Source: an optimization exercise on an open RTL-to-GDS flow (aim: small area). Production flows keep margins and buffers that such runs may drop. RTL that was checked went through simulation tests only; none was proved equivalent to the original. Some runs may be left out. An edit can pass the tests and still lose a function that they never use. Function not checked in runs 2, 3 and 10: the RTL went through the layout flow alone.

==> flow/design.v <==
`timescale 1ns / 1ps
module double_buffer(
input clock,
input io_in_control_propagate, 
input [15:0]io_in_d, 
input [15:0]io_in_c, 
output [15:0] c_fb,  
output [15:0] c_out 
    );
reg [15:0] c1_s; 
reg [15:0] c2_s;
always @(posedge clock) 
begin
 if (io_in_control_propagate)
	  begin
        c1_s <= io_in_d;
      end 
 else 
      begin
        c1_s <= io_in_c;
      end
if (!io_in_control_propagate) 
	  begin
        c2_s <= io_in_d;
      end 
 else 
	  begin
        c2_s <= io_in_c;
	  end
end
assign c_fb =io_in_control_propagate?c2_s:c1_s;
assign c_out=!io_in_control_propagate?c2_s:c1_s;
endmodule
`timescale 1ns / 1ps
module PE_16 (clock, io_in_a, io_in_b, io_in_d, io_out_a, io_out_b, io_out_c, io_in_control_propagate, 
io_out_control_propagate);
input [7:0] io_in_a, io_in_b;
input [15:0] io_in_d;
input clock, io_in_control_propagate;
output io_out_control_propagate;
output [7:0] io_out_a, io_out_b;
output [15:0] io_out_c;
wire [15:0] mul, add, c_fb, c_out;
wire io_out_control_propagate;
double_buffer d_b0(.clock(clock), .io_in_control_propagate(io_in_control_propagate), .io_in_d(io_in_d),
 .io_in_c(add), .c_fb(c_fb), .c_out(c_out));
assign io_out_control_propagate = io_in_control_propagate;
assign mul = io_in_a * io_in_b;
assign add = c_fb + mul;
assign io_out_a = io_in_a;
assign io_out_b = io_in_b;  
assign io_out_c = c_out;      
endmodule
`timescale 1ns / 1ps
module Tile( 
  input         clock, 
  input  [7:0]  io_in_a_0, 
  input  [7:0] io_in_b_0, 
  input  [15:0] io_in_d_0, 
  input         io_in_control_0_propagate, 
  output [7:0]  io_out_a_0, 
  output [15:0] io_out_c_0, 
  output [7:0] io_out_b_0, 
  output        io_out_control_0_propagate
);
  wire  tile_0_0_clock; 
  wire [7:0] tile_0_0_io_in_a; 
  wire [7:0] tile_0_0_io_in_b;
  wire [15:0] tile_0_0_io_in_d;
  wire [7:0] tile_0_0_io_out_a;
  wire [7:0] tile_0_0_io_out_b; 
  wire [15:0] tile_0_0_io_out_c; 
  wire  tile_0_0_io_in_control_propagate; 
  wire  tile_0_0_io_out_control_propagate;
  PE_16 tile_0_0 ( 
    .clock(tile_0_0_clock),
    .io_in_a(tile_0_0_io_in_a),
    .io_in_b(tile_0_0_io_in_b),
    .io_in_d(tile_0_0_io_in_d),
    .io_out_a(tile_0_0_io_out_a),
    .io_out_b(tile_0_0_io_out_b),
    .io_out_c(tile_0_0_io_out_c),
    .io_in_control_propagate(tile_0_0_io_in_control_propagate),
    .io_out_control_propagate(tile_0_0_io_out_control_propagate)
  );
  assign io_out_a_0 = tile_0_0_io_out_a; 
  assign io_out_c_0 = tile_0_0_io_out_c; 
  assign io_out_b_0 = tile_0_0_io_out_b; 
  assign io_out_control_0_propagate = tile_0_0_io_out_control_propagate;
  assign tile_0_0_clock = clock;
  assign tile_0_0_io_in_a = io_in_a_0; 
  assign tile_0_0_io_in_b = io_in_b_0; 
  assign tile_0_0_io_in_d = io_in_d_0; 
  assign tile_0_0_io_in_control_propagate = io_in_control_0_propagate; 
 endmodule
`timescale 1ns / 1ps
module row_reg(
    input clock,
    input [7:0] in0,
    input [7:0] in1,
    input [7:0] in2,
    input [7:0] in3,
    output [7:0] out0,
    output [7:0] out1,
    output [7:0] out2,
    output [7:0] out3
);
    reg [7:0] o0, o1, o2, o3;
    assign out0 = o0;
    assign out1 = o1;
    assign out2 = o2;
    assign out3 = o3;
    always @(posedge clock) begin
        o0 <= in0;
        o1 <= in1;
        o2 <= in2;
        o3 <= in3;
    end
endmodule
`timescale 1ns / 1ps
module column_reg(
    input clock,
    input [24:0] in0,
    input [24:0] in1,
    input [24:0] in2,
    input [24:0] in3,
    input [24:0] in4,
    output [24:0] out0,
    output [24:0] out1,
    output [24:0] out2,
    output [24:0] out3,
    output [24:0] out4
);
    reg [24:0] o0, o1, o2, o3, o4;
    assign out0 = o0;
    assign out1 = o1;
    assign out2 = o2;
    assign out3 = o3;
    assign out4 = o4;
    always @(posedge clock) begin
        o0 <= in0;
        o1 <= in1;
        o2 <= in2;
        o3 <= in3;
        o4 <= in4;
    end
endmodule
`timescale 1ns / 1ps
module Mesh(
    input clock,
    input [7:0] io_in_a_0_0,  
    input [7:0] io_in_a_1_0,
    input [7:0] io_in_a_2_0,
    input [7:0] io_in_a_3_0,
    input [7:0] io_in_b_0_0,  
    input [7:0] io_in_b_1_0,
    input [7:0] io_in_b_2_0,
    input [7:0] io_in_b_3_0,
    input [15:0] io_in_d_0_0,  
    input [15:0] io_in_d_1_0,
    input [15:0] io_in_d_2_0,
    input [15:0] io_in_d_3_0,
    input io_in_control_0_0_propagate,  
    input io_in_control_1_0_propagate,
    input io_in_control_2_0_propagate,
    input io_in_control_3_0_propagate,
    output [15:0] io_out_c_0_0,  
    output [15:0] io_out_c_1_0,
    output [15:0] io_out_c_2_0,
    output [15:0] io_out_c_3_0
);
    wire [7:0] out_b_0_0, out_b_1_0, out_b_2_0, out_b_3_0;
    wire [7:0] in_b_1_0, in_b_2_0, in_b_3_0, in_b_4_0;
    wire [7:0] out_b_0_1, out_b_1_1, out_b_2_1, out_b_3_1;
    wire [7:0] in_b_1_1, in_b_2_1, in_b_3_1, in_b_4_1;
    wire [7:0] out_b_0_2, out_b_1_2, out_b_2_2, out_b_3_2;
    wire [7:0] in_b_1_2, in_b_2_2, in_b_3_2, in_b_4_2;
    wire [7:0] out_b_0_3, out_b_1_3, out_b_2_3, out_b_3_3;
    wire [7:0] in_b_1_3, in_b_2_3, in_b_3_3, in_b_4_3;
row_reg row_reg_0(.clock(clock), .in0(io_in_b_0_0), .in1(in_b_1_0), .in2(in_b_2_0), .in3(in_b_3_0),
 .out0(out_b_0_0), .out1(out_b_1_0), .out2(out_b_2_0), .out3(out_b_3_0));
row_reg row_reg_1(.clock(clock), .in0(io_in_b_1_0), .in1(in_b_1_1), .in2(in_b_2_1), .in3(in_b_3_1),
 .out0(out_b_0_1), .out1(out_b_1_1), .out2(out_b_2_1), .out3(out_b_3_1));
row_reg row_reg_2(.clock(clock), .in0(io_in_b_2_0), .in1(in_b_1_2), .in2(in_b_2_2), .in3(in_b_3_2),
 .out0(out_b_0_2), .out1(out_b_1_2), .out2(out_b_2_2), .out3(out_b_3_2));
row_reg row_reg_3(.clock(clock), .in0(io_in_b_3_0), .in1(in_b_1_3), .in2(in_b_2_3), .in3(in_b_3_3),
 .out0(out_b_0_3), .out1(out_b_1_3), .out2(out_b_2_3), .out3(out_b_3_3));
    wire [7:0] out_a_0_0, out_a_1_0, out_a_2_0, out_a_3_0, out_a_4_0;
    wire [7:0] in_a_1_0, in_a_2_0, in_a_3_0, in_a_4_0;
    wire [15:0] out_d_0_0, out_d_1_0, out_d_2_0, out_d_3_0, out_d_4_0;
    wire [15:0] in_d_1_0, in_d_2_0, in_d_3_0, in_d_4_0;
    wire out_prop_0_0, out_prop_1_0, out_prop_2_0, out_prop_3_0, out_prop_4_0;
    wire in_prop_1_0, in_prop_2_0, in_prop_3_0, in_prop_4_0;
    wire [7:0] out_a_0_1, out_a_1_1, out_a_2_1, out_a_3_1, out_a_4_1;
    wire [7:0] in_a_1_1, in_a_2_1, in_a_3_1, in_a_4_1;
    wire [15:0] out_d_0_1, out_d_1_1, out_d_2_1, out_d_3_1, out_d_4_1;
    wire [15:0] in_d_1_1, in_d_2_1, in_d_3_1, in_d_4_1;
    wire out_prop_0_1, out_prop_1_1, out_prop_2_1, out_prop_3_1, out_prop_4_1;
    wire in_prop_1_1, in_prop_2_1, in_prop_3_1, in_prop_4_1;
    wire [7:0] out_a_0_2, out_a_1_2, out_a_2_2, out_a_3_2, out_a_4_2;
    wire [7:0] in_a_1_2, in_a_2_2, in_a_3_2, in_a_4_2;
    wire [15:0] out_d_0_2, out_d_1_2, out_d_2_2, out_d_3_2, out_d_4_2;
    wire [15:0] in_d_1_2, in_d_2_2, in_d_3_2, in_d_4_2;
    wire out_prop_0_2, out_prop_1_2, out_prop_2_2, out_prop_3_2, out_prop_4_2;
    wire in_prop_1_2, in_prop_2_2, in_prop_3_2, in_prop_4_2;
    wire [7:0] out_a_0_3, out_a_1_3, out_a_2_3, out_a_3_3, out_a_4_3;
    wire [7:0] in_a_1_3, in_a_2_3, in_a_3_3, in_a_4_3;
    wire [15:0] out_d_0_3, out_d_1_3, out_d_2_3, out_d_3_3, out_d_4_3;
    wire [15:0] in_d_1_3, in_d_2_3, in_d_3_3, in_d_4_3;
    wire out_prop_0_3, out_prop_1_3, out_prop_2_3, out_prop_3_3, out_prop_4_3;
    wire in_prop_1_3, in_prop_2_3, in_prop_3_3, in_prop_4_3;
column_reg column_reg_0(.clock(clock), 
.in0({io_in_a_0_0, io_in_d_0_0, io_in_control_0_0_propagate}), .in1({in_a_1_0, in_d_1_0, in_prop_1_0}), 
.in2({in_a_2_0, in_d_2_0, in_prop_2_0}), .in3({in_a_3_0, in_d_3_0, in_prop_3_0}), 
.in4({in_a_4_0, in_d_4_0, in_prop_4_0}), 
.out0({out_a_0_0, out_d_0_0, out_prop_0_0}), .out1({out_a_1_0, out_d_1_0, out_prop_1_0}), 
.out2({out_a_2_0, out_d_2_0, out_prop_2_0}), .out3({out_a_3_0, out_d_3_0, out_prop_3_0}), 
.out4({out_a_4_0, out_d_4_0, out_prop_4_0})); 
column_reg column_reg_1(.clock(clock), 
.in0({io_in_a_1_0, io_in_d_1_0, io_in_control_1_0_propagate}), .in1({in_a_1_1, in_d_1_1, in_prop_1_1}), 
.in2({in_a_2_1, in_d_2_1, in_prop_2_1}), .in3({in_a_3_1, in_d_3_1, in_prop_3_1}), 
.in4({in_a_4_1, in_d_4_1, in_prop_4_1}), 
.out0({out_a_0_1, out_d_0_1, out_prop_0_1}), .out1({out_a_1_1, out_d_1_1, out_prop_1_1}), 
.out2({out_a_2_1, out_d_2_1, out_prop_2_1}), .out3({out_a_3_1, out_d_3_1, out_prop_3_1}), 
.out4({out_a_4_1, out_d_4_1, out_prop_4_1})); 
column_reg column_reg_2(.clock(clock), 
.in0({io_in_a_2_0, io_in_d_2_0, io_in_control_2_0_propagate}), .in1({in_a_1_2, in_d_1_2, in_prop_1_2}), 
.in2({in_a_2_2, in_d_2_2, in_prop_2_2}), .in3({in_a_3_2, in_d_3_2, in_prop_3_2}), 
.in4({in_a_4_2, in_d_4_2, in_prop_4_2}), 
.out0({out_a_0_2, out_d_0_2, out_prop_0_2}), .out1({out_a_1_2, out_d_1_2, out_prop_1_2}), 
.out2({out_a_2_2, out_d_2_2, out_prop_2_2}), .out3({out_a_3_2, out_d_3_2, out_prop_3_2}), 
.out4({out_a_4_2, out_d_4_2, out_prop_4_2})); 
column_reg column_reg_3(.clock(clock), 
.in0({io_in_a_3_0, io_in_d_3_0, io_in_control_3_0_propagate}), .in1({in_a_1_3, in_d_1_3, in_prop_1_3}), 
.in2({in_a_2_3, in_d_2_3, in_prop_2_3}), .in3({in_a_3_3, in_d_3_3, in_prop_3_3}), 
.in4({in_a_4_3, in_d_4_3, in_prop_4_3}), 
.out0({out_a_0_3, out_d_0_3, out_prop_0_3}), .out1({out_a_1_3, out_d_1_3, out_prop_1_3}), 
.out2({out_a_2_3, out_d_2_3, out_prop_2_3}), .out3({out_a_3_3, out_d_3_3, out_prop_3_3}), 
.out4({out_a_4_3, out_d_4_3, out_prop_4_3})); 
Tile tile_0_0(.clock(clock), .io_in_a_0(out_a_0_0), .io_in_b_0(out_b_0_0), .io_in_d_0(out_d_0_0), 
    .io_in_control_0_propagate(out_prop_0_0), .io_out_a_0(in_a_1_0),
    .io_out_c_0(in_d_1_0), .io_out_b_0(in_b_1_0), .io_out_control_0_propagate(in_prop_1_0));
Tile tile_1_0(.clock(clock), .io_in_a_0(out_a_0_1), .io_in_b_0(out_b_1_0), .io_in_d_0(out_d_0_1), 
    .io_in_control_0_propagate(out_prop_0_1), .io_out_a_0(in_a_1_1),
    .io_out_c_0(in_d_1_1), .io_out_b_0(in_b_2_0), .io_out_control_0_propagate(in_prop_1_1));
Tile tile_2_0(.clock(clock), .io_in_a_0(out_a_0_2), .io_in_b_0(out_b_2_0), .io_in_d_0(out_d_0_2), 
    .io_in_control_0_propagate(out_prop_0_2), .io_out_a_0(in_a_1_2),
    .io_out_c_0(in_d_1_2), .io_out_b_0(in_b_3_0), .io_out_control_0_propagate(in_prop_1_2));
Tile tile_3_0(.clock(clock), .io_in_a_0(out_a_0_3), .io_in_b_0(out_b_3_0), .io_in_d_0(out_d_0_3), 
    .io_in_control_0_propagate(out_prop_0_3), .io_out_a_0(in_a_1_3),
    .io_out_c_0(in_d_1_3), .io_out_b_0(in_b_4_0), .io_out_control_0_propagate(in_prop_1_3));
Tile tile_0_1(.clock(clock), .io_in_a_0(out_a_1_0), .io_in_b_0(out_b_0_1), .io_in_d_0(out_d_1_0), 
    .io_in_control_0_propagate(out_prop_1_0), .io_out_a_0(in_a_2_0),
    .io_out_c_0(in_d_2_0), .io_out_b_0(in_b_1_1), .io_out_control_0_propagate(in_prop_2_0));
Tile tile_1_1(.clock(clock), .io_in_a_0(out_a_1_1), .io_in_b_0(out_b_1_1), .io_in_d_0(out_d_1_1), 
    .io_in_control_0_propagate(out_prop_1_1), .io_out_a_0(in_a_2_1),
    .io_out_c_0(in_d_2_1), .io_out_b_0(in_b_2_1), .io_out_control_0_propagate(in_prop_2_1));
Tile tile_2_1(.clock(clock), .io_in_a_0(out_a_1_2), .io_in_b_0(out_b_2_1), .io_in_d_0(out_d_1_2), 
    .io_in_control_0_propagate(out_prop_1_2), .io_out_a_0(in_a_2_2),
    .io_out_c_0(in_d_2_2), .io_out_b_0(in_b_3_1), .io_out_control_0_propagate(in_prop_2_2));
Tile tile_3_1(.clock(clock), .io_in_a_0(out_a_1_3), .io_in_b_0(out_b_3_1), .io_in_d_0(out_d_1_3), 
    .io_in_control_0_propagate(out_prop_1_3), .io_out_a_0(in_a_2_3),
    .io_out_c_0(in_d_2_3), .io_out_b_0(in_b_4_1), .io_out_control_0_propagate(in_prop_2_3));
Tile tile_0_2(.clock(clock), .io_in_a_0(out_a_2_0), .io_in_b_0(out_b_0_2), .io_in_d_0(out_d_2_0), 
    .io_in_control_0_propagate(out_prop_2_0), .io_out_a_0(in_a_3_0),
    .io_out_c_0(in_d_3_0), .io_out_b_0(in_b_1_2), .io_out_control_0_propagate(in_prop_3_0));
Tile tile_1_2(.clock(clock), .io_in_a_0(out_a_2_1), .io_in_b_0(out_b_1_2), .io_in_d_0(out_d_2_1), 
    .io_in_control_0_propagate(out_prop_2_1), .io_out_a_0(in_a_3_1),
    .io_out_c_0(in_d_3_1), .io_out_b_0(in_b_2_2), .io_out_control_0_propagate(in_prop_3_1));
Tile tile_2_2(.clock(clock), .io_in_a_0(out_a_2_2), .io_in_b_0(out_b_2_2), .io_in_d_0(out_d_2_2), 
    .io_in_control_0_propagate(out_prop_2_2), .io_out_a_0(in_a_3_2),
    .io_out_c_0(in_d_3_2), .io_out_b_0(in_b_3_2), .io_out_control_0_propagate(in_prop_3_2));
Tile tile_3_2(.clock(clock), .io_in_a_0(out_a_2_3), .io_in_b_0(out_b_3_2), .io_in_d_0(out_d_2_3), 
    .io_in_control_0_propagate(out_prop_2_3), .io_out_a_0(in_a_3_3),
    .io_out_c_0(in_d_3_3), .io_out_b_0(in_b_4_2), .io_out_control_0_propagate(in_prop_3_3));
Tile tile_0_3(.clock(clock), .io_in_a_0(out_a_3_0), .io_in_b_0(out_b_0_3), .io_in_d_0(out_d_3_0), 
    .io_in_control_0_propagate(out_prop_3_0), .io_out_a_0(in_a_4_0),
    .io_out_c_0(in_d_4_0), .io_out_b_0(in_b_1_3), .io_out_control_0_propagate(in_prop_4_0));
Tile tile_1_3(.clock(clock), .io_in_a_0(out_a_3_1), .io_in_b_0(out_b_1_3), .io_in_d_0(out_d_3_1), 
    .io_in_control_0_propagate(out_prop_3_1), .io_out_a_0(in_a_4_1),
    .io_out_c_0(in_d_4_1), .io_out_b_0(in_b_2_3), .io_out_control_0_propagate(in_prop_4_1));
Tile tile_2_3(.clock(clock), .io_in_a_0(out_a_3_2), .io_in_b_0(out_b_2_3), .io_in_d_0(out_d_3_2), 
    .io_in_control_0_propagate(out_prop_3_2), .io_out_a_0(in_a_4_2),
    .io_out_c_0(in_d_4_2), .io_out_b_0(in_b_3_3), .io_out_control_0_propagate(in_prop_4_2));
Tile tile_3_3(.clock(clock), .io_in_a_0(out_a_3_3), .io_in_b_0(out_b_3_3), .io_in_d_0(out_d_3_3), 
    .io_in_control_0_propagate(out_prop_3_3), .io_out_a_0(in_a_4_3),
    .io_out_c_0(in_d_4_3), .io_out_b_0(in_b_4_3), .io_out_control_0_propagate(in_prop_4_3));
assign io_out_c_0_0 = out_d_4_0;
assign io_out_c_1_0 = out_d_4_1;
assign io_out_c_2_0 = out_d_4_2;
assign io_out_c_3_0 = out_d_4_3;
endmodule
==> flow/run.sh <==
#!/bin/bash
# synth_recipe.tcl (not shown) runs the flow's synth.tcl, then flattens the netlist and writes it again
# the make line also repeats each setting of config.mk as NAME=value (left out here)
make -C /OpenROAD-flow-scripts/flow DESIGN_CONFIG=/design/flow/config.mk WORK_HOME=/design/flow/orfs CLKGATE_MAP_FILE= SYNTH_SCRIPT=/design/flow/synth_recipe.tcl finish
==> flow/config.mk <==
export PLATFORM = sky130hd
export DESIGN_NAME = Mesh
export DESIGN_NICKNAME = Mesh
export VERILOG_FILES = /design/flow/design.v
export SDC_FILE = /design/flow/constraint.sdc
export NUM_CORES = 4
export LEC_CHECK = 0
export CAP_MARGIN = 20
export CORE_MARGIN = 2
export CORE_UTILIZATION = 40
export SLEW_MARGIN = 20
==> flow/constraint.sdc <==
create_clock -name core_clock -period 5.0 [get_ports {clock}]
set_input_delay 1.0000 -clock core_clock [delete_from_list [all_inputs] [get_ports {clock}]]
set_output_delay 1.0000 -clock core_clock [all_outputs]
set_load 0.01 [all_outputs]
==> run summary, run 1 <==
- Yosys warns: 3
- Final setup fails: 0
- Critical path origin: column_reg_3.o1[0]
- Final non-clock buffer share: 3.22%
- Crit path max fanout: 13
- Worst slew pin tran: 0.761 ns
- TritonCTS buffer count: 132
- RSZ-0062 raised after global routing: false
- Fmax: 210 MHz
- Register area share after synthesis: 29.8%
- Syn nets: 8,744
- CTS Sinks: 1,104
- Setup Crit Path Kind: reg2reg
- Initial antenna violation count: 9
- Post-CTS setup repair buffer count: 0
- Die Area: 0.189 mm^2
- CP max stage cell: dfxtp_2
- Reg2reg end: tile_3_1.tile_0_0.d_b0.c2_s[11]
- Clock Skew: 0.0340 ns
- Hold Path End: tile_1_2.tile_0_0.d_b0.c1_s[9]
- RR Startpoint: column_reg_3.o1[0]
- Setup crit start kind: flip-flop
- Critical Path, Cell by Cell: buf_4 -> mux2i_1 -> fa_1 -> inv_1 -> ha_1 -> ha_1 -> inv_1 -> fa_1 -> inv_1 -> ha_1 -> inv_1 -> fa_1 -> nor2b_1 -> o31ai_1 -> a21boi_1 -> a21o_1 -> nor3_1 -> a211o_1
- CP arrival: 5.41 ns
- CTS root buffer: clkbuf_16
- Antenna Cells: 4
- Cell variety after synth: 86
- Crit-path max cell delay: 0.53 ns
- Global route overflow: 0
- Worst rel slew slack: 49.2%
- Placed inst area: 0.0792 mm^2
- Nets: 8,985
- Outcome: finished clean
- Drt pass-1 iters: 7
- Area growth syn-to-layout: 13.1%
==> run 1: worst min-delay path, delay by kind of cell (launching register included) <==
family	cells	cell delay [ns]
DFF	1	0.32
and+or+nand+nor	2	0.09
==> run 1: layer usage <==
layer  share of wire [%]  global-route usage [%]
met5                   0                       0
met4                 2.9                    5.89
met3                 3.8                    2.57
met2                  46                    29.5
met1                  47                    24.8
==> run 1: cells by family (layout without fill, tap and decap cells) <==
logic type / Yosys count / after routing / synth area share, %
compound gates: 560 / 560 / 5.14
xor+xnor: 181 / 181 / 2.14
fa+ha+maj: 1360 / 1360 / 31.1
other cells: 0 / 4 / 0
flops: 1104 / 1104 / 29.8
buf+inv: 1598 / 1945 / 8.13
mux: 894 / 894 / 13.3
simple gates: 1554 / 1554 / 10.4
==> run 1: placed cells by master (no fill, tap or decap), types with 27 or more instances in the layout <==
cell                n
and2_1            569
nor2_1            128
a21oi_1           141
dfxtp_1          1088
o21ai_0            94
xnor2_1           130
clkbuf_16         135
mux2i_1           172
fa_1              800
inv_1            1406
buf_4              96
ha_1              560
o21a_1             27
clkdlybuf4s50_1   196
a21o_1             47
xor2_1             51
nand3_1            41
nand2_1           667
mux2_2            722
Figure 1. Routed metal, one color a layer (run 1).
The bar under the picture is 100 um long. Two of the layers only.
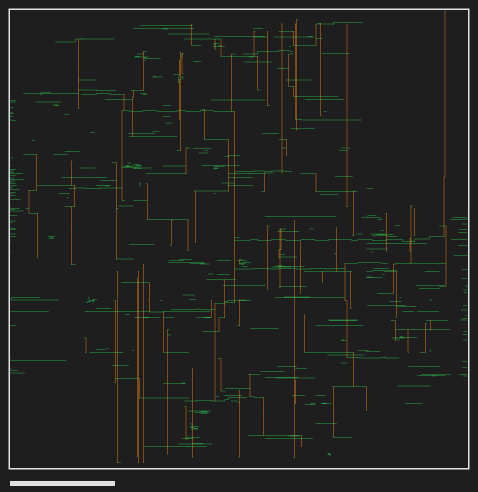
M3: marked green, wire length 6,240 um. M4: marked orange, wire length 4,890 um.

Figure 2. Placement view (run 1).
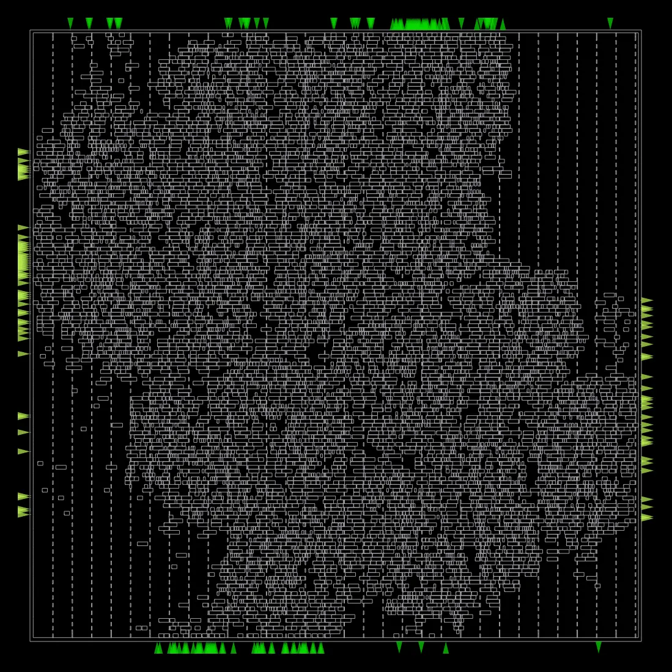
fin cells: 10,100
Core Area: 0.185 mm^2

Figure 3. Wiring heat map (run 1).
The die is cut into 22 by 22 equal tiles; black is low, pale yellow is high, scaled to the fullest tile. Values are wire area over tile area, all layers added.
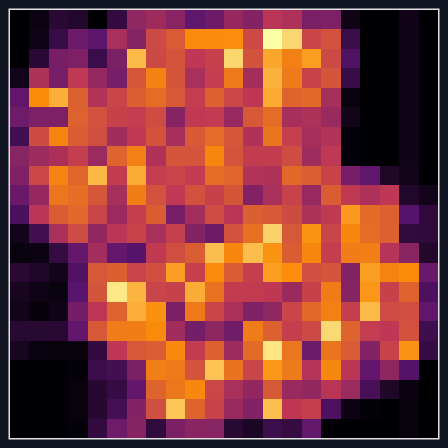
12% of the tiles are nearly empty. The emptiest ninth of the die: upper right. 47% of the tiles are over half the peak. The mean over all tiles is 0.14. The fullest tile reaches 0.33.
Vias: 48,400
gr usage total: 18.1%
final wirelength: 166 mm
DR WL/cell: 16.5 um

Figure 4. Placed cells, one color a class (run 1).
The bar under the picture is 100 um long.
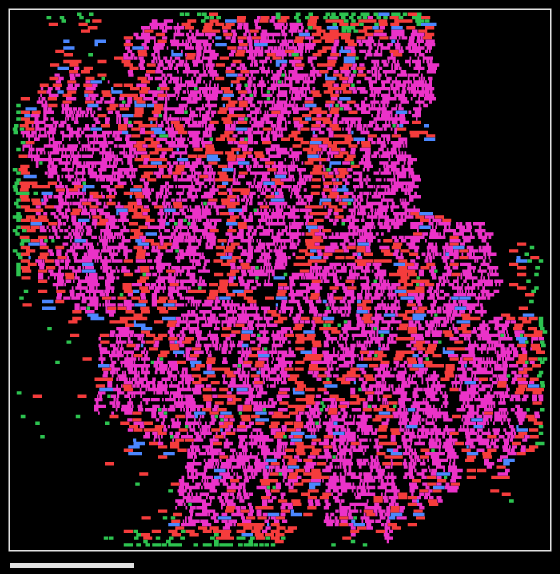
clock drivers and dummy loads: marked blue, cells 240, share of their area 5.7%. remaining buffers and delay cells: marked green, cells 293, share of their area 3.3%. remaining logic cells: marked magenta, cells 5,961, share of their area 64%. registers: marked red, cells 1,104, share of their area 27%.
row count: 158
Util after Layout: 45.4%
register share of the cell area: 26.4%
post-route cell area: 0.0839 mm^2

--- run 2 (changed files replaced; the others as in run 1) ---
==> flow/design.v <==
`timescale 1ns / 1ps
`timescale 1ns / 1ps
module PE_16 (
  input         clock,
  input  [7:0]  a,
  input  [7:0]  b,
  input  [15:0] d,
  input         flip,
  output [15:0] c_out
);
  reg [15:0] acc, sh;
  wire s1;
  wire c2;
  assign s1 = (a[0] & b[5]) ^ (a[1] & b[4]);
  assign c2 = (a[0] & b[5]) & (a[1] & b[4]);
  wire s3;
  wire c4;
  assign s3 = (a[0] & b[6]) ^ (a[1] & b[5]) ^ (a[2] & b[4]);
  assign c4 = ((a[0] & b[6]) & (a[1] & b[5])) | ((a[0] & b[6]) & (a[2] & b[4])) | ((a[1] & b[5]) & (a[2] & b[4]));
  wire s5;
  wire c6;
  assign s5 = (a[3] & b[3]) ^ (a[4] & b[2]);
  assign c6 = (a[3] & b[3]) & (a[4] & b[2]);
  wire s7;
  wire c8;
  assign s7 = (a[0] & b[7]) ^ (a[1] & b[6]) ^ (a[2] & b[5]);
  assign c8 = ((a[0] & b[7]) & (a[1] & b[6])) | ((a[0] & b[7]) & (a[2] & b[5])) | ((a[1] & b[6]) & (a[2] & b[5]));
  wire s9;
  wire c10;
  assign s9 = (a[3] & b[4]) ^ (a[4] & b[3]) ^ (a[5] & b[2]);
  assign c10 = ((a[3] & b[4]) & (a[4] & b[3])) | ((a[3] & b[4]) & (a[5] & b[2])) | ((a[4] & b[3]) & (a[5] & b[2]));
  wire s11;
  wire c12;
  assign s11 = (a[6] & b[1]) ^ (a[7] & b[0]);
  assign c12 = (a[6] & b[1]) & (a[7] & b[0]);
  wire s13;
  wire c14;
  assign s13 = (a[1] & b[7]) ^ (a[2] & b[6]) ^ (a[3] & b[5]);
  assign c14 = ((a[1] & b[7]) & (a[2] & b[6])) | ((a[1] & b[7]) & (a[3] & b[5])) | ((a[2] & b[6]) & (a[3] & b[5]));
  wire s15;
  wire c16;
  assign s15 = (a[4] & b[4]) ^ (a[5] & b[3]) ^ (a[6] & b[2]);
  assign c16 = ((a[4] & b[4]) & (a[5] & b[3])) | ((a[4] & b[4]) & (a[6] & b[2])) | ((a[5] & b[3]) & (a[6] & b[2]));
  wire s17;
  wire c18;
  assign s17 = (a[7] & b[1]) ^ acc[8];
  assign c18 = (a[7] & b[1]) & acc[8];
  wire s19;
  wire c20;
  assign s19 = (a[2] & b[7]) ^ (a[3] & b[6]) ^ (a[4] & b[5]);
  assign c20 = ((a[2] & b[7]) & (a[3] & b[6])) | ((a[2] & b[7]) & (a[4] & b[5])) | ((a[3] & b[6]) & (a[4] & b[5]));
  wire s21;
  wire c22;
  assign s21 = (a[5] & b[4]) ^ (a[6] & b[3]) ^ (a[7] & b[2]);
  assign c22 = ((a[5] & b[4]) & (a[6] & b[3])) | ((a[5] & b[4]) & (a[7] & b[2])) | ((a[6] & b[3]) & (a[7] & b[2]));
  wire s23;
  wire c24;
  assign s23 = (a[3] & b[7]) ^ (a[4] & b[6]) ^ (a[5] & b[5]);
  assign c24 = ((a[3] & b[7]) & (a[4] & b[6])) | ((a[3] & b[7]) & (a[5] & b[5])) | ((a[4] & b[6]) & (a[5] & b[5]));
  wire s25;
  wire c26;
  assign s25 = (a[0] & b[3]) ^ (a[1] & b[2]);
  assign c26 = (a[0] & b[3]) & (a[1] & b[2]);
  wire s27;
  wire c28;
  assign s27 = (a[0] & b[4]) ^ (a[1] & b[3]) ^ (a[2] & b[2]);
  assign c28 = ((a[0] & b[4]) & (a[1] & b[3])) | ((a[0] & b[4]) & (a[2] & b[2])) | ((a[1] & b[3]) & (a[2] & b[2]));
  wire s29;
  wire c30;
  assign s29 = (a[3] & b[1]) ^ (a[4] & b[0]);
  assign c30 = (a[3] & b[1]) & (a[4] & b[0]);
  wire s31;
  wire c32;
  assign s31 = (a[2] & b[3]) ^ (a[3] & b[2]) ^ (a[4] & b[1]);
  assign c32 = ((a[2] & b[3]) & (a[3] & b[2])) | ((a[2] & b[3]) & (a[4] & b[1])) | ((a[3] & b[2]) & (a[4] & b[1]));
  wire s33;
  wire c34;
  assign s33 = (a[5] & b[0]) ^ acc[5] ^ s1;
  assign c34 = ((a[5] & b[0]) & acc[5]) | ((a[5] & b[0]) & s1) | (acc[5] & s1);
  wire s35;
  wire c36;
  assign s35 = (a[5] & b[1]) ^ (a[6] & b[0]) ^ acc[6];
  assign c36 = ((a[5] & b[1]) & (a[6] & b[0])) | ((a[5] & b[1]) & acc[6]) | ((a[6] & b[0]) & acc[6]);
  wire s37;
  wire c38;
  assign s37 = c2 ^ s3 ^ s5;
  assign c38 = (c2 & s3) | (c2 & s5) | (s3 & s5);
  wire s39;
  wire c40;
  assign s39 = acc[7] ^ c4 ^ c6;
  assign c40 = (acc[7] & c4) | (acc[7] & c6) | (c4 & c6);
  wire s41;
  wire c42;
  assign s41 = s7 ^ s9 ^ s11;
  assign c42 = (s7 & s9) | (s7 & s11) | (s9 & s11);
  wire s43;
  wire c44;
  assign s43 = c8 ^ c10 ^ c12;
  assign c44 = (c8 & c10) | (c8 & c12) | (c10 & c12);
  wire s45;
  wire c46;
  assign s45 = s13 ^ s15 ^ s17;
  assign c46 = (s13 & s15) | (s13 & s17) | (s15 & s17);
  wire s47;
  wire c48;
  assign s47 = acc[9] ^ c14 ^ c16;
  assign c48 = (acc[9] & c14) | (acc[9] & c16) | (c14 & c16);
  wire s49;
  wire c50;
  assign s49 = c18 ^ s19 ^ s21;
  assign c50 = (c18 & s19) | (c18 & s21) | (s19 & s21);
  wire s51;
  wire c52;
  assign s51 = (a[6] & b[4]) ^ (a[7] & b[3]) ^ acc[10];
  assign c52 = ((a[6] & b[4]) & (a[7] & b[3])) | ((a[6] & b[4]) & acc[10]) | ((a[7] & b[3]) & acc[10]);
  wire s53;
  wire c54;
  assign s53 = c20 ^ c22 ^ s23;
  assign c54 = (c20 & c22) | (c20 & s23) | (c22 & s23);
  wire s55;
  wire c56;
  assign s55 = (a[4] & b[7]) ^ (a[5] & b[6]) ^ (a[6] & b[5]);
  assign c56 = ((a[4] & b[7]) & (a[5] & b[6])) | ((a[4] & b[7]) & (a[6] & b[5])) | ((a[5] & b[6]) & (a[6] & b[5]));
  wire s57;
  wire c58;
  assign s57 = (a[7] & b[4]) ^ acc[11] ^ c24;
  assign c58 = ((a[7] & b[4]) & acc[11]) | ((a[7] & b[4]) & c24) | (acc[11] & c24);
  wire s59;
  wire c60;
  assign s59 = (a[5] & b[7]) ^ (a[6] & b[6]) ^ (a[7] & b[5]);
  assign c60 = ((a[5] & b[7]) & (a[6] & b[6])) | ((a[5] & b[7]) & (a[7] & b[5])) | ((a[6] & b[6]) & (a[7] & b[5]));
  wire s61;
  wire c62;
  assign s61 = (a[0] & b[2]) ^ (a[1] & b[1]);
  assign c62 = (a[0] & b[2]) & (a[1] & b[1]);
  wire s63;
  wire c64;
  assign s63 = (a[2] & b[1]) ^ (a[3] & b[0]) ^ acc[3];
  assign c64 = ((a[2] & b[1]) & (a[3] & b[0])) | ((a[2] & b[1]) & acc[3]) | ((a[3] & b[0]) & acc[3]);
  wire s65;
  wire c66;
  assign s65 = acc[4] ^ c26 ^ s27;
  assign c66 = (acc[4] & c26) | (acc[4] & s27) | (c26 & s27);
  wire s67;
  wire c68;
  assign s67 = c28 ^ c30 ^ s31;
  assign c68 = (c28 & c30) | (c28 & s31) | (c30 & s31);
  wire s69;
  wire c70;
  assign s69 = c32 ^ c34 ^ s35;
  assign c70 = (c32 & c34) | (c32 & s35) | (c34 & s35);
  wire s71;
  wire c72;
  assign s71 = c36 ^ c38 ^ s39;
  assign c72 = (c36 & c38) | (c36 & s39) | (c38 & s39);
  wire s73;
  wire c74;
  assign s73 = c40 ^ c42 ^ s43;
  assign c74 = (c40 & c42) | (c40 & s43) | (c42 & s43);
  wire s75;
  wire c76;
  assign s75 = c44 ^ c46 ^ s47;
  assign c76 = (c44 & c46) | (c44 & s47) | (c46 & s47);
  wire s77;
  wire c78;
  assign s77 = c48 ^ c50 ^ s51;
  assign c78 = (c48 & c50) | (c48 & s51) | (c50 & s51);
  wire s79;
  wire c80;
  assign s79 = c52 ^ c54 ^ s55;
  assign c80 = (c52 & c54) | (c52 & s55) | (c54 & s55);
  wire s81;
  wire c82;
  assign s81 = acc[12] ^ c56 ^ c58;
  assign c82 = (acc[12] & c56) | (acc[12] & c58) | (c56 & c58);
  wire s83;
  wire c84;
  assign s83 = (a[6] & b[7]) ^ (a[7] & b[6]) ^ acc[13];
  assign c84 = ((a[6] & b[7]) & (a[7] & b[6])) | ((a[6] & b[7]) & acc[13]) | ((a[7] & b[6]) & acc[13]);
  wire s85;
  wire c86;
  assign s85 = (a[0] & b[1]) ^ (a[1] & b[0]);
  assign c86 = (a[0] & b[1]) & (a[1] & b[0]);
  wire s87;
  wire c88;
  assign s87 = (a[2] & b[0]) ^ acc[2] ^ s61;
  assign c88 = ((a[2] & b[0]) & acc[2]) | ((a[2] & b[0]) & s61) | (acc[2] & s61);
  wire s89;
  wire c90;
  assign s89 = s25 ^ c62 ^ s63;
  assign c90 = (s25 & c62) | (s25 & s63) | (c62 & s63);
  wire s91;
  wire c92;
  assign s91 = s29 ^ c64 ^ s65;
  assign c92 = (s29 & c64) | (s29 & s65) | (c64 & s65);
  wire s93;
  wire c94;
  assign s93 = s33 ^ c66 ^ s67;
  assign c94 = (s33 & c66) | (s33 & s67) | (c66 & s67);
  wire s95;
  wire c96;
  assign s95 = s37 ^ c68 ^ s69;
  assign c96 = (s37 & c68) | (s37 & s69) | (c68 & s69);
  wire s97;
  wire c98;
  assign s97 = s41 ^ c70 ^ s71;
  assign c98 = (s41 & c70) | (s41 & s71) | (c70 & s71);
  wire s99;
  wire c100;
  assign s99 = s45 ^ c72 ^ s73;
  assign c100 = (s45 & c72) | (s45 & s73) | (c72 & s73);
  wire s101;
  wire c102;
  assign s101 = s49 ^ c74 ^ s75;
  assign c102 = (s49 & c74) | (s49 & s75) | (c74 & s75);
  wire s103;
  wire c104;
  assign s103 = s53 ^ c76 ^ s77;
  assign c104 = (s53 & c76) | (s53 & s77) | (c76 & s77);
  wire s105;
  wire c106;
  assign s105 = s57 ^ c78 ^ s79;
  assign c106 = (s57 & c78) | (s57 & s79) | (c78 & s79);
  wire s107;
  wire c108;
  assign s107 = s59 ^ c80 ^ s81;
  assign c108 = (s59 & c80) | (s59 & s81) | (c80 & s81);
  wire s109;
  wire c110;
  assign s109 = c60 ^ c82 ^ s83;
  assign c110 = (c60 & c82) | (c60 & s83) | (c82 & s83);
  wire s111;
  wire c112;
  assign s111 = (a[7] & b[7]) ^ acc[14] ^ c84;
  assign c112 = ((a[7] & b[7]) & acc[14]) | ((a[7] & b[7]) & c84) | (acc[14] & c84);
  wire [15:0] r0 = {acc[15], c110, c108, c106, c104, c102, c100, c98, c96, c94, c92, c90, c88, c86, acc[1], (a[0] & b[0])};
  wire [15:0] r1 = {c112, s111, s109, s107, s105, s103, s101, s99, s97, s95, s93, s91, s89, s87, s85, acc[0]};
  wire [15:0] gg = r0 & r1;
  wire [15:0] pp_ = r0 ^ r1;
  wire k113;
  assign k113 = gg[1] | (pp_[1] & gg[0]);
  wire k114;
  assign k114 = gg[2] | (pp_[2] & k113);
  wire k115;
  assign k115 = gg[4] | (pp_[4] & gg[3]);
  wire k116;
  assign k116 = pp_[4] & pp_[3];
  wire k117;
  assign k117 = gg[6] | (pp_[6] & gg[5]);
  wire k118;
  assign k118 = pp_[6] & pp_[5];
  wire k119;
  assign k119 = gg[8] | (pp_[8] & gg[7]);
  wire k120;
  assign k120 = pp_[8] & pp_[7];
  wire k121;
  assign k121 = gg[10] | (pp_[10] & gg[9]);
  wire k122;
  assign k122 = pp_[10] & pp_[9];
  wire k123;
  assign k123 = gg[12] | (pp_[12] & gg[11]);
  wire k124;
  assign k124 = pp_[12] & pp_[11];
  wire k125;
  assign k125 = gg[14] | (pp_[14] & gg[13]);
  wire k126;
  assign k126 = pp_[14] & pp_[13];
  wire k127;
  assign k127 = gg[3] | (pp_[3] & k114);
  wire k128;
  assign k128 = k115 | (k116 & k114);
  wire k129;
  assign k129 = gg[7] | (pp_[7] & k117);
  wire k130;
  assign k130 = pp_[7] & k118;
  wire k131;
  assign k131 = k119 | (k120 & k117);
  wire k132;
  assign k132 = k120 & k118;
  wire k133;
  assign k133 = gg[11] | (pp_[11] & k121);
  wire k134;
  assign k134 = pp_[11] & k122;
  wire k135;
  assign k135 = k123 | (k124 & k121);
  wire k136;
  assign k136 = k124 & k122;
  wire k137;
  assign k137 = gg[5] | (pp_[5] & k128);
  wire k138;
  assign k138 = k117 | (k118 & k128);
  wire k139;
  assign k139 = k129 | (k130 & k128);
  wire k140;
  assign k140 = k131 | (k132 & k128);
  wire k141;
  assign k141 = gg[13] | (pp_[13] & k135);
  wire k142;
  assign k142 = pp_[13] & k136;
  wire k143;
  assign k143 = k125 | (k126 & k135);
  wire k144;
  assign k144 = k126 & k136;
  wire k145;
  assign k145 = gg[9] | (pp_[9] & k140);
  wire k146;
  assign k146 = k121 | (k122 & k140);
  wire k147;
  assign k147 = k133 | (k134 & k140);
  wire k148;
  assign k148 = k135 | (k136 & k140);
  wire k149;
  assign k149 = k141 | (k142 & k140);
  wire k150;
  assign k150 = k143 | (k144 & k140);
  wire [15:0] cy = {k150, k149, k148, k147, k146, k145, k140, k139, k138, k137, k128, k127, k114, k113, gg[0], 1'b0};
  wire [15:0] sum = pp_ ^ cy;
  always @(posedge clock) begin
    acc <= flip ? d : sum;
    sh  <= flip ? sum : d;
  end
  assign c_out = sh;
endmodule
`timescale 1ns / 1ps
`timescale 1ns / 1ps
`timescale 1ns / 1ps
`timescale 1ns / 1ps
module Mesh(
    input clock,
    input [7:0] io_in_a_0_0,
    input [7:0] io_in_a_1_0,
    input [7:0] io_in_a_2_0,
    input [7:0] io_in_a_3_0,
    input [7:0] io_in_b_0_0,
    input [7:0] io_in_b_1_0,
    input [7:0] io_in_b_2_0,
    input [7:0] io_in_b_3_0,
    input [15:0] io_in_d_0_0,
    input [15:0] io_in_d_1_0,
    input [15:0] io_in_d_2_0,
    input [15:0] io_in_d_3_0,
    input io_in_control_0_0_propagate,
    input io_in_control_1_0_propagate,
    input io_in_control_2_0_propagate,
    input io_in_control_3_0_propagate,
    output [15:0] io_out_c_0_0,
    output [15:0] io_out_c_1_0,
    output [15:0] io_out_c_2_0,
    output [15:0] io_out_c_3_0
);
  wire [7:0]  a_in [0:3];
  wire [7:0]  b_in [0:3];
  wire [15:0] d_in [0:3];
  wire        p_in [0:3];
  assign a_in[0] = io_in_a_0_0; assign a_in[1] = io_in_a_1_0;
  assign a_in[2] = io_in_a_2_0; assign a_in[3] = io_in_a_3_0;
  assign b_in[0] = io_in_b_0_0; assign b_in[1] = io_in_b_1_0;
  assign b_in[2] = io_in_b_2_0; assign b_in[3] = io_in_b_3_0;
  assign d_in[0] = io_in_d_0_0; assign d_in[1] = io_in_d_1_0;
  assign d_in[2] = io_in_d_2_0; assign d_in[3] = io_in_d_3_0;
  assign p_in[0] = io_in_control_0_0_propagate; assign p_in[1] = io_in_control_1_0_propagate;
  assign p_in[2] = io_in_control_2_0_propagate; assign p_in[3] = io_in_control_3_0_propagate;
  reg  [7:0]  a_r [0:3][0:3];
  reg  [7:0]  b_r [0:3][0:3];
  reg         p_r [0:3][0:3];
  reg  [15:0] d_r [0:3][0:4];
  wire [15:0] c_out [0:3][0:3];
  genvar i, k;
  generate
    for (i = 0; i < 4; i = i + 1) begin : chain
      for (k = 0; k < 4; k = k + 1) begin : pos
        always @(posedge clock) begin
          a_r[i][k] <= (k == 0) ? a_in[i] : a_r[i][k-1];
          b_r[k][i] <= (i == 0) ? b_in[k] : b_r[k][i-1];
          p_r[i][k] <= (k == 0) ? p_in[i] : p_r[i][k-1];
          d_r[i][k+1] <= c_out[i][k];
        end
        wire p_next = (k == 0) ? p_in[i] : p_r[i][k-1];
        PE_16 pe (
          .clock(clock),
          .a(a_r[i][k]),
          .b(b_r[k][i]),
          .d(d_r[i][k]),
          .flip(p_r[i][k] ^ p_next),
          .c_out(c_out[i][k])
        );
      end
      always @(posedge clock) d_r[i][0] <= d_in[i];
    end
  endgenerate
  assign io_out_c_0_0 = d_r[0][4];
  assign io_out_c_1_0 = d_r[1][4];
  assign io_out_c_2_0 = d_r[2][4];
  assign io_out_c_3_0 = d_r[3][4];
endmodule
Figure 5. Placement view (run 2).
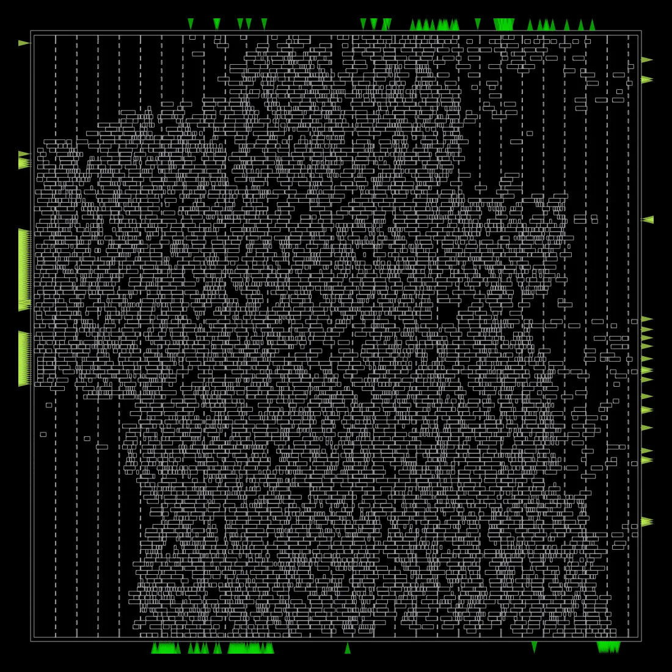
register share of the cell area: 31.1%
FFs & Latches: 1,104
Filler Cell Count: 14,400
row count: 144
Well Taps: 2,044

Figure 6. Where the registers sit (run 2).
Other sequential cells in the stronger gray, the rest of the logic in the fainter gray.
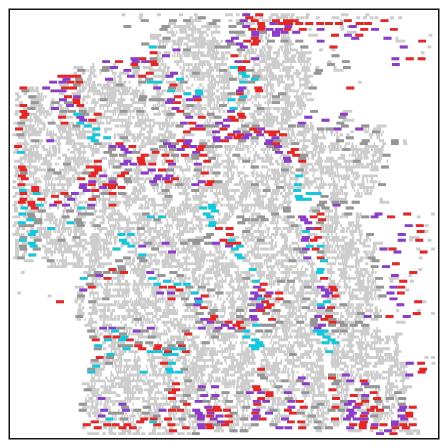
chain.pos.pe.sh: marked purple, placed flops 256, where all over the die. a_r: marked cyan, placed flops 128. d_r: marked red, placed flops 320, where all over the die.
Another 400 sequential cells are not colored.

Figure 7. Placed cells, one color a class (run 2).
The bar under the picture is 100 um long.
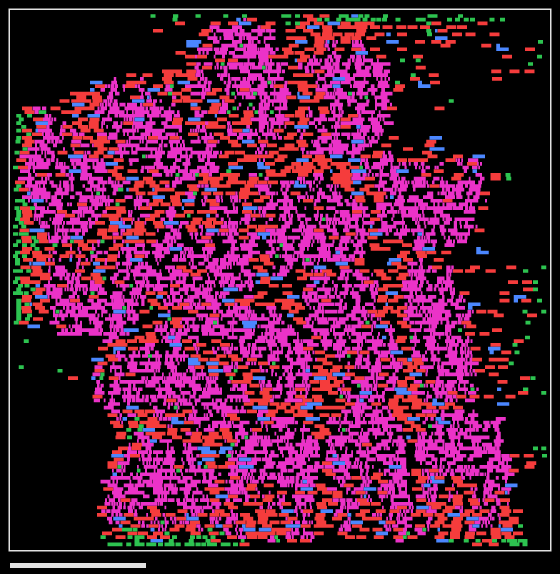
post-route cell area: 0.0711 mm^2
Util after Layout: 46.2%

==> run 2 against run 1 <==
Still clean on timing, DRC and antenna; cell count fell by 14%; synthesized area fell by 16%; routed wire length fell by 13%; sequential share of layout area rose by 4.7 points; via count fell by 14%.
==> run summary, run 2 <==
- Crit-path max cell delay: 0.63 ns
- RSZ-0062 raised after global routing: false
- CP arrival: 5.31 ns
- Setup Crit Path Kind: reg2reg
- Clock Skew: 0.0295 ns
- M3 GR Usage: 2.40%
- Final setup fails: 0
- CTS Sinks: 1,104
- Worst slew pin tran: 0.983 ns
- Global route overflow: 0
- Register area share after synthesis: 35.7%
- Initial antenna violation count: 3
- Most common cell after layout, fill and taps aside: nand2_1
- Most frequent cells in the layout: 1,334 x nand2_1, 1,104 x dfxtp_1, 848 x fa_1
- DR WL/cell: 16.6 um
- Area growth syn-to-layout: 14.8%
- Outcome: finished clean
- Grt met2 use: 31.8%
- Worst rel slew slack: 34.2%
- Die Area: 0.158 mm^2
- Final wirelength: 144 mm
- Final non-clock buffer share: 3.51%
- Crit path max fanout: 9
- Fin cells: 8,637
- TritonCTS buffer count: 120
- Vias: 41,500
- CTS root buffer: clkbuf_16
- CP max stage cell: dfxtp_1
- GRT busiest layer: met2
- Setup crit start kind: flip-flop
- #FFs+latches synth: 1,104
- Post-CTS setup repair buffer count: 0
- Core Area: 0.154 mm^2
- Antenna Cells: 2
- Placed inst area: 0.0668 mm^2
- Cell variety after synth: 47
- Cts hold-fix bufs: 0
- Global-route met1 utilization: 25.4%
- Gr usage total: 18.9%
- Drt pass-1 iters: 8
- Syn nets: 7,527
-- run 2: changes by cell type after synthesis, sizes merged, moves of 56 or more --
cell | before | now
mux2 | 722 | 0
nand2 | 667 | 1334
inv | 1410 | 790
ha | 560 | 336
o21ai | 110 | 325
mux2i | 172 | 0
and2 | 570 | 465
buf | 57 | 1
-- run 2: worst paths after layout --
path,from,endpoint,slack (ns),depth (start not counted)
setup / recovery,b_r[5][4],chain[1].pos[1].pe.sh[14],0.32,13
hold / removal,chain[2].pos[0].pe.sh[3],d_r[11][3],0.32,0
setup reg to reg,b_r[5][4],chain[1].pos[1].pe.sh[14],0.32,13
hold reg to reg,chain[2].pos[0].pe.sh[3],d_r[11][3],0.32,0
-- run 2: logic make-up after synthesis --
| group | Yosys count | share of synthesized area (%) |
|---|---|---|
| xor gates and xnor gates | 144 | 2.04 |
| and+or+nand+nor | 2156 | 15.7 |
| adders and majority gates | 1184 | 34.2 |
| AOI/OAI and AO/OA | 720 | 6.89 |
| buffers and inverters | 902 | 5.47 |
| DFF | 1104 | 35.7 |
-- run 2: metal layers --
layer  up-vias  share of wire (%)
li1      19900                  -
met1     20500                 45
met2       886                 49
met3       205                4.4
met4         2                2.2
met5         -             0.0090
Figure 8. Cells by drive strength (run 2).
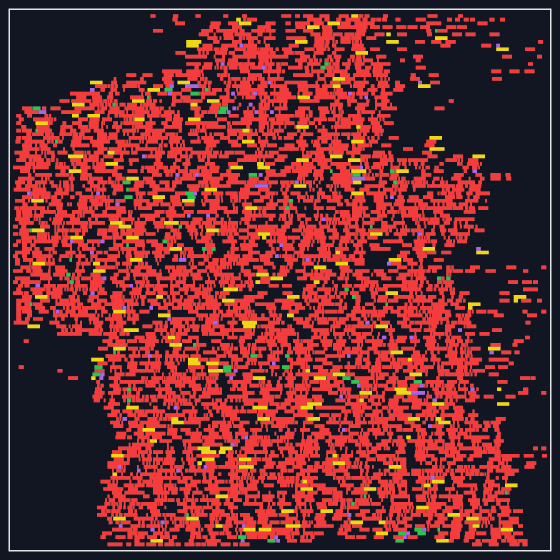

==> run 2 -> run 3 <==
--- a/flow/config.mk
+++ b/flow/config.mk
@@ -7,5 +7,7 @@
 export LEC_CHECK = 0
 export CAP_MARGIN = 20
 export CORE_MARGIN = 2
-export CORE_UTILIZATION = 40
+export CORE_UTILIZATION = 60
+export CTS_BUF_LIST = sky130_fd_sc_hd__clkbuf_4 sky130_fd_sc_hd__clkbuf_8
+export PLACE_DENSITY = 0.7
 export SLEW_MARGIN = 20
Figure 9. Cells by drive strength (run 3).
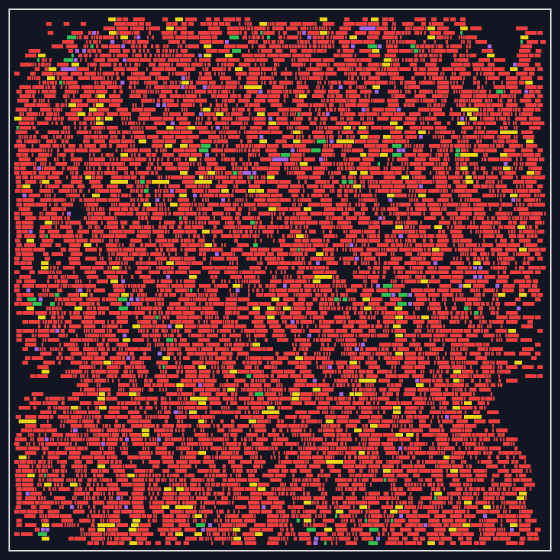
x1 and smaller: marked red, cells 6,238, share 93%. x2: marked green, cells 72, share 1.1%. x6 and larger: marked yellow, cells 246, share 3.7%. x3 and x4: marked purple, cells 126, share 1.9%.
post-route cell area: 0.0701 mm^2
Area growth syn-to-layout: 13.2%
setup ws final: 0.284 ns

Figure 10. Placed cells, one color a class (run 3).
The bar under the picture is 100 um long.
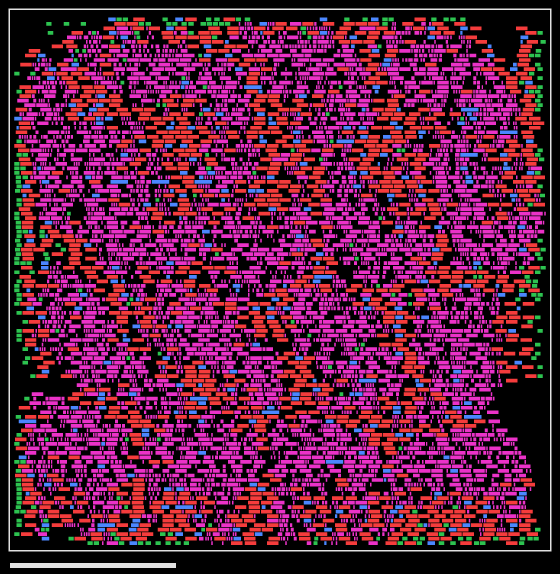
Core Area: 0.102 mm^2
row count: 117
register share of the cell area: 31.5%
Util after Layout: 68.7%

Figure 11. Wiring heat map (run 3).
The die is cut into 33 by 33 equal tiles; black is low, pale yellow is high, scaled to the fullest tile. Values are wire area over tile area, all layers added.
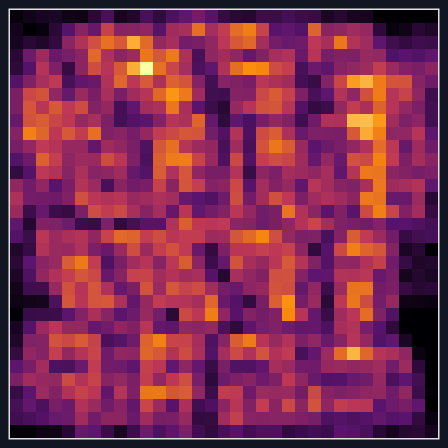
22% of the tiles are over half the peak. The fullest tile reaches 0.57. 2.2% of the tiles are nearly empty.

==> run 3 against run 2 <==
Non-clock buffer count is 4 lower; synthesized cell count stayed put; global-route usage is 8.5 points higher; clock-buffer cell count is 108 higher; first-iteration DRC count is 18% higher; final area is 1.4% lower; register-to-register slack worse by 0.04 ns; fmax is 0.77% lower; largest cell class unchanged.
==> run summary, run 3 <==
- Outcome: finished clean
- Synth Area in Compound Gates: 6.89%
- Number of cells on the critical path: 13
- Global route overflow: 0
- Clock Skew: 0.0318 ns
- Cts hold-fix bufs: 0
- Reg2reg end: chain[1].pos[1].pe.acc[14]
- Synth Area in Simple Gates: 15.7%
- Worst slew pin tran: 1.01 ns
- First-pass GRT wire length: 230 mm
- Vias: 42,100
- Drt pass-1 iters: 5
- Die Area: 0.106 mm^2
- Max reg flops: 320
- #FFs+latches synth: 1,104
- Fmax: 212 MHz
- Worst rel slew slack: 32.8%
- Synth Area in Adders: 34.2%
- Crit path max fanout: 9
- Nets: 7,855
- Post-CTS setup repair buffer count: 0
- DR WL/cell: 17.2 um
- PortBufs: 196
- Synth area leader: dfxtp_1
- Post-synth EDFFs: 0
- Final setup fails: 0
- XOR/XNOR share of the synthesized area: 2.04%
- CTS Sinks: 1,104
- Critical path origin: b_r[5][7]
- Reg-to-reg slack, setup: 0.28 ns
- Most frequent cells in the layout: 1,334 x nand2_1, 1,104 x dfxtp_1, 848 x fa_1
- Cell variety after synth: 47
- CP max stage cell: dfxtp_1
- Placed inst area: 0.0659 mm^2
- Maxcap violations: 0
- Crit-path max cell delay: 0.62 ns
- Yosys warns: 10
- Syn avg cell area: 9.97 um^2
- RR Startpoint: b_r[5][7]
- Largest family of logic cells by synthesized area: adder cells
- Gr usage total: 27.4%
- TritonCTS buffer count: 175
- Fin cells: 8,052
- Routability cong.: 0.918
- CTS root buffer: clkbuf_8
- Setup crit start kind: flip-flop
- CP arrival: 5.50 ns
- Initial antenna violation count: 2
- Most common cell after layout, fill and taps aside: nand2_1
- Reg2Reg Depth: 13
- Critical Path, Cell by Cell: nand2_1 -> fa_1 -> inv_1 -> fa_1 -> fa_1 -> fa_1 -> ha_1 -> a21oi_2 -> nor2b_1 -> a221o_1 -> o21a_4 -> or4_1 -> nand3_1
- Setup Crit Path Kind: reg2reg
## run 3: cell counts after synthesis
No cell type changed its count.
## run 3: final cells by class
cell class | instances | area, um^2
clock buffers | 258 | 3290
fillers | 8002 | 32000
well taps | 1368 | 1710
flip-flops and latches | 1104 | 22100
repair buffers | 263 | 2460
clock inverters | 63 | 845
diodes | 2 | 5.00
inverters | 790 | 2970
multi-input cells | 4204 | 36700
## run 3: worst min path at each step
stage	startpoint	end	slack, ns	cells after the start
final	chain[0].pos[0].pe.sh[4]	d_r[1][4]	0.31	0
after global routing	chain[3].pos[0].pe.sh[9]	d_r[16][9]	0.32	0
after CTS	chain[0].pos[2].pe.sh[2]	d_r[3][2]	0.32	0
after detailed placement	chain[2].pos[0].pe.sh[12]	d_r[11][12]	0.31	0
after global placement	chain[0].pos[2].pe.sh[11]	d_r[3][11]	0.31	0
after floorplan	chain[2].pos[0].pe.sh[0]	d_r[11][0]	0.31	0
## run 3: routing by layer
layer	track usage [%]	share of wire [%]	wire length, um
met5	0	0	0
met4	8.58	2.7	3760
met3	4.33	5.5	7690
met2	44.2	47	65000
met1	38.2	45	62100
Figure 12. Where the registers sit (run 3).
Other sequential cells in the stronger gray, the rest of the logic in the fainter gray.
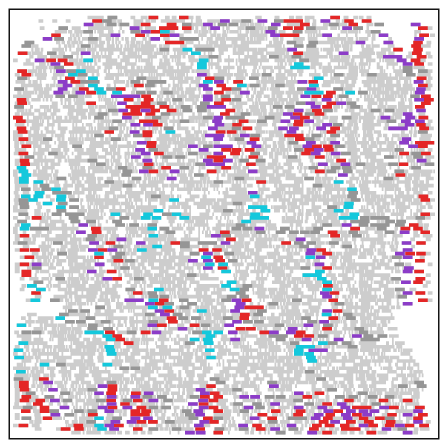

## Run 4: files that changed since run 3, shown whole
==> flow/design.v <==
`timescale 1ns / 1ps
`timescale 1ns / 1ps
module PE_16 #(parameter DIN_INV = 0, parameter SH_INV = 0) (
  input         clock,
  input  [7:0]  an,
  input  [7:0]  bn,
  input  [15:0] d,
  input         flip,
  output [15:0] c_out
);
  reg [15:0] acc, sh;
  wire [63:0] pp;
  genvar gx, gy;
  generate
    for (gx = 0; gx < 8; gx = gx + 1) begin : ppx
      for (gy = 0; gy < 8; gy = gy + 1) begin : ppy
        assign pp[gx*8+gy] = ~(an[gx] | bn[gy]);
      end
    end
  endgenerate
  wire s1, c2;
  FA u_s1 (.x(acc[5]), .y(pp[5]), .z(pp[12]), .s(s1), .c(c2));
  wire s3, c4;
  FA u_s3 (.x(acc[6]), .y(pp[6]), .z(pp[13]), .s(s3), .c(c4));
  wire s5, c6;
  FA u_s5 (.x(pp[20]), .y(pp[27]), .z(pp[34]), .s(s5), .c(c6));
  wire s7, c8;
  FA u_s7 (.x(acc[7]), .y(pp[7]), .z(pp[14]), .s(s7), .c(c8));
  wire s9, c10;
  FA u_s9 (.x(pp[21]), .y(pp[28]), .z(pp[35]), .s(s9), .c(c10));
  wire s11, c12;
  FA u_s11 (.x(pp[42]), .y(pp[49]), .z(pp[56]), .s(s11), .c(c12));
  wire s13, c14;
  FA u_s13 (.x(acc[8]), .y(pp[15]), .z(pp[22]), .s(s13), .c(c14));
  wire s15, c16;
  FA u_s15 (.x(pp[29]), .y(pp[36]), .z(pp[43]), .s(s15), .c(c16));
  wire s17, c18;
  HA u_s17 (.x(pp[50]), .y(pp[57]), .s(s17), .c(c18));
  wire s19, c20;
  FA u_s19 (.x(acc[9]), .y(pp[23]), .z(pp[30]), .s(s19), .c(c20));
  wire s21, c22;
  FA u_s21 (.x(pp[37]), .y(pp[44]), .z(pp[51]), .s(s21), .c(c22));
  wire s23, c24;
  FA u_s23 (.x(acc[10]), .y(pp[31]), .z(pp[38]), .s(s23), .c(c24));
  wire s25, c26;
  FA u_s25 (.x(acc[3]), .y(pp[3]), .z(pp[10]), .s(s25), .c(c26));
  wire s27, c28;
  FA u_s27 (.x(acc[4]), .y(pp[4]), .z(pp[11]), .s(s27), .c(c28));
  wire s29, c30;
  FA u_s29 (.x(pp[18]), .y(pp[25]), .z(pp[32]), .s(s29), .c(c30));
  wire s31, c32;
  FA u_s31 (.x(pp[19]), .y(pp[26]), .z(pp[33]), .s(s31), .c(c32));
  wire s33, c34;
  HA u_s33 (.x(pp[40]), .y(s1), .s(s33), .c(c34));
  wire s35, c36;
  FA u_s35 (.x(pp[41]), .y(pp[48]), .z(c2), .s(s35), .c(c36));
  wire s37, c38;
  HA u_s37 (.x(s3), .y(s5), .s(s37), .c(c38));
  wire s39, c40;
  FA u_s39 (.x(c4), .y(c6), .z(s7), .s(s39), .c(c40));
  wire s41, c42;
  HA u_s41 (.x(s9), .y(s11), .s(s41), .c(c42));
  wire s43, c44;
  FA u_s43 (.x(c8), .y(c10), .z(c12), .s(s43), .c(c44));
  wire s45, c46;
  FA u_s45 (.x(s13), .y(s15), .z(s17), .s(s45), .c(c46));
  wire s47, c48;
  FA u_s47 (.x(pp[58]), .y(c14), .z(c16), .s(s47), .c(c48));
  wire s49, c50;
  FA u_s49 (.x(c18), .y(s19), .z(s21), .s(s49), .c(c50));
  wire s51, c52;
  FA u_s51 (.x(pp[45]), .y(pp[52]), .z(pp[59]), .s(s51), .c(c52));
  wire s53, c54;
  FA u_s53 (.x(c20), .y(c22), .z(s23), .s(s53), .c(c54));
  wire s55, c56;
  FA u_s55 (.x(acc[11]), .y(pp[39]), .z(pp[46]), .s(s55), .c(c56));
  wire s57, c58;
  FA u_s57 (.x(pp[53]), .y(pp[60]), .z(c24), .s(s57), .c(c58));
  wire s59, c60;
  FA u_s59 (.x(acc[12]), .y(pp[47]), .z(pp[54]), .s(s59), .c(c60));
  wire s61, c62;
  FA u_s61 (.x(acc[2]), .y(pp[2]), .z(pp[9]), .s(s61), .c(c62));
  wire s63, c64;
  FA u_s63 (.x(pp[17]), .y(pp[24]), .z(s25), .s(s63), .c(c64));
  wire s65, c66;
  FA u_s65 (.x(c26), .y(s27), .z(s29), .s(s65), .c(c66));
  wire s67, c68;
  FA u_s67 (.x(c28), .y(c30), .z(s31), .s(s67), .c(c68));
  wire s69, c70;
  FA u_s69 (.x(c32), .y(c34), .z(s35), .s(s69), .c(c70));
  wire s71, c72;
  FA u_s71 (.x(c36), .y(c38), .z(s39), .s(s71), .c(c72));
  wire s73, c74;
  FA u_s73 (.x(c40), .y(c42), .z(s43), .s(s73), .c(c74));
  wire s75, c76;
  FA u_s75 (.x(c44), .y(c46), .z(s47), .s(s75), .c(c76));
  wire s77, c78;
  FA u_s77 (.x(c48), .y(c50), .z(s51), .s(s77), .c(c78));
  wire s79, c80;
  FA u_s79 (.x(c52), .y(c54), .z(s55), .s(s79), .c(c80));
  wire s81, c82;
  FA u_s81 (.x(pp[61]), .y(c56), .z(c58), .s(s81), .c(c82));
  wire s83, c84;
  FA u_s83 (.x(acc[13]), .y(pp[55]), .z(pp[62]), .s(s83), .c(c84));
  wire s85, c86;
  FA u_s85 (.x(acc[1]), .y(pp[1]), .z(pp[8]), .s(s85), .c(c86));
  wire s87, c88;
  HA u_s87 (.x(pp[16]), .y(s61), .s(s87), .c(c88));
  wire s89, c90;
  HA u_s89 (.x(c62), .y(s63), .s(s89), .c(c90));
  wire s91, c92;
  HA u_s91 (.x(c64), .y(s65), .s(s91), .c(c92));
  wire s93, c94;
  FA u_s93 (.x(s33), .y(c66), .z(s67), .s(s93), .c(c94));
  wire s95, c96;
  FA u_s95 (.x(s37), .y(c68), .z(s69), .s(s95), .c(c96));
  wire s97, c98;
  FA u_s97 (.x(s41), .y(c70), .z(s71), .s(s97), .c(c98));
  wire s99, c100;
  FA u_s99 (.x(s45), .y(c72), .z(s73), .s(s99), .c(c100));
  wire s101, c102;
  FA u_s101 (.x(s49), .y(c74), .z(s75), .s(s101), .c(c102));
  wire s103, c104;
  FA u_s103 (.x(s53), .y(c76), .z(s77), .s(s103), .c(c104));
  wire s105, c106;
  FA u_s105 (.x(s57), .y(c78), .z(s79), .s(s105), .c(c106));
  wire s107, c108;
  FA u_s107 (.x(s59), .y(c80), .z(s81), .s(s107), .c(c108));
  wire s109, c110;
  FA u_s109 (.x(c60), .y(c82), .z(s83), .s(s109), .c(c110));
  wire s111, c112;
  FA u_s111 (.x(acc[14]), .y(pp[63]), .z(c84), .s(s111), .c(c112));
  wire s113, c114;
  HA u_s113 (.x(acc[0]), .y(pp[0]), .s(s113), .c(c114));
  wire s115, c116;
  HA u_s115 (.x(s85), .y(c114), .s(s115), .c(c116));
  wire s117, c118;
  FA u_s117 (.x(c86), .y(s87), .z(c116), .s(s117), .c(c118));
  wire s119, c120;
  FA u_s119 (.x(c88), .y(s89), .z(c118), .s(s119), .c(c120));
  wire s121, c122;
  FA u_s121 (.x(c90), .y(s91), .z(c120), .s(s121), .c(c122));
  wire s123, c124;
  FA u_s123 (.x(c92), .y(s93), .z(c122), .s(s123), .c(c124));
  wire s125, c126;
  HA u_s125 (.x(c94), .y(s95), .s(s125), .c(c126));
  wire s127, c128;
  HA u_s127 (.x(c96), .y(s97), .s(s127), .c(c128));
  wire s129, c130;
  HA u_s129 (.x(c98), .y(s99), .s(s129), .c(c130));
  wire s131, c132;
  HA u_s131 (.x(c100), .y(s101), .s(s131), .c(c132));
  wire s133, c134;
  HA u_s133 (.x(c102), .y(s103), .s(s133), .c(c134));
  wire s135, c136;
  HA u_s135 (.x(c104), .y(s105), .s(s135), .c(c136));
  wire s137, c138;
  HA u_s137 (.x(c106), .y(s107), .s(s137), .c(c138));
  wire s139, c140;
  HA u_s139 (.x(c108), .y(s109), .s(s139), .c(c140));
  wire s141, c142;
  HA u_s141 (.x(c110), .y(s111), .s(s141), .c(c142));
  wire s143, c144;
  HA u_s143 (.x(acc[15]), .y(c112), .s(s143), .c(c144));
  wire k145 = c126 | (s125 & c124);
  wire k146 = c130 | (s129 & c128);
  wire k147 = s129 & s127;
  wire k148 = c134 | (s133 & c132);
  wire k149 = s133 & s131;
  wire k150 = c138 | (s137 & c136);
  wire k151 = s137 & s135;
  wire k152 = c142 | (s141 & c140);
  wire k153 = s141 & s139;
  wire k154 = c128 | (s127 & k145);
  wire k155 = k146 | (k147 & k145);
  wire k156 = c136 | (s135 & k148);
  wire k157 = s135 & k149;
  wire k158 = k150 | (k151 & k148);
  wire k159 = k151 & k149;
  wire k160 = c132 | (s131 & k155);
  wire k161 = k148 | (k149 & k155);
  wire k162 = k156 | (k157 & k155);
  wire k163 = k158 | (k159 & k155);
  wire k164 = c140 | (s139 & k163);
  wire k165 = k152 | (k153 & k163);
  wire k166 = s125 ^ c124;
  wire k167 = s127 ^ k145;
  wire k168 = s129 ^ k154;
  wire k169 = s131 ^ k155;
  wire k170 = s133 ^ k160;
  wire k171 = s135 ^ k161;
  wire k172 = s137 ^ k162;
  wire k173 = s139 ^ k163;
  wire k174 = s141 ^ k164;
  wire k175 = s143 ^ k165;
  wire [15:0] sum = {k175, k174, k173, k172, k171, k170, k169, k168, k167, k166, s123, s121, s119, s117, s115, s113};
  wire [15:0] dv = DIN_INV ? ~d : d;
  wire [15:0] sh_next = flip ? sum : dv;
  always @(posedge clock) begin
    acc <= flip ? dv : sum;
    sh  <= SH_INV ? ~sh_next : sh_next;
  end
  assign c_out = sh;
endmodule
module FA (input x, input y, input z, output s, output c);
  assign s = x ^ y ^ z;
  assign c = (x & y) | (x & z) | (y & z);
endmodule
module HA (input x, input y, output s, output c);
  assign s = x ^ y;
  assign c = x & y;
endmodule
`timescale 1ns / 1ps
`timescale 1ns / 1ps
`timescale 1ns / 1ps
`timescale 1ns / 1ps
module Mesh(
    input clock,
    input [7:0] io_in_a_0_0,
    input [7:0] io_in_a_1_0,
    input [7:0] io_in_a_2_0,
    input [7:0] io_in_a_3_0,
    input [7:0] io_in_b_0_0,
    input [7:0] io_in_b_1_0,
    input [7:0] io_in_b_2_0,
    input [7:0] io_in_b_3_0,
    input [15:0] io_in_d_0_0,
    input [15:0] io_in_d_1_0,
    input [15:0] io_in_d_2_0,
    input [15:0] io_in_d_3_0,
    input io_in_control_0_0_propagate,
    input io_in_control_1_0_propagate,
    input io_in_control_2_0_propagate,
    input io_in_control_3_0_propagate,
    output [15:0] io_out_c_0_0,
    output [15:0] io_out_c_1_0,
    output [15:0] io_out_c_2_0,
    output [15:0] io_out_c_3_0
);
  wire [7:0]  a_in [0:3];
  wire [7:0]  b_in [0:3];
  wire [15:0] d_in [0:3];
  wire        p_in [0:3];
  assign a_in[0] = io_in_a_0_0; assign a_in[1] = io_in_a_1_0;
  assign a_in[2] = io_in_a_2_0; assign a_in[3] = io_in_a_3_0;
  assign b_in[0] = io_in_b_0_0; assign b_in[1] = io_in_b_1_0;
  assign b_in[2] = io_in_b_2_0; assign b_in[3] = io_in_b_3_0;
  assign d_in[0] = io_in_d_0_0; assign d_in[1] = io_in_d_1_0;
  assign d_in[2] = io_in_d_2_0; assign d_in[3] = io_in_d_3_0;
  assign p_in[0] = io_in_control_0_0_propagate; assign p_in[1] = io_in_control_1_0_propagate;
  assign p_in[2] = io_in_control_2_0_propagate; assign p_in[3] = io_in_control_3_0_propagate;
  reg  [7:0]  a_r [0:3][0:3];
  reg  [7:0]  b_r [0:3][0:3];
  reg         p_r [0:3][0:3];
  reg  [15:0] d_r [0:3][0:4];
  wire [15:0] c_out [0:3][0:3];
  genvar i, k;
  generate
    for (i = 0; i < 4; i = i + 1) begin : chain
      for (k = 0; k < 4; k = k + 1) begin : pos
        always @(posedge clock) begin
          a_r[i][k] <= (k == 0) ? ~a_in[i] : a_r[i][k-1];
          b_r[k][i] <= (i == 0) ? ~b_in[k] : b_r[k][i-1];
          p_r[i][k] <= (k == 0) ? p_in[i] : p_r[i][k-1];
          d_r[i][k+1] <= c_out[i][k];
        end
        wire p_next = (k == 0) ? p_in[i] : p_r[i][k-1];
        PE_16 #(.DIN_INV(k != 0), .SH_INV(k != 3)) pe (
          .clock(clock),
          .an(a_r[i][k]),
          .bn(b_r[k][i]),
          .d(d_r[i][k]),
          .flip(p_r[i][k] ^ p_next),
          .c_out(c_out[i][k])
        );
      end
      always @(posedge clock) d_r[i][0] <= d_in[i];
    end
  endgenerate
  assign io_out_c_0_0 = d_r[0][4];
  assign io_out_c_1_0 = d_r[1][4];
  assign io_out_c_2_0 = d_r[2][4];
  assign io_out_c_3_0 = d_r[3][4];
endmodule
==> flow/config.mk <==
export PLATFORM = sky130hd
export DESIGN_NAME = Mesh
export DESIGN_NICKNAME = Mesh
export VERILOG_FILES = /design/flow/design.v
export SDC_FILE = /design/flow/constraint.sdc
export NUM_CORES = 4
export LEC_CHECK = 0
export ABC_AREA = 1
export CAP_MARGIN = 20
export CORE_MARGIN = 2
export CORE_UTILIZATION = 60
export CTS_BUF_LIST = sky130_fd_sc_hd__clkbuf_8
export CTS_CLUSTER_DIAMETER = 60
export CTS_CLUSTER_SIZE = 20
export PLACE_DENSITY = 0.7
export SLEW_MARGIN = 20
export SYNTH_HIERARCHICAL = 1
Figure 13. Where the registers sit (run 4).
Other sequential cells in the stronger gray, the rest of the logic in the fainter gray.
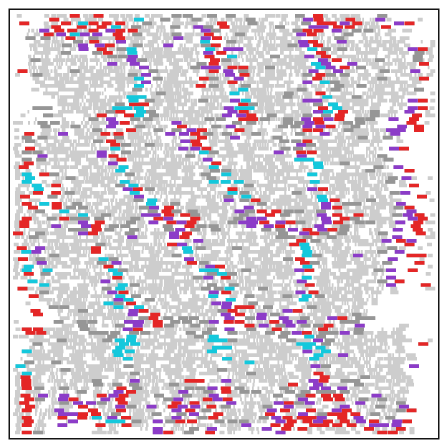
d_r: marked red, placed flops 320, where all over the die. a_r: marked cyan, placed flops 128, where all over the die. chain.pos.pe.sh: marked purple, placed flops 256, where all over the die.
FF/Latch Area: 0.0221 mm^2
register share of the cell area: 35.0%
Util after Layout: 65.3%

Figure 14. Cells by drive strength (run 4).
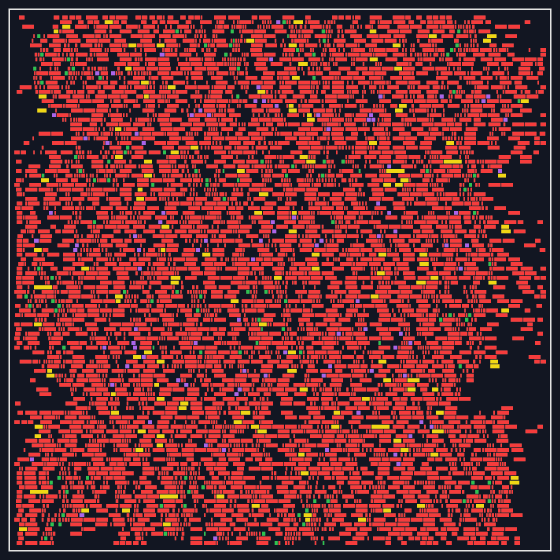
x6 and larger: marked yellow, cells 140, share 2.4%. x3 and x4: marked purple, cells 94, share 1.6%. x1 and smaller: marked red, cells 5,544, share 94%. x2: marked green, cells 118, share 2.0%.

==> run 4 against run 3 <==
Via count fell by 12%; worst setup slack improved by 0.069 ns; critical path type unchanged; non-clock buffer count rose by 19; critical endpoint is now chain[1].pos[0].pe.sh[14]; clock-buffer cell count fell by 161; largest cell class unchanged; routed wire length fell by 13%; still clean on timing, DRC and antenna; synthesized area fell by 5.8%.
==> run summary, run 4 <==
- Outcome: finished clean
- Worst rel slew slack: 35.5%
- Die Area: 0.0997 mm^2
- Largest family of logic cells by synthesized area: adder cells
- Final wirelength: 120 mm
- Synth Area in Compound Gates: 4.26%
- Nets: 7,181
- DR WL/cell: 16.7 um
- Area growth syn-to-layout: 8.17%
- CP max stage cell: fa_1
- Multiplexer area fraction after synthesis: 0%
- Synth area leader: dfxtp_1
- Most common cell after layout, fill and taps aside: dfxtp_1
- Cell variety after synth: 22
- WHS Path Cells: 0
- CP arrival: 5.32 ns
- Global route overflow: 0
- Setup ws final: 0.354 ns
- Yosys warns: 18
- XOR/XNOR share of the synthesized area: 0.781%
- Register area share after synthesis: 37.9%
- RSZ-0062 raised after global routing: false
- TritonCTS buffer count: 88
- Number of cells on the critical path: 19
- Reg2Reg Depth: 19
- Setup Crit Path Kind: reg2reg
- Max reg flops: 320
- Core Area: 0.0966 mm^2
- Post-synth EDFFs: 0
- Synth Area in Adders: 37.0%
- PortBufs: 196
- Crit-path max cell delay: 0.57 ns
- Fmax: 215 MHz
- #FFs+latches synth: 1,104
- Gr usage total: 25.1%
- Routability cong.: 0.884
- First-pass GRT wire length: 197 mm
- Final setup fails: 0
- Post-CTS setup repair buffer count: 0
- Syn nets: 7,165
- Fin cells: 7,174
- Post-route cell area: 0.0631 mm^2
- Critical Path, Cell by Cell: nor2_1 -> fa_1 -> fa_1 -> ha_1 -> fa_1 -> fa_1 -> fa_1 -> ha_1 -> inv_1 -> nand2_1 -> nand2_1 -> nand2_2 -> nand2_1 -> nand2_2 -> ha_1 -> nor2_1 -> xor2_1 -> nand2_1 -> o21ai_0
- CTS root buffer: clkbuf_8
- Vias: 37,000
- Setup crit start kind: flip-flop
- Crit path max fanout: 9
Figure 15. Placed cells, one color a class (run 4).
The bar under the picture is 100 um long.
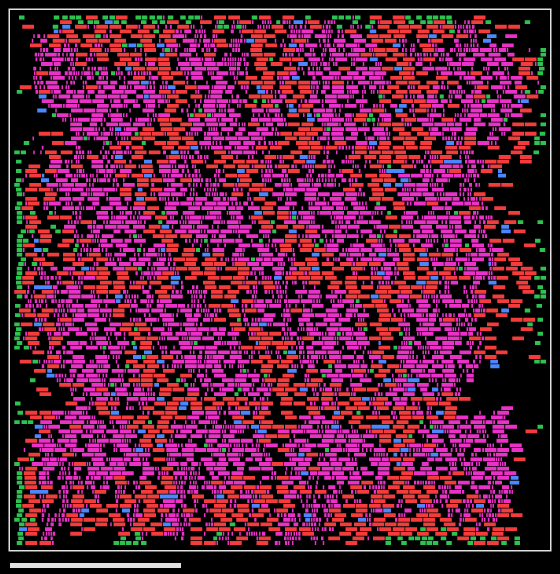
remaining buffers and delay cells: marked green, cells 282, share of their area 4.2%. clock drivers and dummy loads: marked blue, cells 154, share of their area 3.4%. remaining logic cells: marked magenta, cells 4,356, share of their area 56%. registers: marked red, cells 1,104, share of their area 36%.

run 4: routing by layer:
metal	share of wire [%]	up-vias	wire, um	global-route usage, %
met5	0	-	0	0
met1	46	18000	55500	36.6
met4	2.1	0	2570	6.75
met3	6.1	158	7280	4.30
met2	46	992	54600	39.1
li1	-	17900	-	-
run 4: cell type report:
type | instances | area, um^2
fill | 7590 | 33500
multi-input combinational | 3980 | 33300
sequential | 1104 | 22100
timing repair buffer | 282 | 2610
tap | 1276 | 1600
inverter | 376 | 1410
clock buffer | 97 | 1340
clock inverter | 57 | 753
antenna | 2 | 5.00
run 4: path summary, 6_finish.rpt:
kind,from,end,slack [ns]
setup / recovery,a_r[4][0],chain[1].pos[0].pe.sh[14],0.35
hold / removal,chain[2].pos[1].pe.sh[0],d_r[12][0],0.31
setup reg to reg,a_r[4][0],chain[1].pos[0].pe.sh[14],0.35
hold reg to reg,chain[2].pos[1].pe.sh[0],d_r[12][0],0.31
run 4: modules after synthesis (local to each module, per instance), a selection:
module  flops+latches  cells  copies in the design
Mesh              592    724                     1
FA                  0      1                   848
HA                  0      1                   304
Figure 16. Wiring heat map (run 4).
The die is cut into 32 by 32 equal tiles; black is low, pale yellow is high, scaled to the fullest tile. Values are wire area over tile area, all layers added.
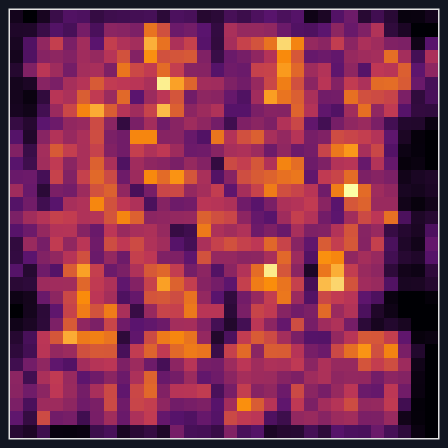

==> run 4 -> run 5 <==
--- a/flow/config.mk
+++ b/flow/config.mk
@@ -9,9 +9,9 @@
 export CAP_MARGIN = 20
 export CORE_MARGIN = 2
 export CORE_UTILIZATION = 60
-export CTS_BUF_LIST = sky130_fd_sc_hd__clkbuf_8
-export CTS_CLUSTER_DIAMETER = 60
-export CTS_CLUSTER_SIZE = 20
+export CTS_BUF_LIST = sky130_fd_sc_hd__clkbuf_16
+export CTS_CLUSTER_DIAMETER = 80
+export CTS_CLUSTER_SIZE = 30
 export PLACE_DENSITY = 0.7
 export SLEW_MARGIN = 20
 export SYNTH_HIERARCHICAL = 1
Figure 17. Wiring heat map (run 5).
The die is cut into 32 by 32 equal tiles; black is low, pale yellow is high, scaled to the fullest tile. Values are wire area over tile area, all layers added.
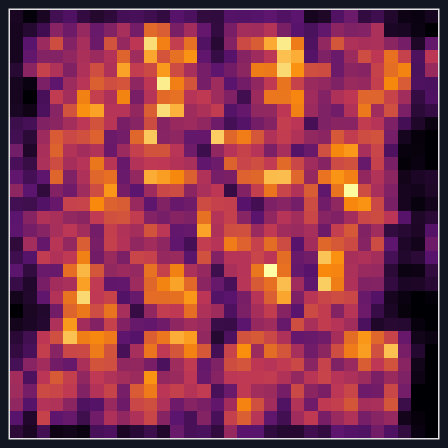
final wirelength: 120 mm
Vias: 36,900
gr usage total: 24.9%
DR WL/cell: 16.8 um

Figure 18. Placement view (run 5).
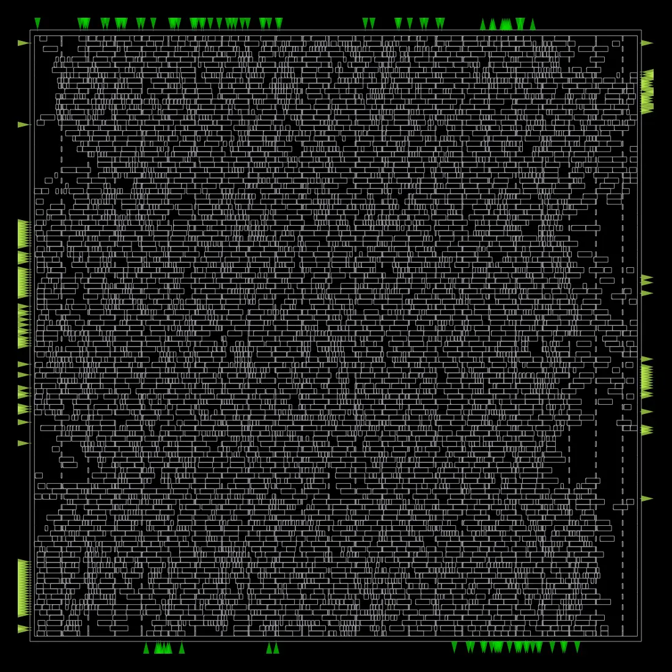
Core Area: 0.0966 mm^2
Util after Layout: 65.1%
Filler Cell Count: 7,611
register share of the cell area: 35.2%
row count: 114

Figure 19. Placed cells, one color a class (run 5).
The bar under the picture is 100 um long.
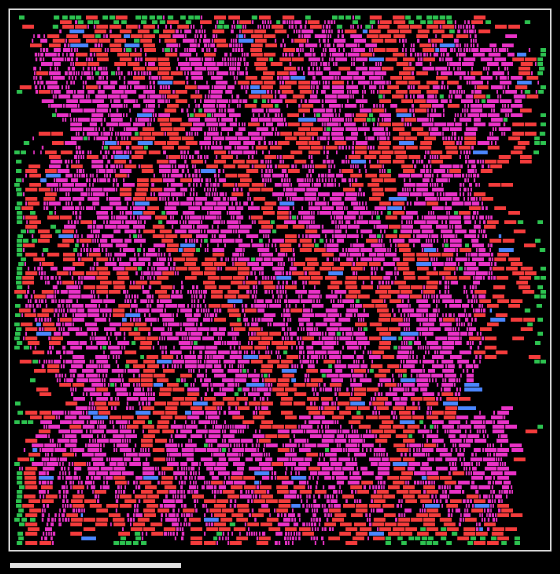
remaining buffers and delay cells: marked green, cells 282, share of their area 4.3%. remaining logic cells: marked magenta, cells 4,356, share of their area 57%. registers: marked red, cells 1,104, share of their area 36%. clock drivers and dummy loads: marked blue, cells 85, share of their area 3.0%.
post-route cell area: 0.0628 mm^2

==> run 5 against run 4 <==
Still clean on timing, DRC and antenna; synthesized cell count is the same; utilization shrank 0.29 points; hold slack gained 0.0026 ns; highest routed layer unchanged.
==> run summary, run 5 <==
- Outcome: finished clean
- Top_reg_cell synth: dfxtp_1
- Antenna Cells: 0
- Total negative slack: 0 ns
- WHS Path Cells: 0
- FF/Latch Area: 0.0221 mm^2
- Top-count cell post-synth: dfxtp_1
- Req. time, crit path: 5.57 ns
- Number of clock-tree buffers in the layout: 53
- Final clock-cell share: 2.89%
- H-tree depth: 2
- Setup Crit Path Kind: reg2reg
- Routability cong.: 0.884
- Nets: 7,145
- Reg2Reg Depth: 19
- Placed inst area: 0.0610 mm^2
- Fin cells: 7,103
- Multi-input combinational cell area: 0.0333 mm^2
- Maxcap violations: 0
- Syn nets: 7,165
- CTS Sinks: 1,104
- CP arrival: 5.25 ns
- Well Taps: 1,276
- Post-DRT Antenna Nets: 0
- Die Area: 0.0997 mm^2
- Resized Gates After CTS: 0
- Signal buffers: 282
- Fin crit period: 4.68 ns
- Clock Skew: 0.0445 ns
- Most frequent cells in the layout: 1,104 x dfxtp_1, 1,088 x nor2_1, 892 x nand2_1
- Post-synthesis instance area: 0.0583 mm^2
- First-pass GRT wire length: 197 mm
- Fmax: 214 MHz
- Post-CTS setup repair buffer count: 0
- Crit path max fanout: 9
- Largest regs: d_r (320), chain.pos.pe.acc (256), chain.pos.pe.sh (256)
- Bufs on Longest Clock Path: 3
- Area contributors post-synth: dfxtp_1 38%, fa_1 29%, ha_1 7.9%
- Reg clk slew, reported paths: 0.11 ns
- Vias per cell: 5.19
- CTS root buffer: clkbuf_16
- Worst Hold Slack: 0.315 ns
- Max Slew Vio Count: 0
- Worst slew pin tran: 0.974 ns
- CP endpoint kind: flip-flop
- Number of I/O pins: 197
- Reg-to-reg slack, setup: 0.32 ns
- Critical path origin: a_r[4][0]
- Multi-In Gates: 3,980
- FFs & Latches: 1,104
- Share of layout cells above drive strength 1: 4.82%
- DP HPWL: 96.0 mm
- Yosys warns: 18
- Biggest Area Class: multi-input combinational cells
- Initial Utilization: 60.4%
- Crit path to: chain[1].pos[0].pe.sh[14]
- Reg2reg end: chain[1].pos[0].pe.sh[14]
- Register area share after synthesis: 37.9%
- Place WS: 0.342 ns
- Global route overflow: 0
- Inverter count: 376
- Post-synth EDFFs: 0
- DIE WIDTH: 316 um
- Largest Register: d_r
- Hold Path End: d_r[6][15]
- Hold Path Class: reg2reg
- Setup crit start kind: flip-flop
- Crit share post-route: 93.6%
- Synth area leader: dfxtp_1
- Worst rel slew slack: 34.8%
- TritonCTS buffer count: 52
- Placed cell count: 7,018
- TritonCTS clock tree: yes
- Initial antenna violation count: 1
- #FFs+latches synth: 1,104
- Final setup fails: 0
- Setup ws final: 0.319 ns
- Initial drt markers: 2,507
- Share of cell area taken by multi-input logic gates: 53.0%
- Largest net degree at the start of global routing: 64
- Syn avg cell area: 10.0 um^2
- Cts hold-fix bufs: 0
- Final hold vios: 0
- Final non-clock buffer share: 4.15%
- Area growth syn-to-layout: 7.69%
- Drt pass-1 iters: 7
- RR Startpoint: a_r[4][0]
- PortBufs: 196
- DR DRC count: 0
- Vias in the first global route: 37,400
- Max reg flops: 320
- Hold Crit Start: chain[1].pos[0].pe.sh[15]
- Most common cell after layout, fill and taps aside: dfxtp_1
- RSZ-0062 raised after global routing: false
- Clock Latency Late Sink: 0.69 ns
- Cell variety after synth: 22
==> run 5: layer usage <==
metal	share of wire (%)	global-route usage, %	vias up
li1	-	-	17800
met1	47	37.0	18000
met2	46	39.4	945
met3	5.3	3.46	139
met4	1.8	5.29	0
met5	0	0	-
==> run 5: cell families after synthesis <==
group	Yosys count	share of synthesized area (%)
simple gates	2216	15.0
xor+xnor	52	0.781
flops	1104	37.9
buf+inv	732	5.06
compound gates	496	4.26
fa+ha+maj	1216	37.0
==> run 5: worst max-delay path: stages (launching register included) <==
cell and delay [ns]:
dfxtp_1 0.52, nor2_1 0.12, fa_1 0.57, fa_1 0.43
ha_1 0.33, fa_1 0.47, fa_1 0.45, fa_1 0.43
ha_1 0.21, inv_1 0.05, nand2_1 0.06, nand2_1 0.07
nand2_2 0.07, nand2_1 0.08, nand2_2 0.06, ha_1 0.18
nor2_1 0.11, xor2_1 0.18, nand2_1 0.08, o21ai_0 0.11
Figure 20. Where the registers sit (run 5).
Other sequential cells in the stronger gray, the rest of the logic in the fainter gray.
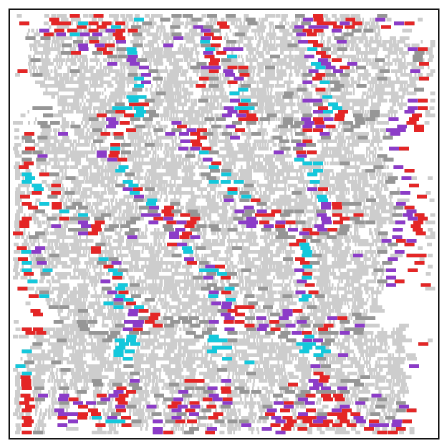

==> run 5 -> run 6 <==
==> flow/flow/run.sh (new file) <==
#!/bin/bash
# Own layout flow: the standard layout (standard.sh), with two changes.
# 1. Synthesis is synth_recipe.tcl, except that the final ABC technology
#    mapping runs flow/area.abc (area-oriented mapping followed by ABC's
#    timing-driven up/down sizing) in place of ORFS's speed script. The
#    registers, their names and cell types are the same as the standard
#    synthesis's.
# 2. Ports are buffered with sky130_fd_sc_hd__buf_1 instead of the buffer
#    ORFS picks by itself.
# Each tool writes its full log under orfs/logs/ (ORFS's own logs); the
# output of make itself goes to run_*.log in this folder.
set -euo pipefail
W=$(pwd)
F=$W/flow
{
  head -n 1 synth_recipe.tcl
  cat <<EOT
proc abc {args} {
  set i [lsearch -exact \$args -script]
  if { \$i >= 0 } { lset args [expr {\$i + 1}] $F/area.abc }
  yosys abc {*}\$args
}
EOT
  tail -n +2 synth_recipe.tcl
} > "$W/own_synth.tcl"
sed "s#SYNTH_SCRIPT=[^ ]*synth_recipe.tcl#SYNTH_SCRIPT=$W/own_synth.tcl#" standard.sh > "$W/own_standard.sh"
grep -q "SYNTH_SCRIPT=$W/own_synth.tcl" "$W/own_standard.sh"
export BUFFER_PORTS_ARGS="-buffer_cell sky130_fd_sc_hd__buf_1"
bash "$W/own_standard.sh" finish > "$W/run_finish.log" 2>&1
test -s "$W/out/final.def"
==> flow/flow/area.abc (new file) <==
strash
dch
map -a
topo
stime -c
upsize -c
dnsize -c
==> flow/standard.sh (new file) <==
#!/bin/bash
# synth_recipe.tcl (not shown) runs the flow's synth.tcl, then flattens the netlist and writes it again
# the make line also repeats each setting of config.mk as NAME=value (left out here)
make -C /OpenROAD-flow-scripts/flow DESIGN_CONFIG=/design/flow/config.mk WORK_HOME=/design/flow/orfs CLKGATE_MAP_FILE= SYNTH_SCRIPT=/design/flow/synth_recipe.tcl "${@:-finish}"
--- a/flow/config.mk
+++ b/flow/config.mk
@@ -5,7 +5,6 @@
 export SDC_FILE = /design/flow/constraint.sdc
 export NUM_CORES = 4
 export LEC_CHECK = 0
-export ABC_AREA = 1
 export CAP_MARGIN = 20
 export CORE_MARGIN = 2
 export CORE_UTILIZATION = 60
removed: flow/run.sh
Figure 21. Where the registers sit (run 6).
Other sequential cells in the stronger gray, the rest of the logic in the fainter gray.
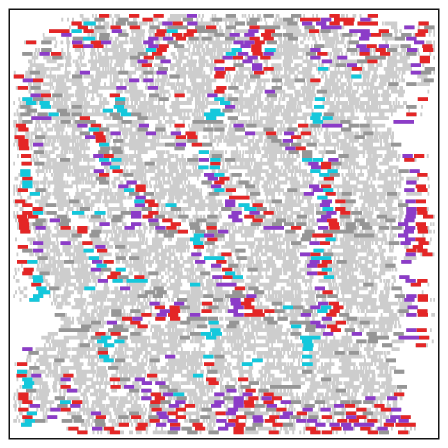
a_r: marked cyan, placed flops 128, where all over the die. chain.pos.pe.sh: marked purple, placed flops 256, where all over the die. d_r: marked red, placed flops 320, where all over the die.
Another 400 sequential cells are not colored.

Figure 22. Placed cells, one color a class (run 6).
The bar under the picture is 100 um long.
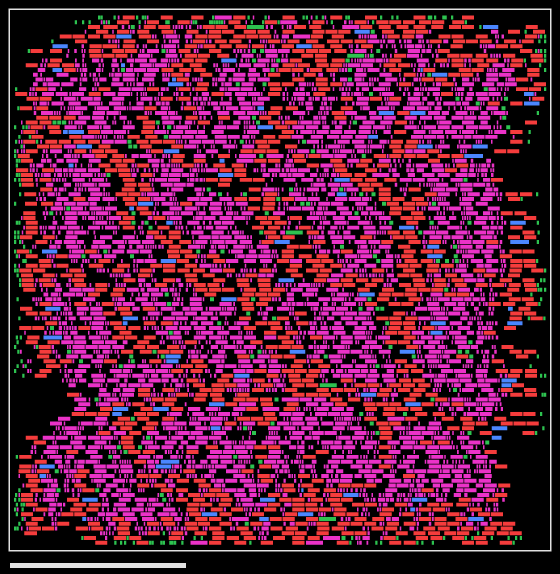
clock drivers and dummy loads: marked blue, cells 84, share of their area 3.0%. remaining buffers and delay cells: marked green, cells 346, share of their area 3.3%. registers: marked red, cells 1,104, share of their area 37%. remaining logic cells: marked magenta, cells 3,872, share of their area 56%.
post-route cell area: 0.0609 mm^2
register share of the cell area: 36.4%

==> run 6 against run 5 <==
Flip-flop and latch count unchanged; synthesized cell count down 14%; routed wire length down 5.6%; hold slack improved by 0.0092 ns; non-clock buffer count is 64 higher; cell count fell by 7.2%; utilization is 1.5 points higher; critical endpoint is now chain[1].pos[1].pe.acc[14].
==> run summary, run 6 <==
- Number of clock-tree buffers in the layout: 53
- Post-synth EDFFs: 0
- Register area share after synthesis: 40.0%
- H-tree depth: 2
- Outcome: finished clean
- DR DRC count: 0
- FFs & Latches: 1,104
- Area contributors post-synth: dfxtp_1 40%, fa_1 31%, nor2_1 9.0%
- Global route overflow: 0
- Most common cell after layout, fill and taps aside: nor2_1
- Bufs on Longest Clock Path: 3
- First-pass GRT wire length: 188 mm
- RR Startpoint: b_r[5][2]
- RSZ-0062 raised after global routing: true
- XOR/XNOR share of the synthesized area: 1.77%
- Cts hold-fix bufs: 0
- Req. time, crit path: 5.54 ns
- Signal buffers: 346
- Worst rel slew slack: 32.1%
- Reg clk slew, reported paths: 0.11 ns
- Largest Register: d_r
- M3 GR Usage: 3.52%
- Setup crit start kind: flip-flop
- DIE WIDTH: 308 um
- Max reg flops: 320
- Die Area: 0.0946 mm^2
- Maxcap violations: 0
- Grt met2 use: 39.3%
- Well Taps: 1,186
- CTS Sinks: 1,104
- Util after Layout: 66.5%
- Hold Crit Start: chain[2].pos[0].pe.sh[0]
- Critical path origin: b_r[5][2]
- Place WS: 0.145 ns
- Biggest Area Class: multi-input combinational cells
- Synth area leader: dfxtp_1
Figure 23. Placement view (run 6).
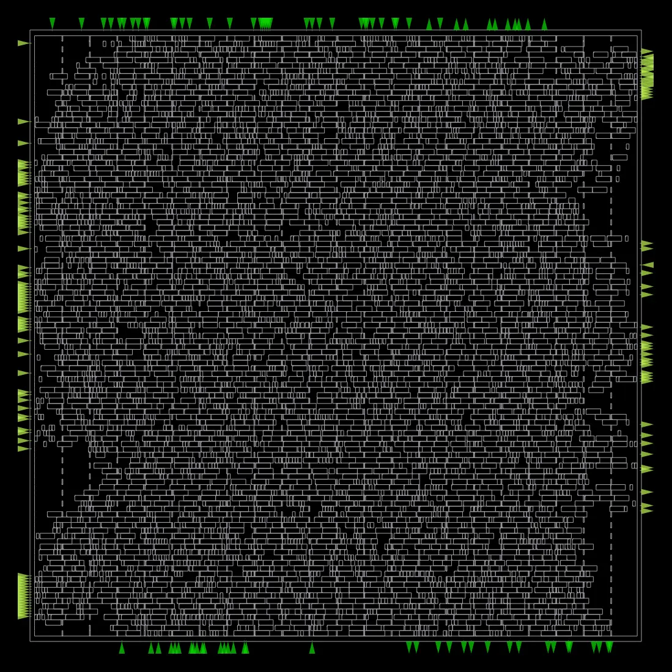
Core Area: 0.0915 mm^2
Filler Cell Count: 7,066
row count: 111
fin cells: 6,593

[run 6: changes by cell type after synthesis, sizes merged, moves of 96 or more]
cell / before / now
clkinv: 4 / 204
clkbuf: 304 / 0
nand2: 972 / 344
o21ai: 448 / 312
nor2: 1088 / 1320
nand3: 120 / 24
inv: 372 / 12
a21oi: 48 / 236
[run 6: worst max-delay path, cell delays in order (launching register included)]
cell     delay [ns]
dfxtp_2        0.45
nor2_1         0.10
fa_1           0.55
fa_1           0.43
ha_1           0.33
fa_1           0.45
fa_1           0.45
fa_1           0.42
ha_1           0.20
or2_2          0.30
nand3_1        0.09
nand2_1        0.10
nand4_1        0.08
nand2_1        0.09
ha_1           0.20
nor2_1         0.13
xor2_1         0.20
o21ai_0        0.10
[run 6: worst min path at each step]
stage	depth (start not counted)	to	slack (ns)
floorplan	0	d_r[11][0]	0.31
global placement	0	d_r[7][0]	0.31
detailed placement	0	d_r[12][8]	0.31
CTS	0	d_r[11][0]	0.32
global route	0	d_r[4][2]	0.33
finish	0	d_r[11][0]	0.32
[run 6: metal layers]
layer  vias to the layer above  wire (um)
li1                      16700          -
met1                     17100      52300
met2                       923      51800
met3                       168       6170
met4                         0       2690
met5                         -          0
Figure 24. Cells by drive strength (run 6).
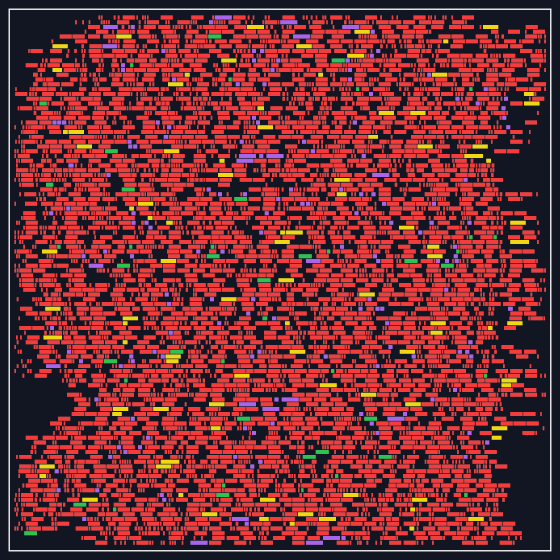

==> run 6 -> run 7 <==
==> flow/config.mk (replaced) <==
export PLATFORM = sky130hd
export DESIGN_NAME = Mesh
export DESIGN_NICKNAME = Mesh
export VERILOG_FILES = /design/flow/design.v
export SDC_FILE = /design/flow/constraint.sdc
export NUM_CORES = 4
export LEC_CHECK = 0
export CAP_MARGIN = 0
export CORE_MARGIN = 2
export CORE_UTILIZATION = 70
export CTS_BUF_LIST = sky130_fd_sc_hd__clkbuf_16
export CTS_CLUSTER_DIAMETER = 80
export CTS_CLUSTER_SIZE = 30
export GPL_TIMING_DRIVEN = 0
export PLACE_DENSITY = 0.8
export SLEW_MARGIN = 0
export SYNTH_HIERARCHICAL = 1
Figure 25. Cells by drive strength (run 7).
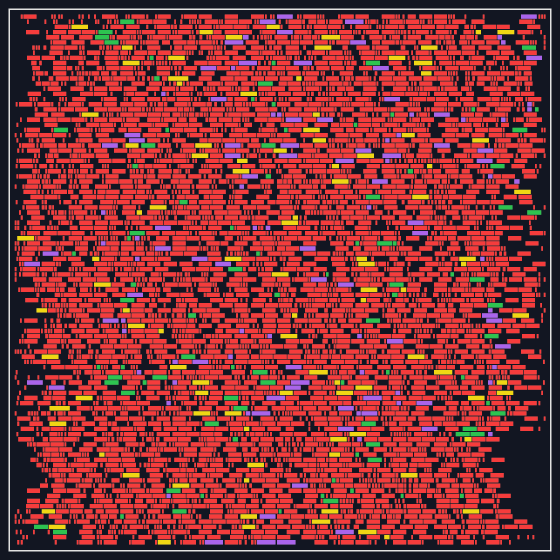
post-route cell area: 0.0603 mm^2
Signal buffers: 256
Area growth syn-to-layout: 9.14%
setup ws final: 0.187 ns

Figure 26. Where the registers sit (run 7).
Other sequential cells in the stronger gray, the rest of the logic in the fainter gray.
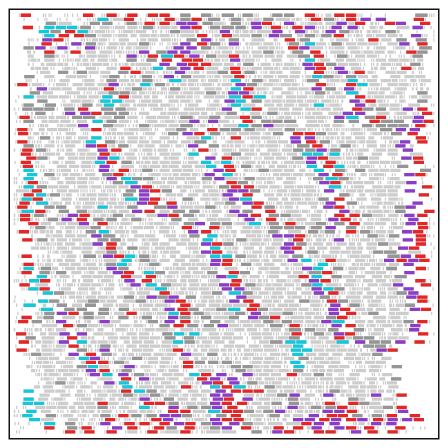
register share of the cell area: 37.0%

Figure 27. Wiring heat map (run 7).
The die is cut into 29 by 29 equal tiles; black is low, pale yellow is high, scaled to the fullest tile. Values are wire area over tile area, all layers added.
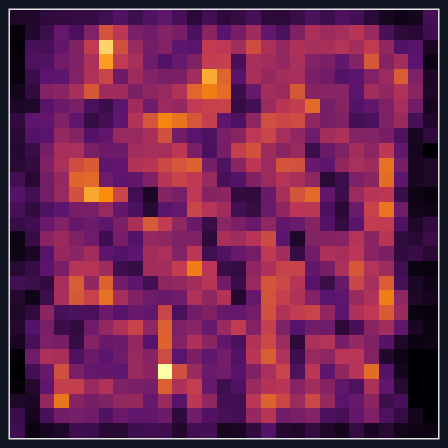
final wirelength: 114 mm
DR WL/cell: 17.8 um

==> run 7 against run 6 <==
Critical path type unchanged; non-clock buffer count shrank 90; largest cell class unchanged; flip-flop and latch count is the same; still clean on timing, DRC and antenna; utilization grew 10 points; routed wire length grew 0.55%.
==> run summary, run 7 <==
- H-tree depth: 2
- Clock Latency Late Sink: 0.66 ns
- Most frequent cells in the layout: 1,305 x nor2_1, 1,016 x dfxtp_1, 837 x fa_1
- Die Area: 0.0812 mm^2
- Top-count cell post-synth: nor2_1
- Post-synthesis instance area: 0.0553 mm^2
- Initial drt markers: 2,458
- Crit-path most repeated cell: fa_1
- RR Startpoint: a_r[13][0]
- Global-route met1 utilization: 41.0%
- GRT busiest layer: met2
- Placed inst area: 0.0580 mm^2
- Reg2Reg Depth: 17
- M1 WL: 49.0 mm
- Cell variety after synth: 19
- Util after Layout: 76.8%
- Grt met2 use: 46.3%
- Highest layer used for signal routing: met4
- RSZ-0062 raised after global routing: true
- Fin crit period: 4.81 ns
- Fin cells: 6,361
- CP arrival: 5.34 ns
- Setup Crit Path Kind: reg2reg
- Synth area leader: dfxtp_1
- Most common cell after layout, fill and taps aside: nor2_1
- Synth Area in Adders: 39.0%
- Largest regs: d_r (320), chain.pos.pe.acc (256), chain.pos.pe.sh (256)
- Met3 wire length: 7.29 mm
- Outcome: finished clean
- Max Slew Vio Count: 0
- Clock Skew: 0.0269 ns
- Largest family of logic cells by synthesized area: adder cells
- Initial antenna violation count: 0
- CP max stage cell: fa_1
- Row count: 103
- Core Area: 0.0786 mm^2
- DP HPWL: 86.0 mm
- TritonCTS buffer count: 50
- Crit path max fanout: 9
- Reg2reg end: chain[3].pos[1].pe.acc[14]
- DIE WIDTH: 285 um
- Worst rel slew slack: 48.0%
- Register area share after synthesis: 40.0%
- CP endpoint kind: flip-flop
- Final setup fails: 0
- Syn avg cell area: 11.1 um^2
- M3 GR Usage: 4.59%
- Met2 WL: 54.1 mm
- Hold Path End: d_r[16][12]
- Multiplexer area fraction after synthesis: 0%
- Cts hold-fix bufs: 0
- Place WS: -0.183 ns
- Placed cell count: 6,238
- WHS Path Cells: 0
- PortBufs: 196
- Initial Utilization: 70.3%
- CTS Sinks: 1,104
- Crit-path max cell delay: 0.58 ns
- CP top delay family: adder cells
- Multi-input combinational cell area: 0.0327 mm^2
- FF/Latch Area: 0.0223 mm^2
- Worst Hold Slack: 0.318 ns
- Synth Area in Simple Gates: 11.9%
- Fmax: 208 MHz
- TritonCTS clock tree: yes
- Vias in the first global route: 37,500
- Final hold vios: 0
- Nets: 6,633
- Largest net degree at the start of global routing: 53
- Req. time, crit path: 5.53 ns
- Largest Register: d_r
- Reg clk slew, reported paths: 0.10 ns
- Top_reg_cell synth: dfxtp_1
- Crit share post-route: 96.3%
- Hold Crit Start: chain[3].pos[0].pe.sh[12]
- Yosys warns: 18
- First-pass GRT wire length: 188 mm
- Critical Path, Cell by Cell: nor2_1 -> fa_1 -> fa_1 -> ha_1 -> fa_1 -> fa_1 -> fa_1 -> ha_1 -> or2_2 -> nand3_1 -> nand2_1 -> nand4_1 -> nand2_1 -> ha_1 -> nor2_1 -> xor2_1 -> o21ai_0
- Max reg flops: 320
- DR DRC count: 0
- XOR/XNOR share of the synthesized area: 1.77%
[run 7: worst max-delay path by stage]
| stage | start | endpoint | slack, ns | cells past startpoint |
|---|---|---|---|---|
| 2_1_floorplan | a_r[1][0] | chain[0].pos[1].pe.acc[14] | 0.45 | 17 |
| 3_3_place_gp | a_r[8][0] | chain[2].pos[0].pe.sh[15] | -0.14 | 18 |
| 3_5_place_dp | b_r[14][3] | chain[2].pos[3].pe.sh[14] | -0.18 | 17 |
| 4_1_cts | b_r[4][3] | chain[0].pos[1].pe.sh[14] | 0.0005 | 18 |
| 5_1_grt | b_r[4][2] | chain[0].pos[1].pe.acc[14] | -0.02 | 18 |
| 6_report | a_r[13][0] | chain[3].pos[1].pe.acc[14] | 0.19 | 17 |
[run 7: what timing repair did]
action | CTS | global route
setup buffers | 0 | 44
gates cloned | 0 | 0
gates resized for setup | 44 | 144
pin swaps | 0 | 15
setup endpoints to repair | 21 | 103
[run 7: cell type report]
cell class	count	share of cell area (%)
multi-input combinational	3656	54.2
inverter	216	1.44
clock inverter	26	0.556
timing repair buffer	256	2.36
sequential	1104	37.0
tap	1050	2.18
clock buffer	53	2.20
Figure 28. Placed cells, one color a class (run 7).
The bar under the picture is 100 um long.
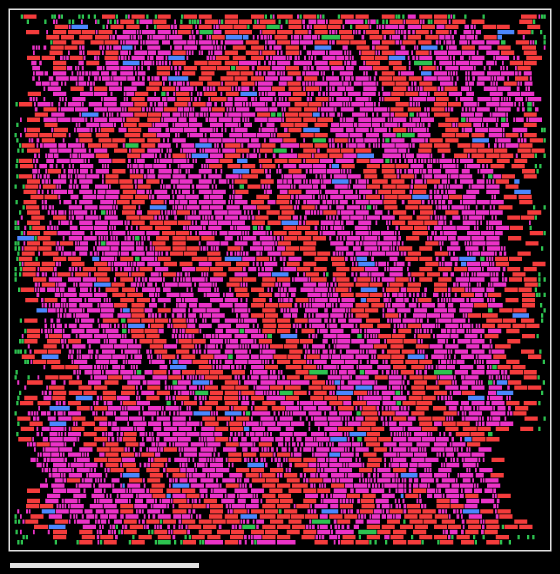

==> run 7 -> run 8 <==
--- a/flow/config.mk
+++ b/flow/config.mk
@@ -11,7 +11,6 @@
 export CTS_BUF_LIST = sky130_fd_sc_hd__clkbuf_16
 export CTS_CLUSTER_DIAMETER = 80
 export CTS_CLUSTER_SIZE = 30
-export GPL_TIMING_DRIVEN = 0
 export PLACE_DENSITY = 0.8
 export SLEW_MARGIN = 0
 export SYNTH_HIERARCHICAL = 1
Figure 29. Placed cells, one color a class (run 8).
The bar under the picture is 100 um long.
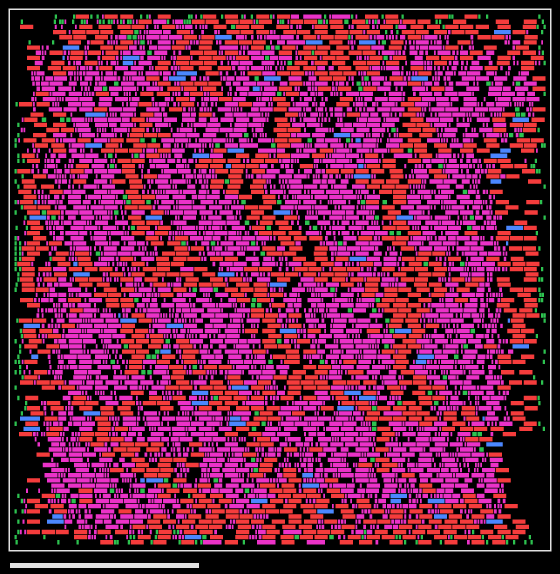
clock drivers and dummy loads: marked blue, cells 77, share of their area 2.7%. registers: marked red, cells 1,104, share of their area 38%. remaining logic cells: marked magenta, cells 3,872, share of their area 57%. remaining buffers and delay cells: marked green, cells 327, share of their area 2.9%.
Core Area: 0.0786 mm^2
post-route cell area: 0.0603 mm^2
register share of the cell area: 36.7%
row count: 103

Figure 30. Cells by drive strength (run 8).
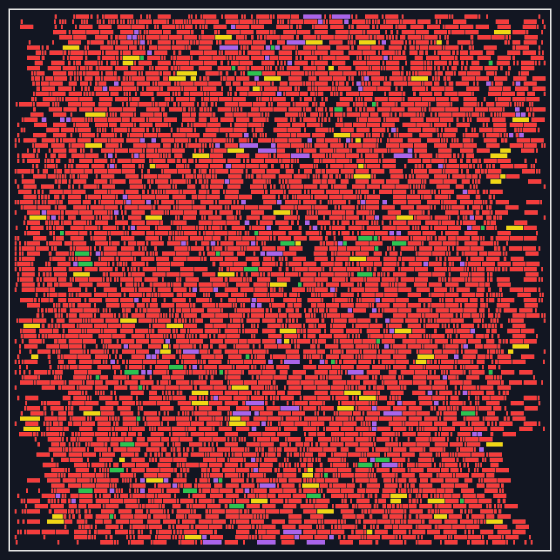
setup ws final: 0.237 ns
Signal buffers: 327
Area growth syn-to-layout: 9.10%

==> run 8 against run 7 <==
Hold slack better by 0.0050 ns; synthesized area unchanged.
==> run summary, run 8 <==
- CP arrival: 5.29 ns
- Crit-path max cell delay: 0.48 ns
- CTS root buffer: clkbuf_16
- Worst rel slew slack: 19.5%
- Global route overflow: 0
- Hold Path Class: reg2reg
- Number of clock-tree buffers in the layout: 51
- Share of layout cells above drive strength 1: 5.22%
- Fin crit period: 4.76 ns
- Share of cell area taken by multi-input logic gates: 54.1%
- Crit-path most repeated cell: fa_1
- Largest Register: d_r
- Place WS: 0.107 ns
- Critical Path, Cell by Cell: nor2_1 -> fa_1 -> fa_1 -> ha_1 -> fa_1 -> fa_1 -> fa_1 -> ha_1 -> or2_2 -> nand3_1 -> nand2_1 -> nand3_1 -> nand2_1 -> ha_1 -> nor2_1 -> xor2_1 -> o21ai_0
- Syn nets: 6,325
- Worst Hold Slack: 0.323 ns
- #FFs+latches synth: 1,104
- Crit share post-route: 95.3%
- Clock Latency Late Sink: 0.66 ns
- Gr usage total: 29.3%
- DR WL/cell: 17.7 um
- Fin cells: 6,430
- Max reg flops: 320
- Multi-In Gates: 3,656
- CP top delay family: adder cells
- FF/Latch Area: 0.0221 mm^2
- Most frequent cells in the layout: 1,311 x nor2_1, 1,081 x dfxtp_1, 846 x fa_1
- Clock Skew: 0.0248 ns
- Final setup fails: 0
- DIE WIDTH: 285 um
- Outcome: finished clean
- Cell variety after synth: 19
- Synth area leader: dfxtp_1
- Post-CTS setup repair buffer count: 0
- Filler Cell Count: 5,090
- Most common cell after layout, fill and taps aside: nor2_1
- H-tree depth: 2
- Final hold vios: 0
- Placed inst area: 0.0586 mm^2
- Worst slew pin tran: 1.21 ns
- Crit path max fanout: 8
- Multi-input combinational cell area: 0.0326 mm^2
- Post-DRT Antenna Nets: 0
- Req. time, crit path: 5.53 ns
- Die Area: 0.0812 mm^2
- CTS Sinks: 1,104
- Drt pass-1 iters: 6
- Post-synthesis instance area: 0.0553 mm^2
- Vias: 35,800
- Biggest Area Class: multi-input combinational cells
- FFs & Latches: 1,104
- Initial Utilization: 70.3%
- Inverter count: 216
- Worst path bufs/invs: 0
Figure 31. Wiring heat map (run 8).
The die is cut into 29 by 29 equal tiles; black is low, pale yellow is high, scaled to the fullest tile. Values are wire area over tile area, all layers added.
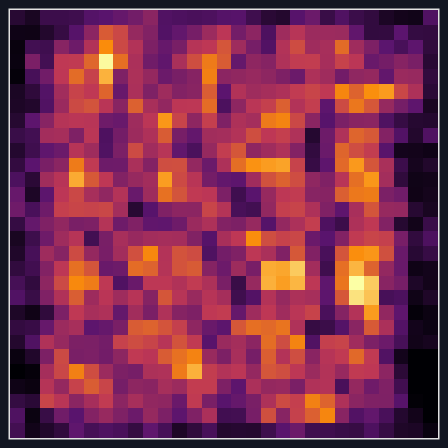
The densest ninth of the die: center. 1.5% of the tiles are nearly empty. 25% of the tiles are over half the peak. The mean over all tiles is 0.23. The fullest tile reaches 0.61.

## run 8: cell types whose count changed in the layout (fill, tap and decap cells not counted), sizes merged
cell,before,now
buf,256,327
clkbuf,53,51
inv,24,22
bufinv,1,2
clkinv,215,216
## run 8: modules after synthesis, one instance, submodules excluded, a selection
module | area, um^2 | flops+latches | cells
FA | 20.0 | 0 | 1
HA | 12.5 | 0 | 1
Mesh | 12200 | 592 | 672
## run 8: cell families (layout without fill, tap and decap cells)
logic type,count (synthesis),count (layout),synth area share (%)
compound gates,608,608,5.76
flops,1104,1104,40.0
buf+inv,216,620,1.58
simple gates,1720,1720,11.9
xor+xnor,112,112,1.77
fa+ha+maj,1216,1216,39.0
## run 8: worst paths after layout
check / to / slack (ns) / depth (start not counted)
max: chain[3].pos[3].pe.acc[14] / 0.24 / 17
min: d_r[18][0] / 0.32 / 0
max reg2reg: chain[3].pos[3].pe.acc[14] / 0.24 / 17
min reg2reg: d_r[18][0] / 0.32 / 0
## run 8: per-layer routing
metal	track usage, %	share of wire, %
met3	5.47	6.9
met1	41.9	43
met4	7.58	2.6
met5	0	0
met2	47.0	47
Figure 32. Where the registers sit (run 8).
Other sequential cells in the stronger gray, the rest of the logic in the fainter gray.
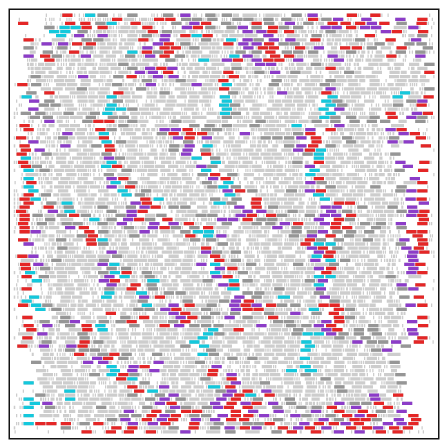

==> run 8 -> run 9 <==
--- a/flow/config.mk
+++ b/flow/config.mk
@@ -7,10 +7,10 @@
 export LEC_CHECK = 0
 export CAP_MARGIN = 0
 export CORE_MARGIN = 2
-export CORE_UTILIZATION = 70
+export CORE_UTILIZATION = 80
 export CTS_BUF_LIST = sky130_fd_sc_hd__clkbuf_16
 export CTS_CLUSTER_DIAMETER = 80
 export CTS_CLUSTER_SIZE = 30
-export PLACE_DENSITY = 0.8
+export PLACE_DENSITY = 0.88
 export SLEW_MARGIN = 0
 export SYNTH_HIERARCHICAL = 1
Figure 33. Where the registers sit (run 9).
Other sequential cells in the stronger gray, the rest of the logic in the fainter gray.
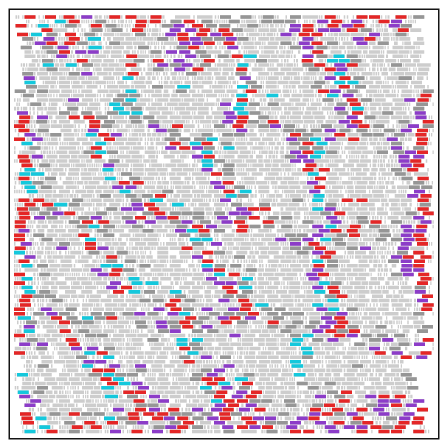
d_r: marked red, placed flops 320, where all over the die. chain.pos.pe.sh: marked purple, placed flops 256, where all over the die. a_r: marked cyan, placed flops 128, where all over the die.
Util after Layout: 87.5%
FF/Latch Area: 0.0222 mm^2
register share of the cell area: 37.0%

Figure 34. Placed cells, one color a class (run 9).
The bar under the picture is 100 um long.
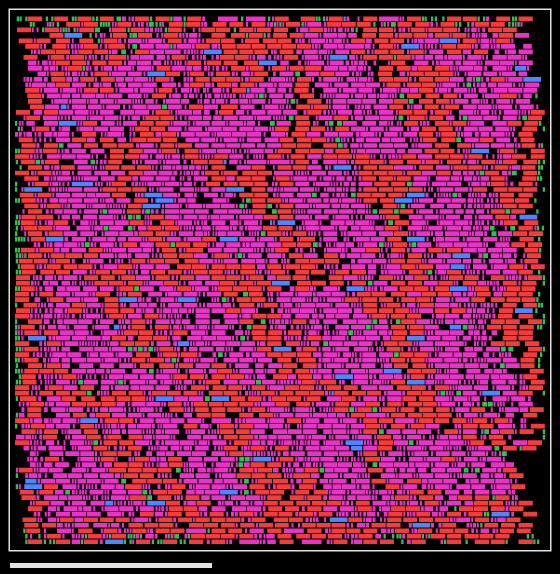
row count: 96
post-route cell area: 0.0599 mm^2
Core Area: 0.0685 mm^2

Figure 35. Cells by drive strength (run 9).
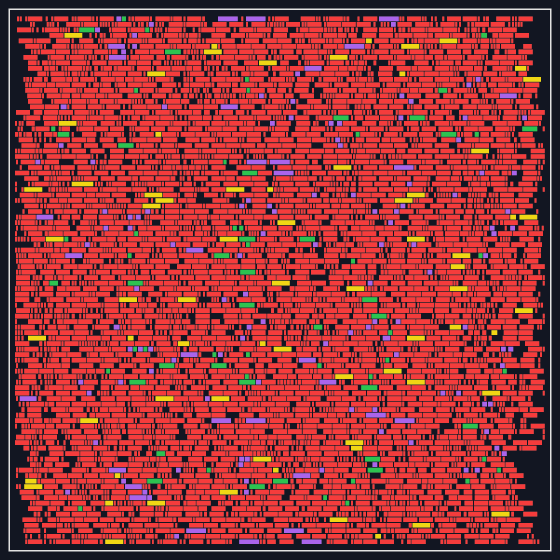
x6 and larger: marked yellow, cells 69, share 1.3%. x1 and smaller: marked red, cells 5,064, share 95%. x3 and x4: marked purple, cells 151, share 2.8%. x2: marked green, cells 69, share 1.3%.

==> run 9 against run 8 <==
Synthesized cell count is the same; cell count down 3.0%; sequential share of layout area rose by 0.33 points; still clean; highest routed layer is now met5; clock-buffer cell count down 2; final area is 0.69% lower; critical path type unchanged.
==> run summary, run 9 <==
- Number of I/O pins: 197
- Largest family of logic cells by synthesized area: adder cells
- CP top delay family: adder cells
- Hold Crit Start: chain[0].pos[1].pe.sh[3]
- CTS Sinks: 1,104
- CP arrival: 5.28 ns
- TritonCTS clock tree: yes
- Reg2reg end: chain[0].pos[0].pe.acc[12]
- Worst slew pin tran: 1.33 ns
- Register area share after synthesis: 40.0%
- Placed inst area: 0.0583 mm^2
- Synth Area in Adders: 39.0%
- Reg clk slew, reported paths: 0.11 ns
- DP HPWL: 94.8 mm
- Crit path to: chain[0].pos[0].pe.acc[12]
- CP max stage cell: fa_1
- Setup Crit Path Kind: reg2reg
- Syn avg cell area: 11.1 um^2
- Setup crit start kind: flip-flop
- Cts hold-fix bufs: 0
- DR WL/cell: 20.0 um
- Top-count cell post-synth: nor2_1
- Reg-to-reg slack, setup: 0.19 ns
- Max Slew Vio Count: 0
- Crit share post-route: 96.3%
- Share of layout cells above drive strength 1: 5.40%
- DIE WIDTH: 267 um
- Fin crit period: 4.81 ns
- Post-DRT Antenna Nets: 0
- Number of cells on the critical path: 16
- Most frequent cells in the layout: 1,301 x nor2_1, 1,066 x dfxtp_1, 843 x fa_1
- Yosys warns: 18
- Gr usage total: 36.4%
- Clock Latency Late Sink: 0.65 ns
- RR Startpoint: a_r[0][1]
- Hold Path Class: reg2reg
- Placed cell count: 6,169
- Top_reg_cell synth: dfxtp_1
- Total negative slack: 0 ns
- WHS Path Cells: 0
- Vias in the first global route: 39,700
- Crit path max fanout: 9
- Post-synth EDFFs: 0
- Cell variety after synth: 19
- Synth Area in Compound Gates: 5.76%
- Bufs on Longest Clock Path: 3
- Hold Path End: d_r[2][3]
- Filler Cell Count: 3,160
- Synth area leader: dfxtp_1
- Maxcap violations: 0
- Syn nets: 6,325
- Req. time, crit path: 5.47 ns
- Largest regs: d_r (320), chain.pos.pe.acc (256), chain.pos.pe.sh (256)
- DR DRC count: 0
- Multi-input combinational cell area: 0.0327 mm^2
- PortBufs: 196
- Drt pass-1 iters: 8
- H-tree depth: 2
- Area growth syn-to-layout: 8.34%
- Place WS: 0.0506 ns
- Worst rel slew slack: 10.9%
- Fin cells: 6,235
- Max reg flops: 320
- Final hold vios: 0
- Vias per cell: 6.02
- XOR/XNOR share of the synthesized area: 1.77%
- Largest net degree at the start of global routing: 65
- Clock Skew: 0.0237 ns
- Crit-path max cell delay: 0.47 ns
- TritonCTS buffer count: 46
- Most common cell after layout, fill and taps aside: nor2_1
- Largest Register: d_r
- Final setup fails: 0
- Outcome: finished clean
- CP endpoint kind: flip-flop
- Initial drt markers: 3,418
- Critical Path, Cell by Cell: nor2_1 -> fa_1 -> ha_1 -> fa_1 -> fa_2 -> fa_1 -> fa_1 -> ha_1 -> or2_2 -> nand3_1 -> nand2_1 -> a21oi_1 -> nor2_1 -> nor2_1 -> xor2_1 -> o21ai_0
- Antenna Cells: 0
- Synth Area in Simple Gates: 11.9%
- Area contributors post-synth: dfxtp_1 40%, fa_1 31%, nor2_1 9.0%
- Setup ws final: 0.187 ns
- Critical path origin: a_r[0][1]
- CTS root buffer: clkbuf_16
## run 9: cell counts after synthesis
Identical to the previous run, type by type.
## run 9: modules after synthesis (local to each module, per instance), a selection
module | times used | flops+latches | cell area (um^2) | cells
FA | 848 | 0 | 20.0 | 1
HA | 304 | 0 | 12.5 | 1
Mesh | 1 | 592 | 12200 | 672
## run 9: area by class of cell
type / instances / share of cell area, %
sequential: 1104 / 37.0
clock inverter: 16 / 0.309
inverter: 216 / 1.45
timing repair buffer: 312 / 2.68
clock buffer: 49 / 2.05
multi-input combinational: 3656 / 54.6
tap: 882 / 1.84
## run 9: metal layers
| metal | vias to the layer above | global-route usage, % | share of wire (%) |
|---|---|---|---|
| li1 | 16600 | - | - |
| met1 | 18500 | 49.6 | 39 |
| met2 | 1965 | 60.4 | 49 |
| met3 | 439 | 5.70 | 8.1 |
| met4 | 8 | 12.8 | 3.9 |
| met5 | - | 0 | 0.039 |
## run 9: timing repair
action	4_1_cts	5_1_grt
endpoints found under the setup margin	0	93
resized for setup	0	85
setup buffers	0	1
Figure 36. Wiring heat map (run 9).
The die is cut into 27 by 27 equal tiles; black is low, pale yellow is high, scaled to the fullest tile. Values are wire area over tile area, all layers added.
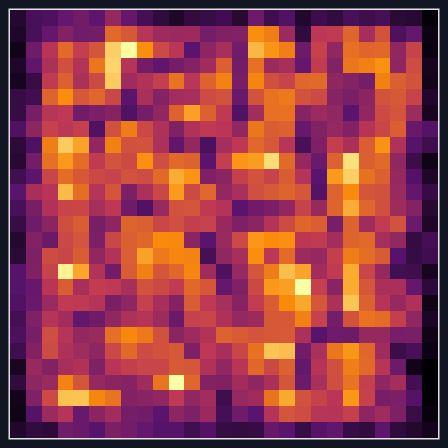

==> run 9 -> run 10 <==
--- a/flow/design.v
+++ b/flow/design.v
@@ -251,7 +251,9 @@
   assign p_in[2] = io_in_control_2_0_propagate; assign p_in[3] = io_in_control_3_0_propagate;
   reg  [7:0]  a_r [0:3][0:3];
   reg  [7:0]  b_r [0:3][0:3];
-  reg         p_r [0:3][0:3];
+  reg         p_r [0:3];
+  reg         f_r [0:3][1:3];
+  wire        flip [0:3][0:3];
   reg  [15:0] d_r [0:3][0:4];
   wire [15:0] c_out [0:3][0:3];
   genvar i, k;
@@ -261,20 +263,27 @@
         always @(posedge clock) begin
           a_r[i][k] <= (k == 0) ? ~a_in[i] : a_r[i][k-1];
           b_r[k][i] <= (i == 0) ? ~b_in[k] : b_r[k][i-1];
-          p_r[i][k] <= (k == 0) ? p_in[i] : p_r[i][k-1];
           d_r[i][k+1] <= c_out[i][k];
         end
-        wire p_next = (k == 0) ? p_in[i] : p_r[i][k-1];
+        if (k == 0) begin : f0
+          assign flip[i][k] = p_r[i] ^ p_in[i];
+        end else begin : fk
+          always @(posedge clock) f_r[i][k] <= flip[i][k-1];
+          assign flip[i][k] = f_r[i][k];
+        end
         PE_16 #(.DIN_INV(k != 0), .SH_INV(k != 3)) pe (
           .clock(clock),
           .an(a_r[i][k]),
           .bn(b_r[k][i]),
           .d(d_r[i][k]),
-          .flip(p_r[i][k] ^ p_next),
+          .flip(flip[i][k]),
           .c_out(c_out[i][k])
         );
       end
-      always @(posedge clock) d_r[i][0] <= d_in[i];
+      always @(posedge clock) begin
+        d_r[i][0] <= d_in[i];
+        p_r[i] <= p_in[i];
+      end
     end
   endgenerate
   assign io_out_c_0_0 = d_r[0][4];
Figure 37. Wiring heat map (run 10).
The die is cut into 27 by 27 equal tiles; black is low, pale yellow is high, scaled to the fullest tile. Values are wire area over tile area, all layers added.
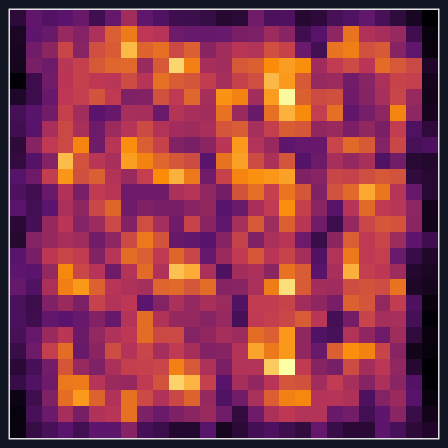
34% of the tiles are over half the peak. The fullest tile reaches 0.70. The emptiest ninth of the die: lower right. The mean over all tiles is 0.29. 0.70% of the tiles are nearly empty.

Figure 38. Where the registers sit (run 10).
Other sequential cells in the stronger gray, the rest of the logic in the fainter gray.
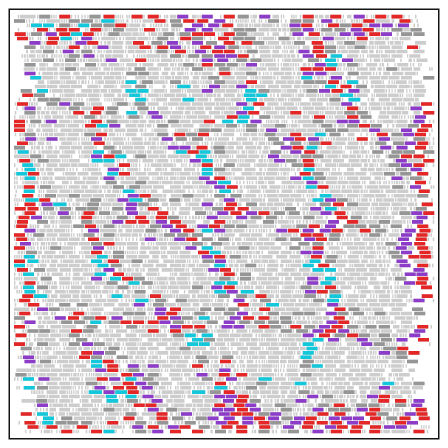
FF/Latch Area: 0.0222 mm^2
register share of the cell area: 37.2%

Figure 39. Placement view (run 10).
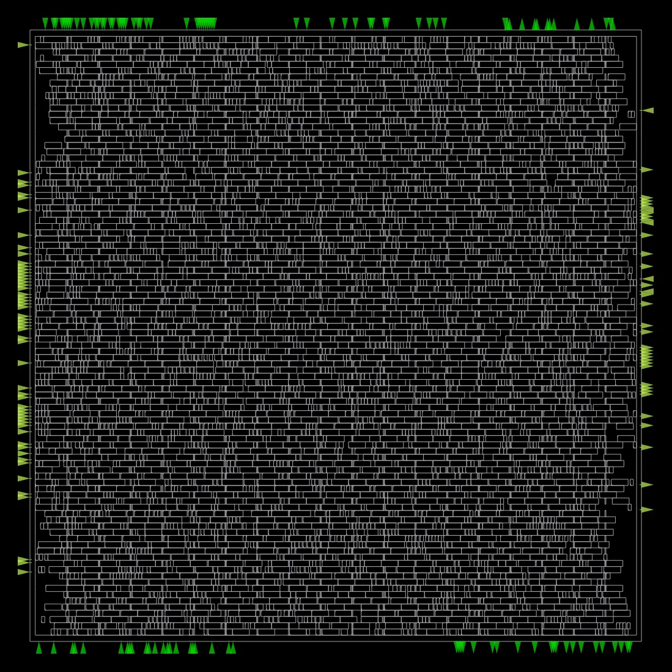
fin cells: 6,230
Filler Cell Count: 3,130
Util after Layout: 87.1%

==> run 10 against run 9 <==
Still clean on timing, DRC and antenna; via count grew 0.32%; routed wire length decreased by 0.30%; clock skew grew 0.0026 ns; register-to-register slack lost 0.05 ns; critical endpoint is now chain[0].pos[1].pe.sh[14]; highest routed layer unchanged.
==> run summary, run 10 <==
- Reg clk slew, reported paths: 0.11 ns
- CTS root buffer: clkbuf_16
- Multi-In Gates: 3,644
- Cts hold-fix bufs: 0
- DR DRC count: 0
- Initial antenna violation count: 1
- Maxcap violations: 0
- Critical path origin: a_r[1][0]
- Synth Area in Adders: 39.1%
- Largest family of logic cells by synthesized area: adder cells
- Worst Hold Slack: 0.329 ns
- Area growth syn-to-layout: 8.04%
- Gr usage total: 36.4%
- Outcome: finished clean
- Number of I/O pins: 197
- Top-count cell post-synth: nor2_1
- Hold Path Class: reg2reg
- RSZ-0062 raised after global routing: true
- Initial Utilization: 80.6%
- Crit path max fanout: 9
- Final non-clock buffer share: 2.75%
- Max reg flops: 320
- Bufs on Longest Clock Path: 3
- CP endpoint kind: flip-flop
- Worst rel slew slack: 32.0%
- #FFs+latches synth: 1,104
- Number of clock-tree buffers in the layout: 49
- Reg2Reg Depth: 18
- Final setup fails: 0
- Synth Area in Simple Gates: 11.9%
- Drt pass-1 iters: 6
- Placed inst area: 0.0580 mm^2
- Critical Path, Cell by Cell: nor2_2 -> fa_1 -> fa_1 -> ha_1 -> fa_2 -> fa_2 -> fa_1 -> ha_1 -> or2_2 -> nand3_1 -> nand2_1 -> nand4_1 -> nand2_1 -> ha_1 -> nor2_1 -> xor2_1 -> nand2_1 -> o21ai_1
- WHS Path Cells: 0
- Yosys warns: 20
- DR WL/cell: 20.0 um
- Req. time, crit path: 5.58 ns
- TritonCTS buffer count: 47
- Register area share after synthesis: 40.1%
- Most common cell after layout, fill and taps aside: nor2_1
- H-tree depth: 2
- Post-synth EDFFs: 0
-- run 10: changes by cell type after synthesis, sizes merged --
| cell | change |
|---|---|
| xor2 | -12 |
-- run 10: worst paths after layout --
path / to / slack (ns)
hold / removal: d_r[14][10] / 0.33
setup reg to reg: chain[0].pos[1].pe.sh[14] / 0.14
hold reg to reg: d_r[14][10] / 0.33
setup / recovery: chain[0].pos[1].pe.sh[14] / 0.14
-- run 10: per-layer routing --
layer  share of wire [%]  wire length [um]  global-route usage [%]
met2                  49             61500                    60.5
met1                  38             47800                    48.8
met5              0.0072                 9                       0
met4                 3.9              4900                    12.9
met3                 8.4             10500                    6.65
-- run 10: critical path: cells and delay by family (launching register included) --
kind                     cells  cell delay [ns]
adder cells (fa/ha/maj)      8             3.02
XOR/XNOR                     1             0.23
flip-flops                   1             0.42
AND/OR/NAND/NOR              8             1.01
AO/OA/AOI/OAI                1             0.12
-- run 10: per-module statistics from Yosys, one instance, submodules excluded, excerpt --
| module | copies in the design | cells | cell area, um^2 | flops+latches |
|---|---|---|---|---|
| Mesh | 1 | 660 | 12100 | 592 |
| FA | 848 | 1 | 20.0 | 0 |
| HA | 304 | 1 | 12.5 | 0 |

-- re-timing with driven ports --
The flow's constraints put no driver on any port. The routed layouts listed below were extracted and timed again, unchanged, in two steps.
Step 1 (the two cells are an assumption about what drives the block):
set clk [get_ports {clock}]
set_driving_cell -lib_cell sky130_fd_sc_hd__clkbuf_16 $clk
set_driving_cell -lib_cell sky130_fd_sc_hd__buf_2 [delete_from_list [all_inputs] $clk]
Step 2 times the ports against the registers' clock, not the clock port: input delays grow and output delays shrink by t, the midpoint of the rising clock arrivals with the driver on.
a / b / c = ideal ports / drivers / drivers and shift; a / b = the first two.
run	t, ns	setup slack, ns	worst setup path at the end	latest minus earliest clock arrival (ns)	worst data-port slew with drivers (ns)
run 1	0.855	0.242 / 0.242 / 0.242	register to register	0.035 / 0.034	0.08
run 2	0.813	0.321 / 0.321 / 0.321	register to register	0.030 / 0.030	0.10
run 3	0.935	0.284 / 0.284 / 0.284	register to register	0.033 / 0.033	0.12
run 4	0.807	0.354 / 0.354 / 0.354	register to register	0.047 / 0.047	0.07
run 5	0.742	0.319 / 0.319 / 0.319	register to register	0.048 / 0.048	0.07
run 6	0.726	0.221 / 0.221 / 0.221	register to register	0.023 / 0.023	0.07
run 7	0.707	0.187 / 0.187 / 0.187	register to register	0.039 / 0.039	0.04
run 8	0.708	0.237 / 0.237 / 0.237	register to register	0.044 / 0.044	0.05
run 9	0.706	0.187 / 0.187 / 0.187	register to register	0.026 / 0.026	0.05
run 10	0.702	0.141 / 0.141 / 0.141	register to register	0.034 / 0.034	0.05
After both steps every run listed still meets setup and hold.
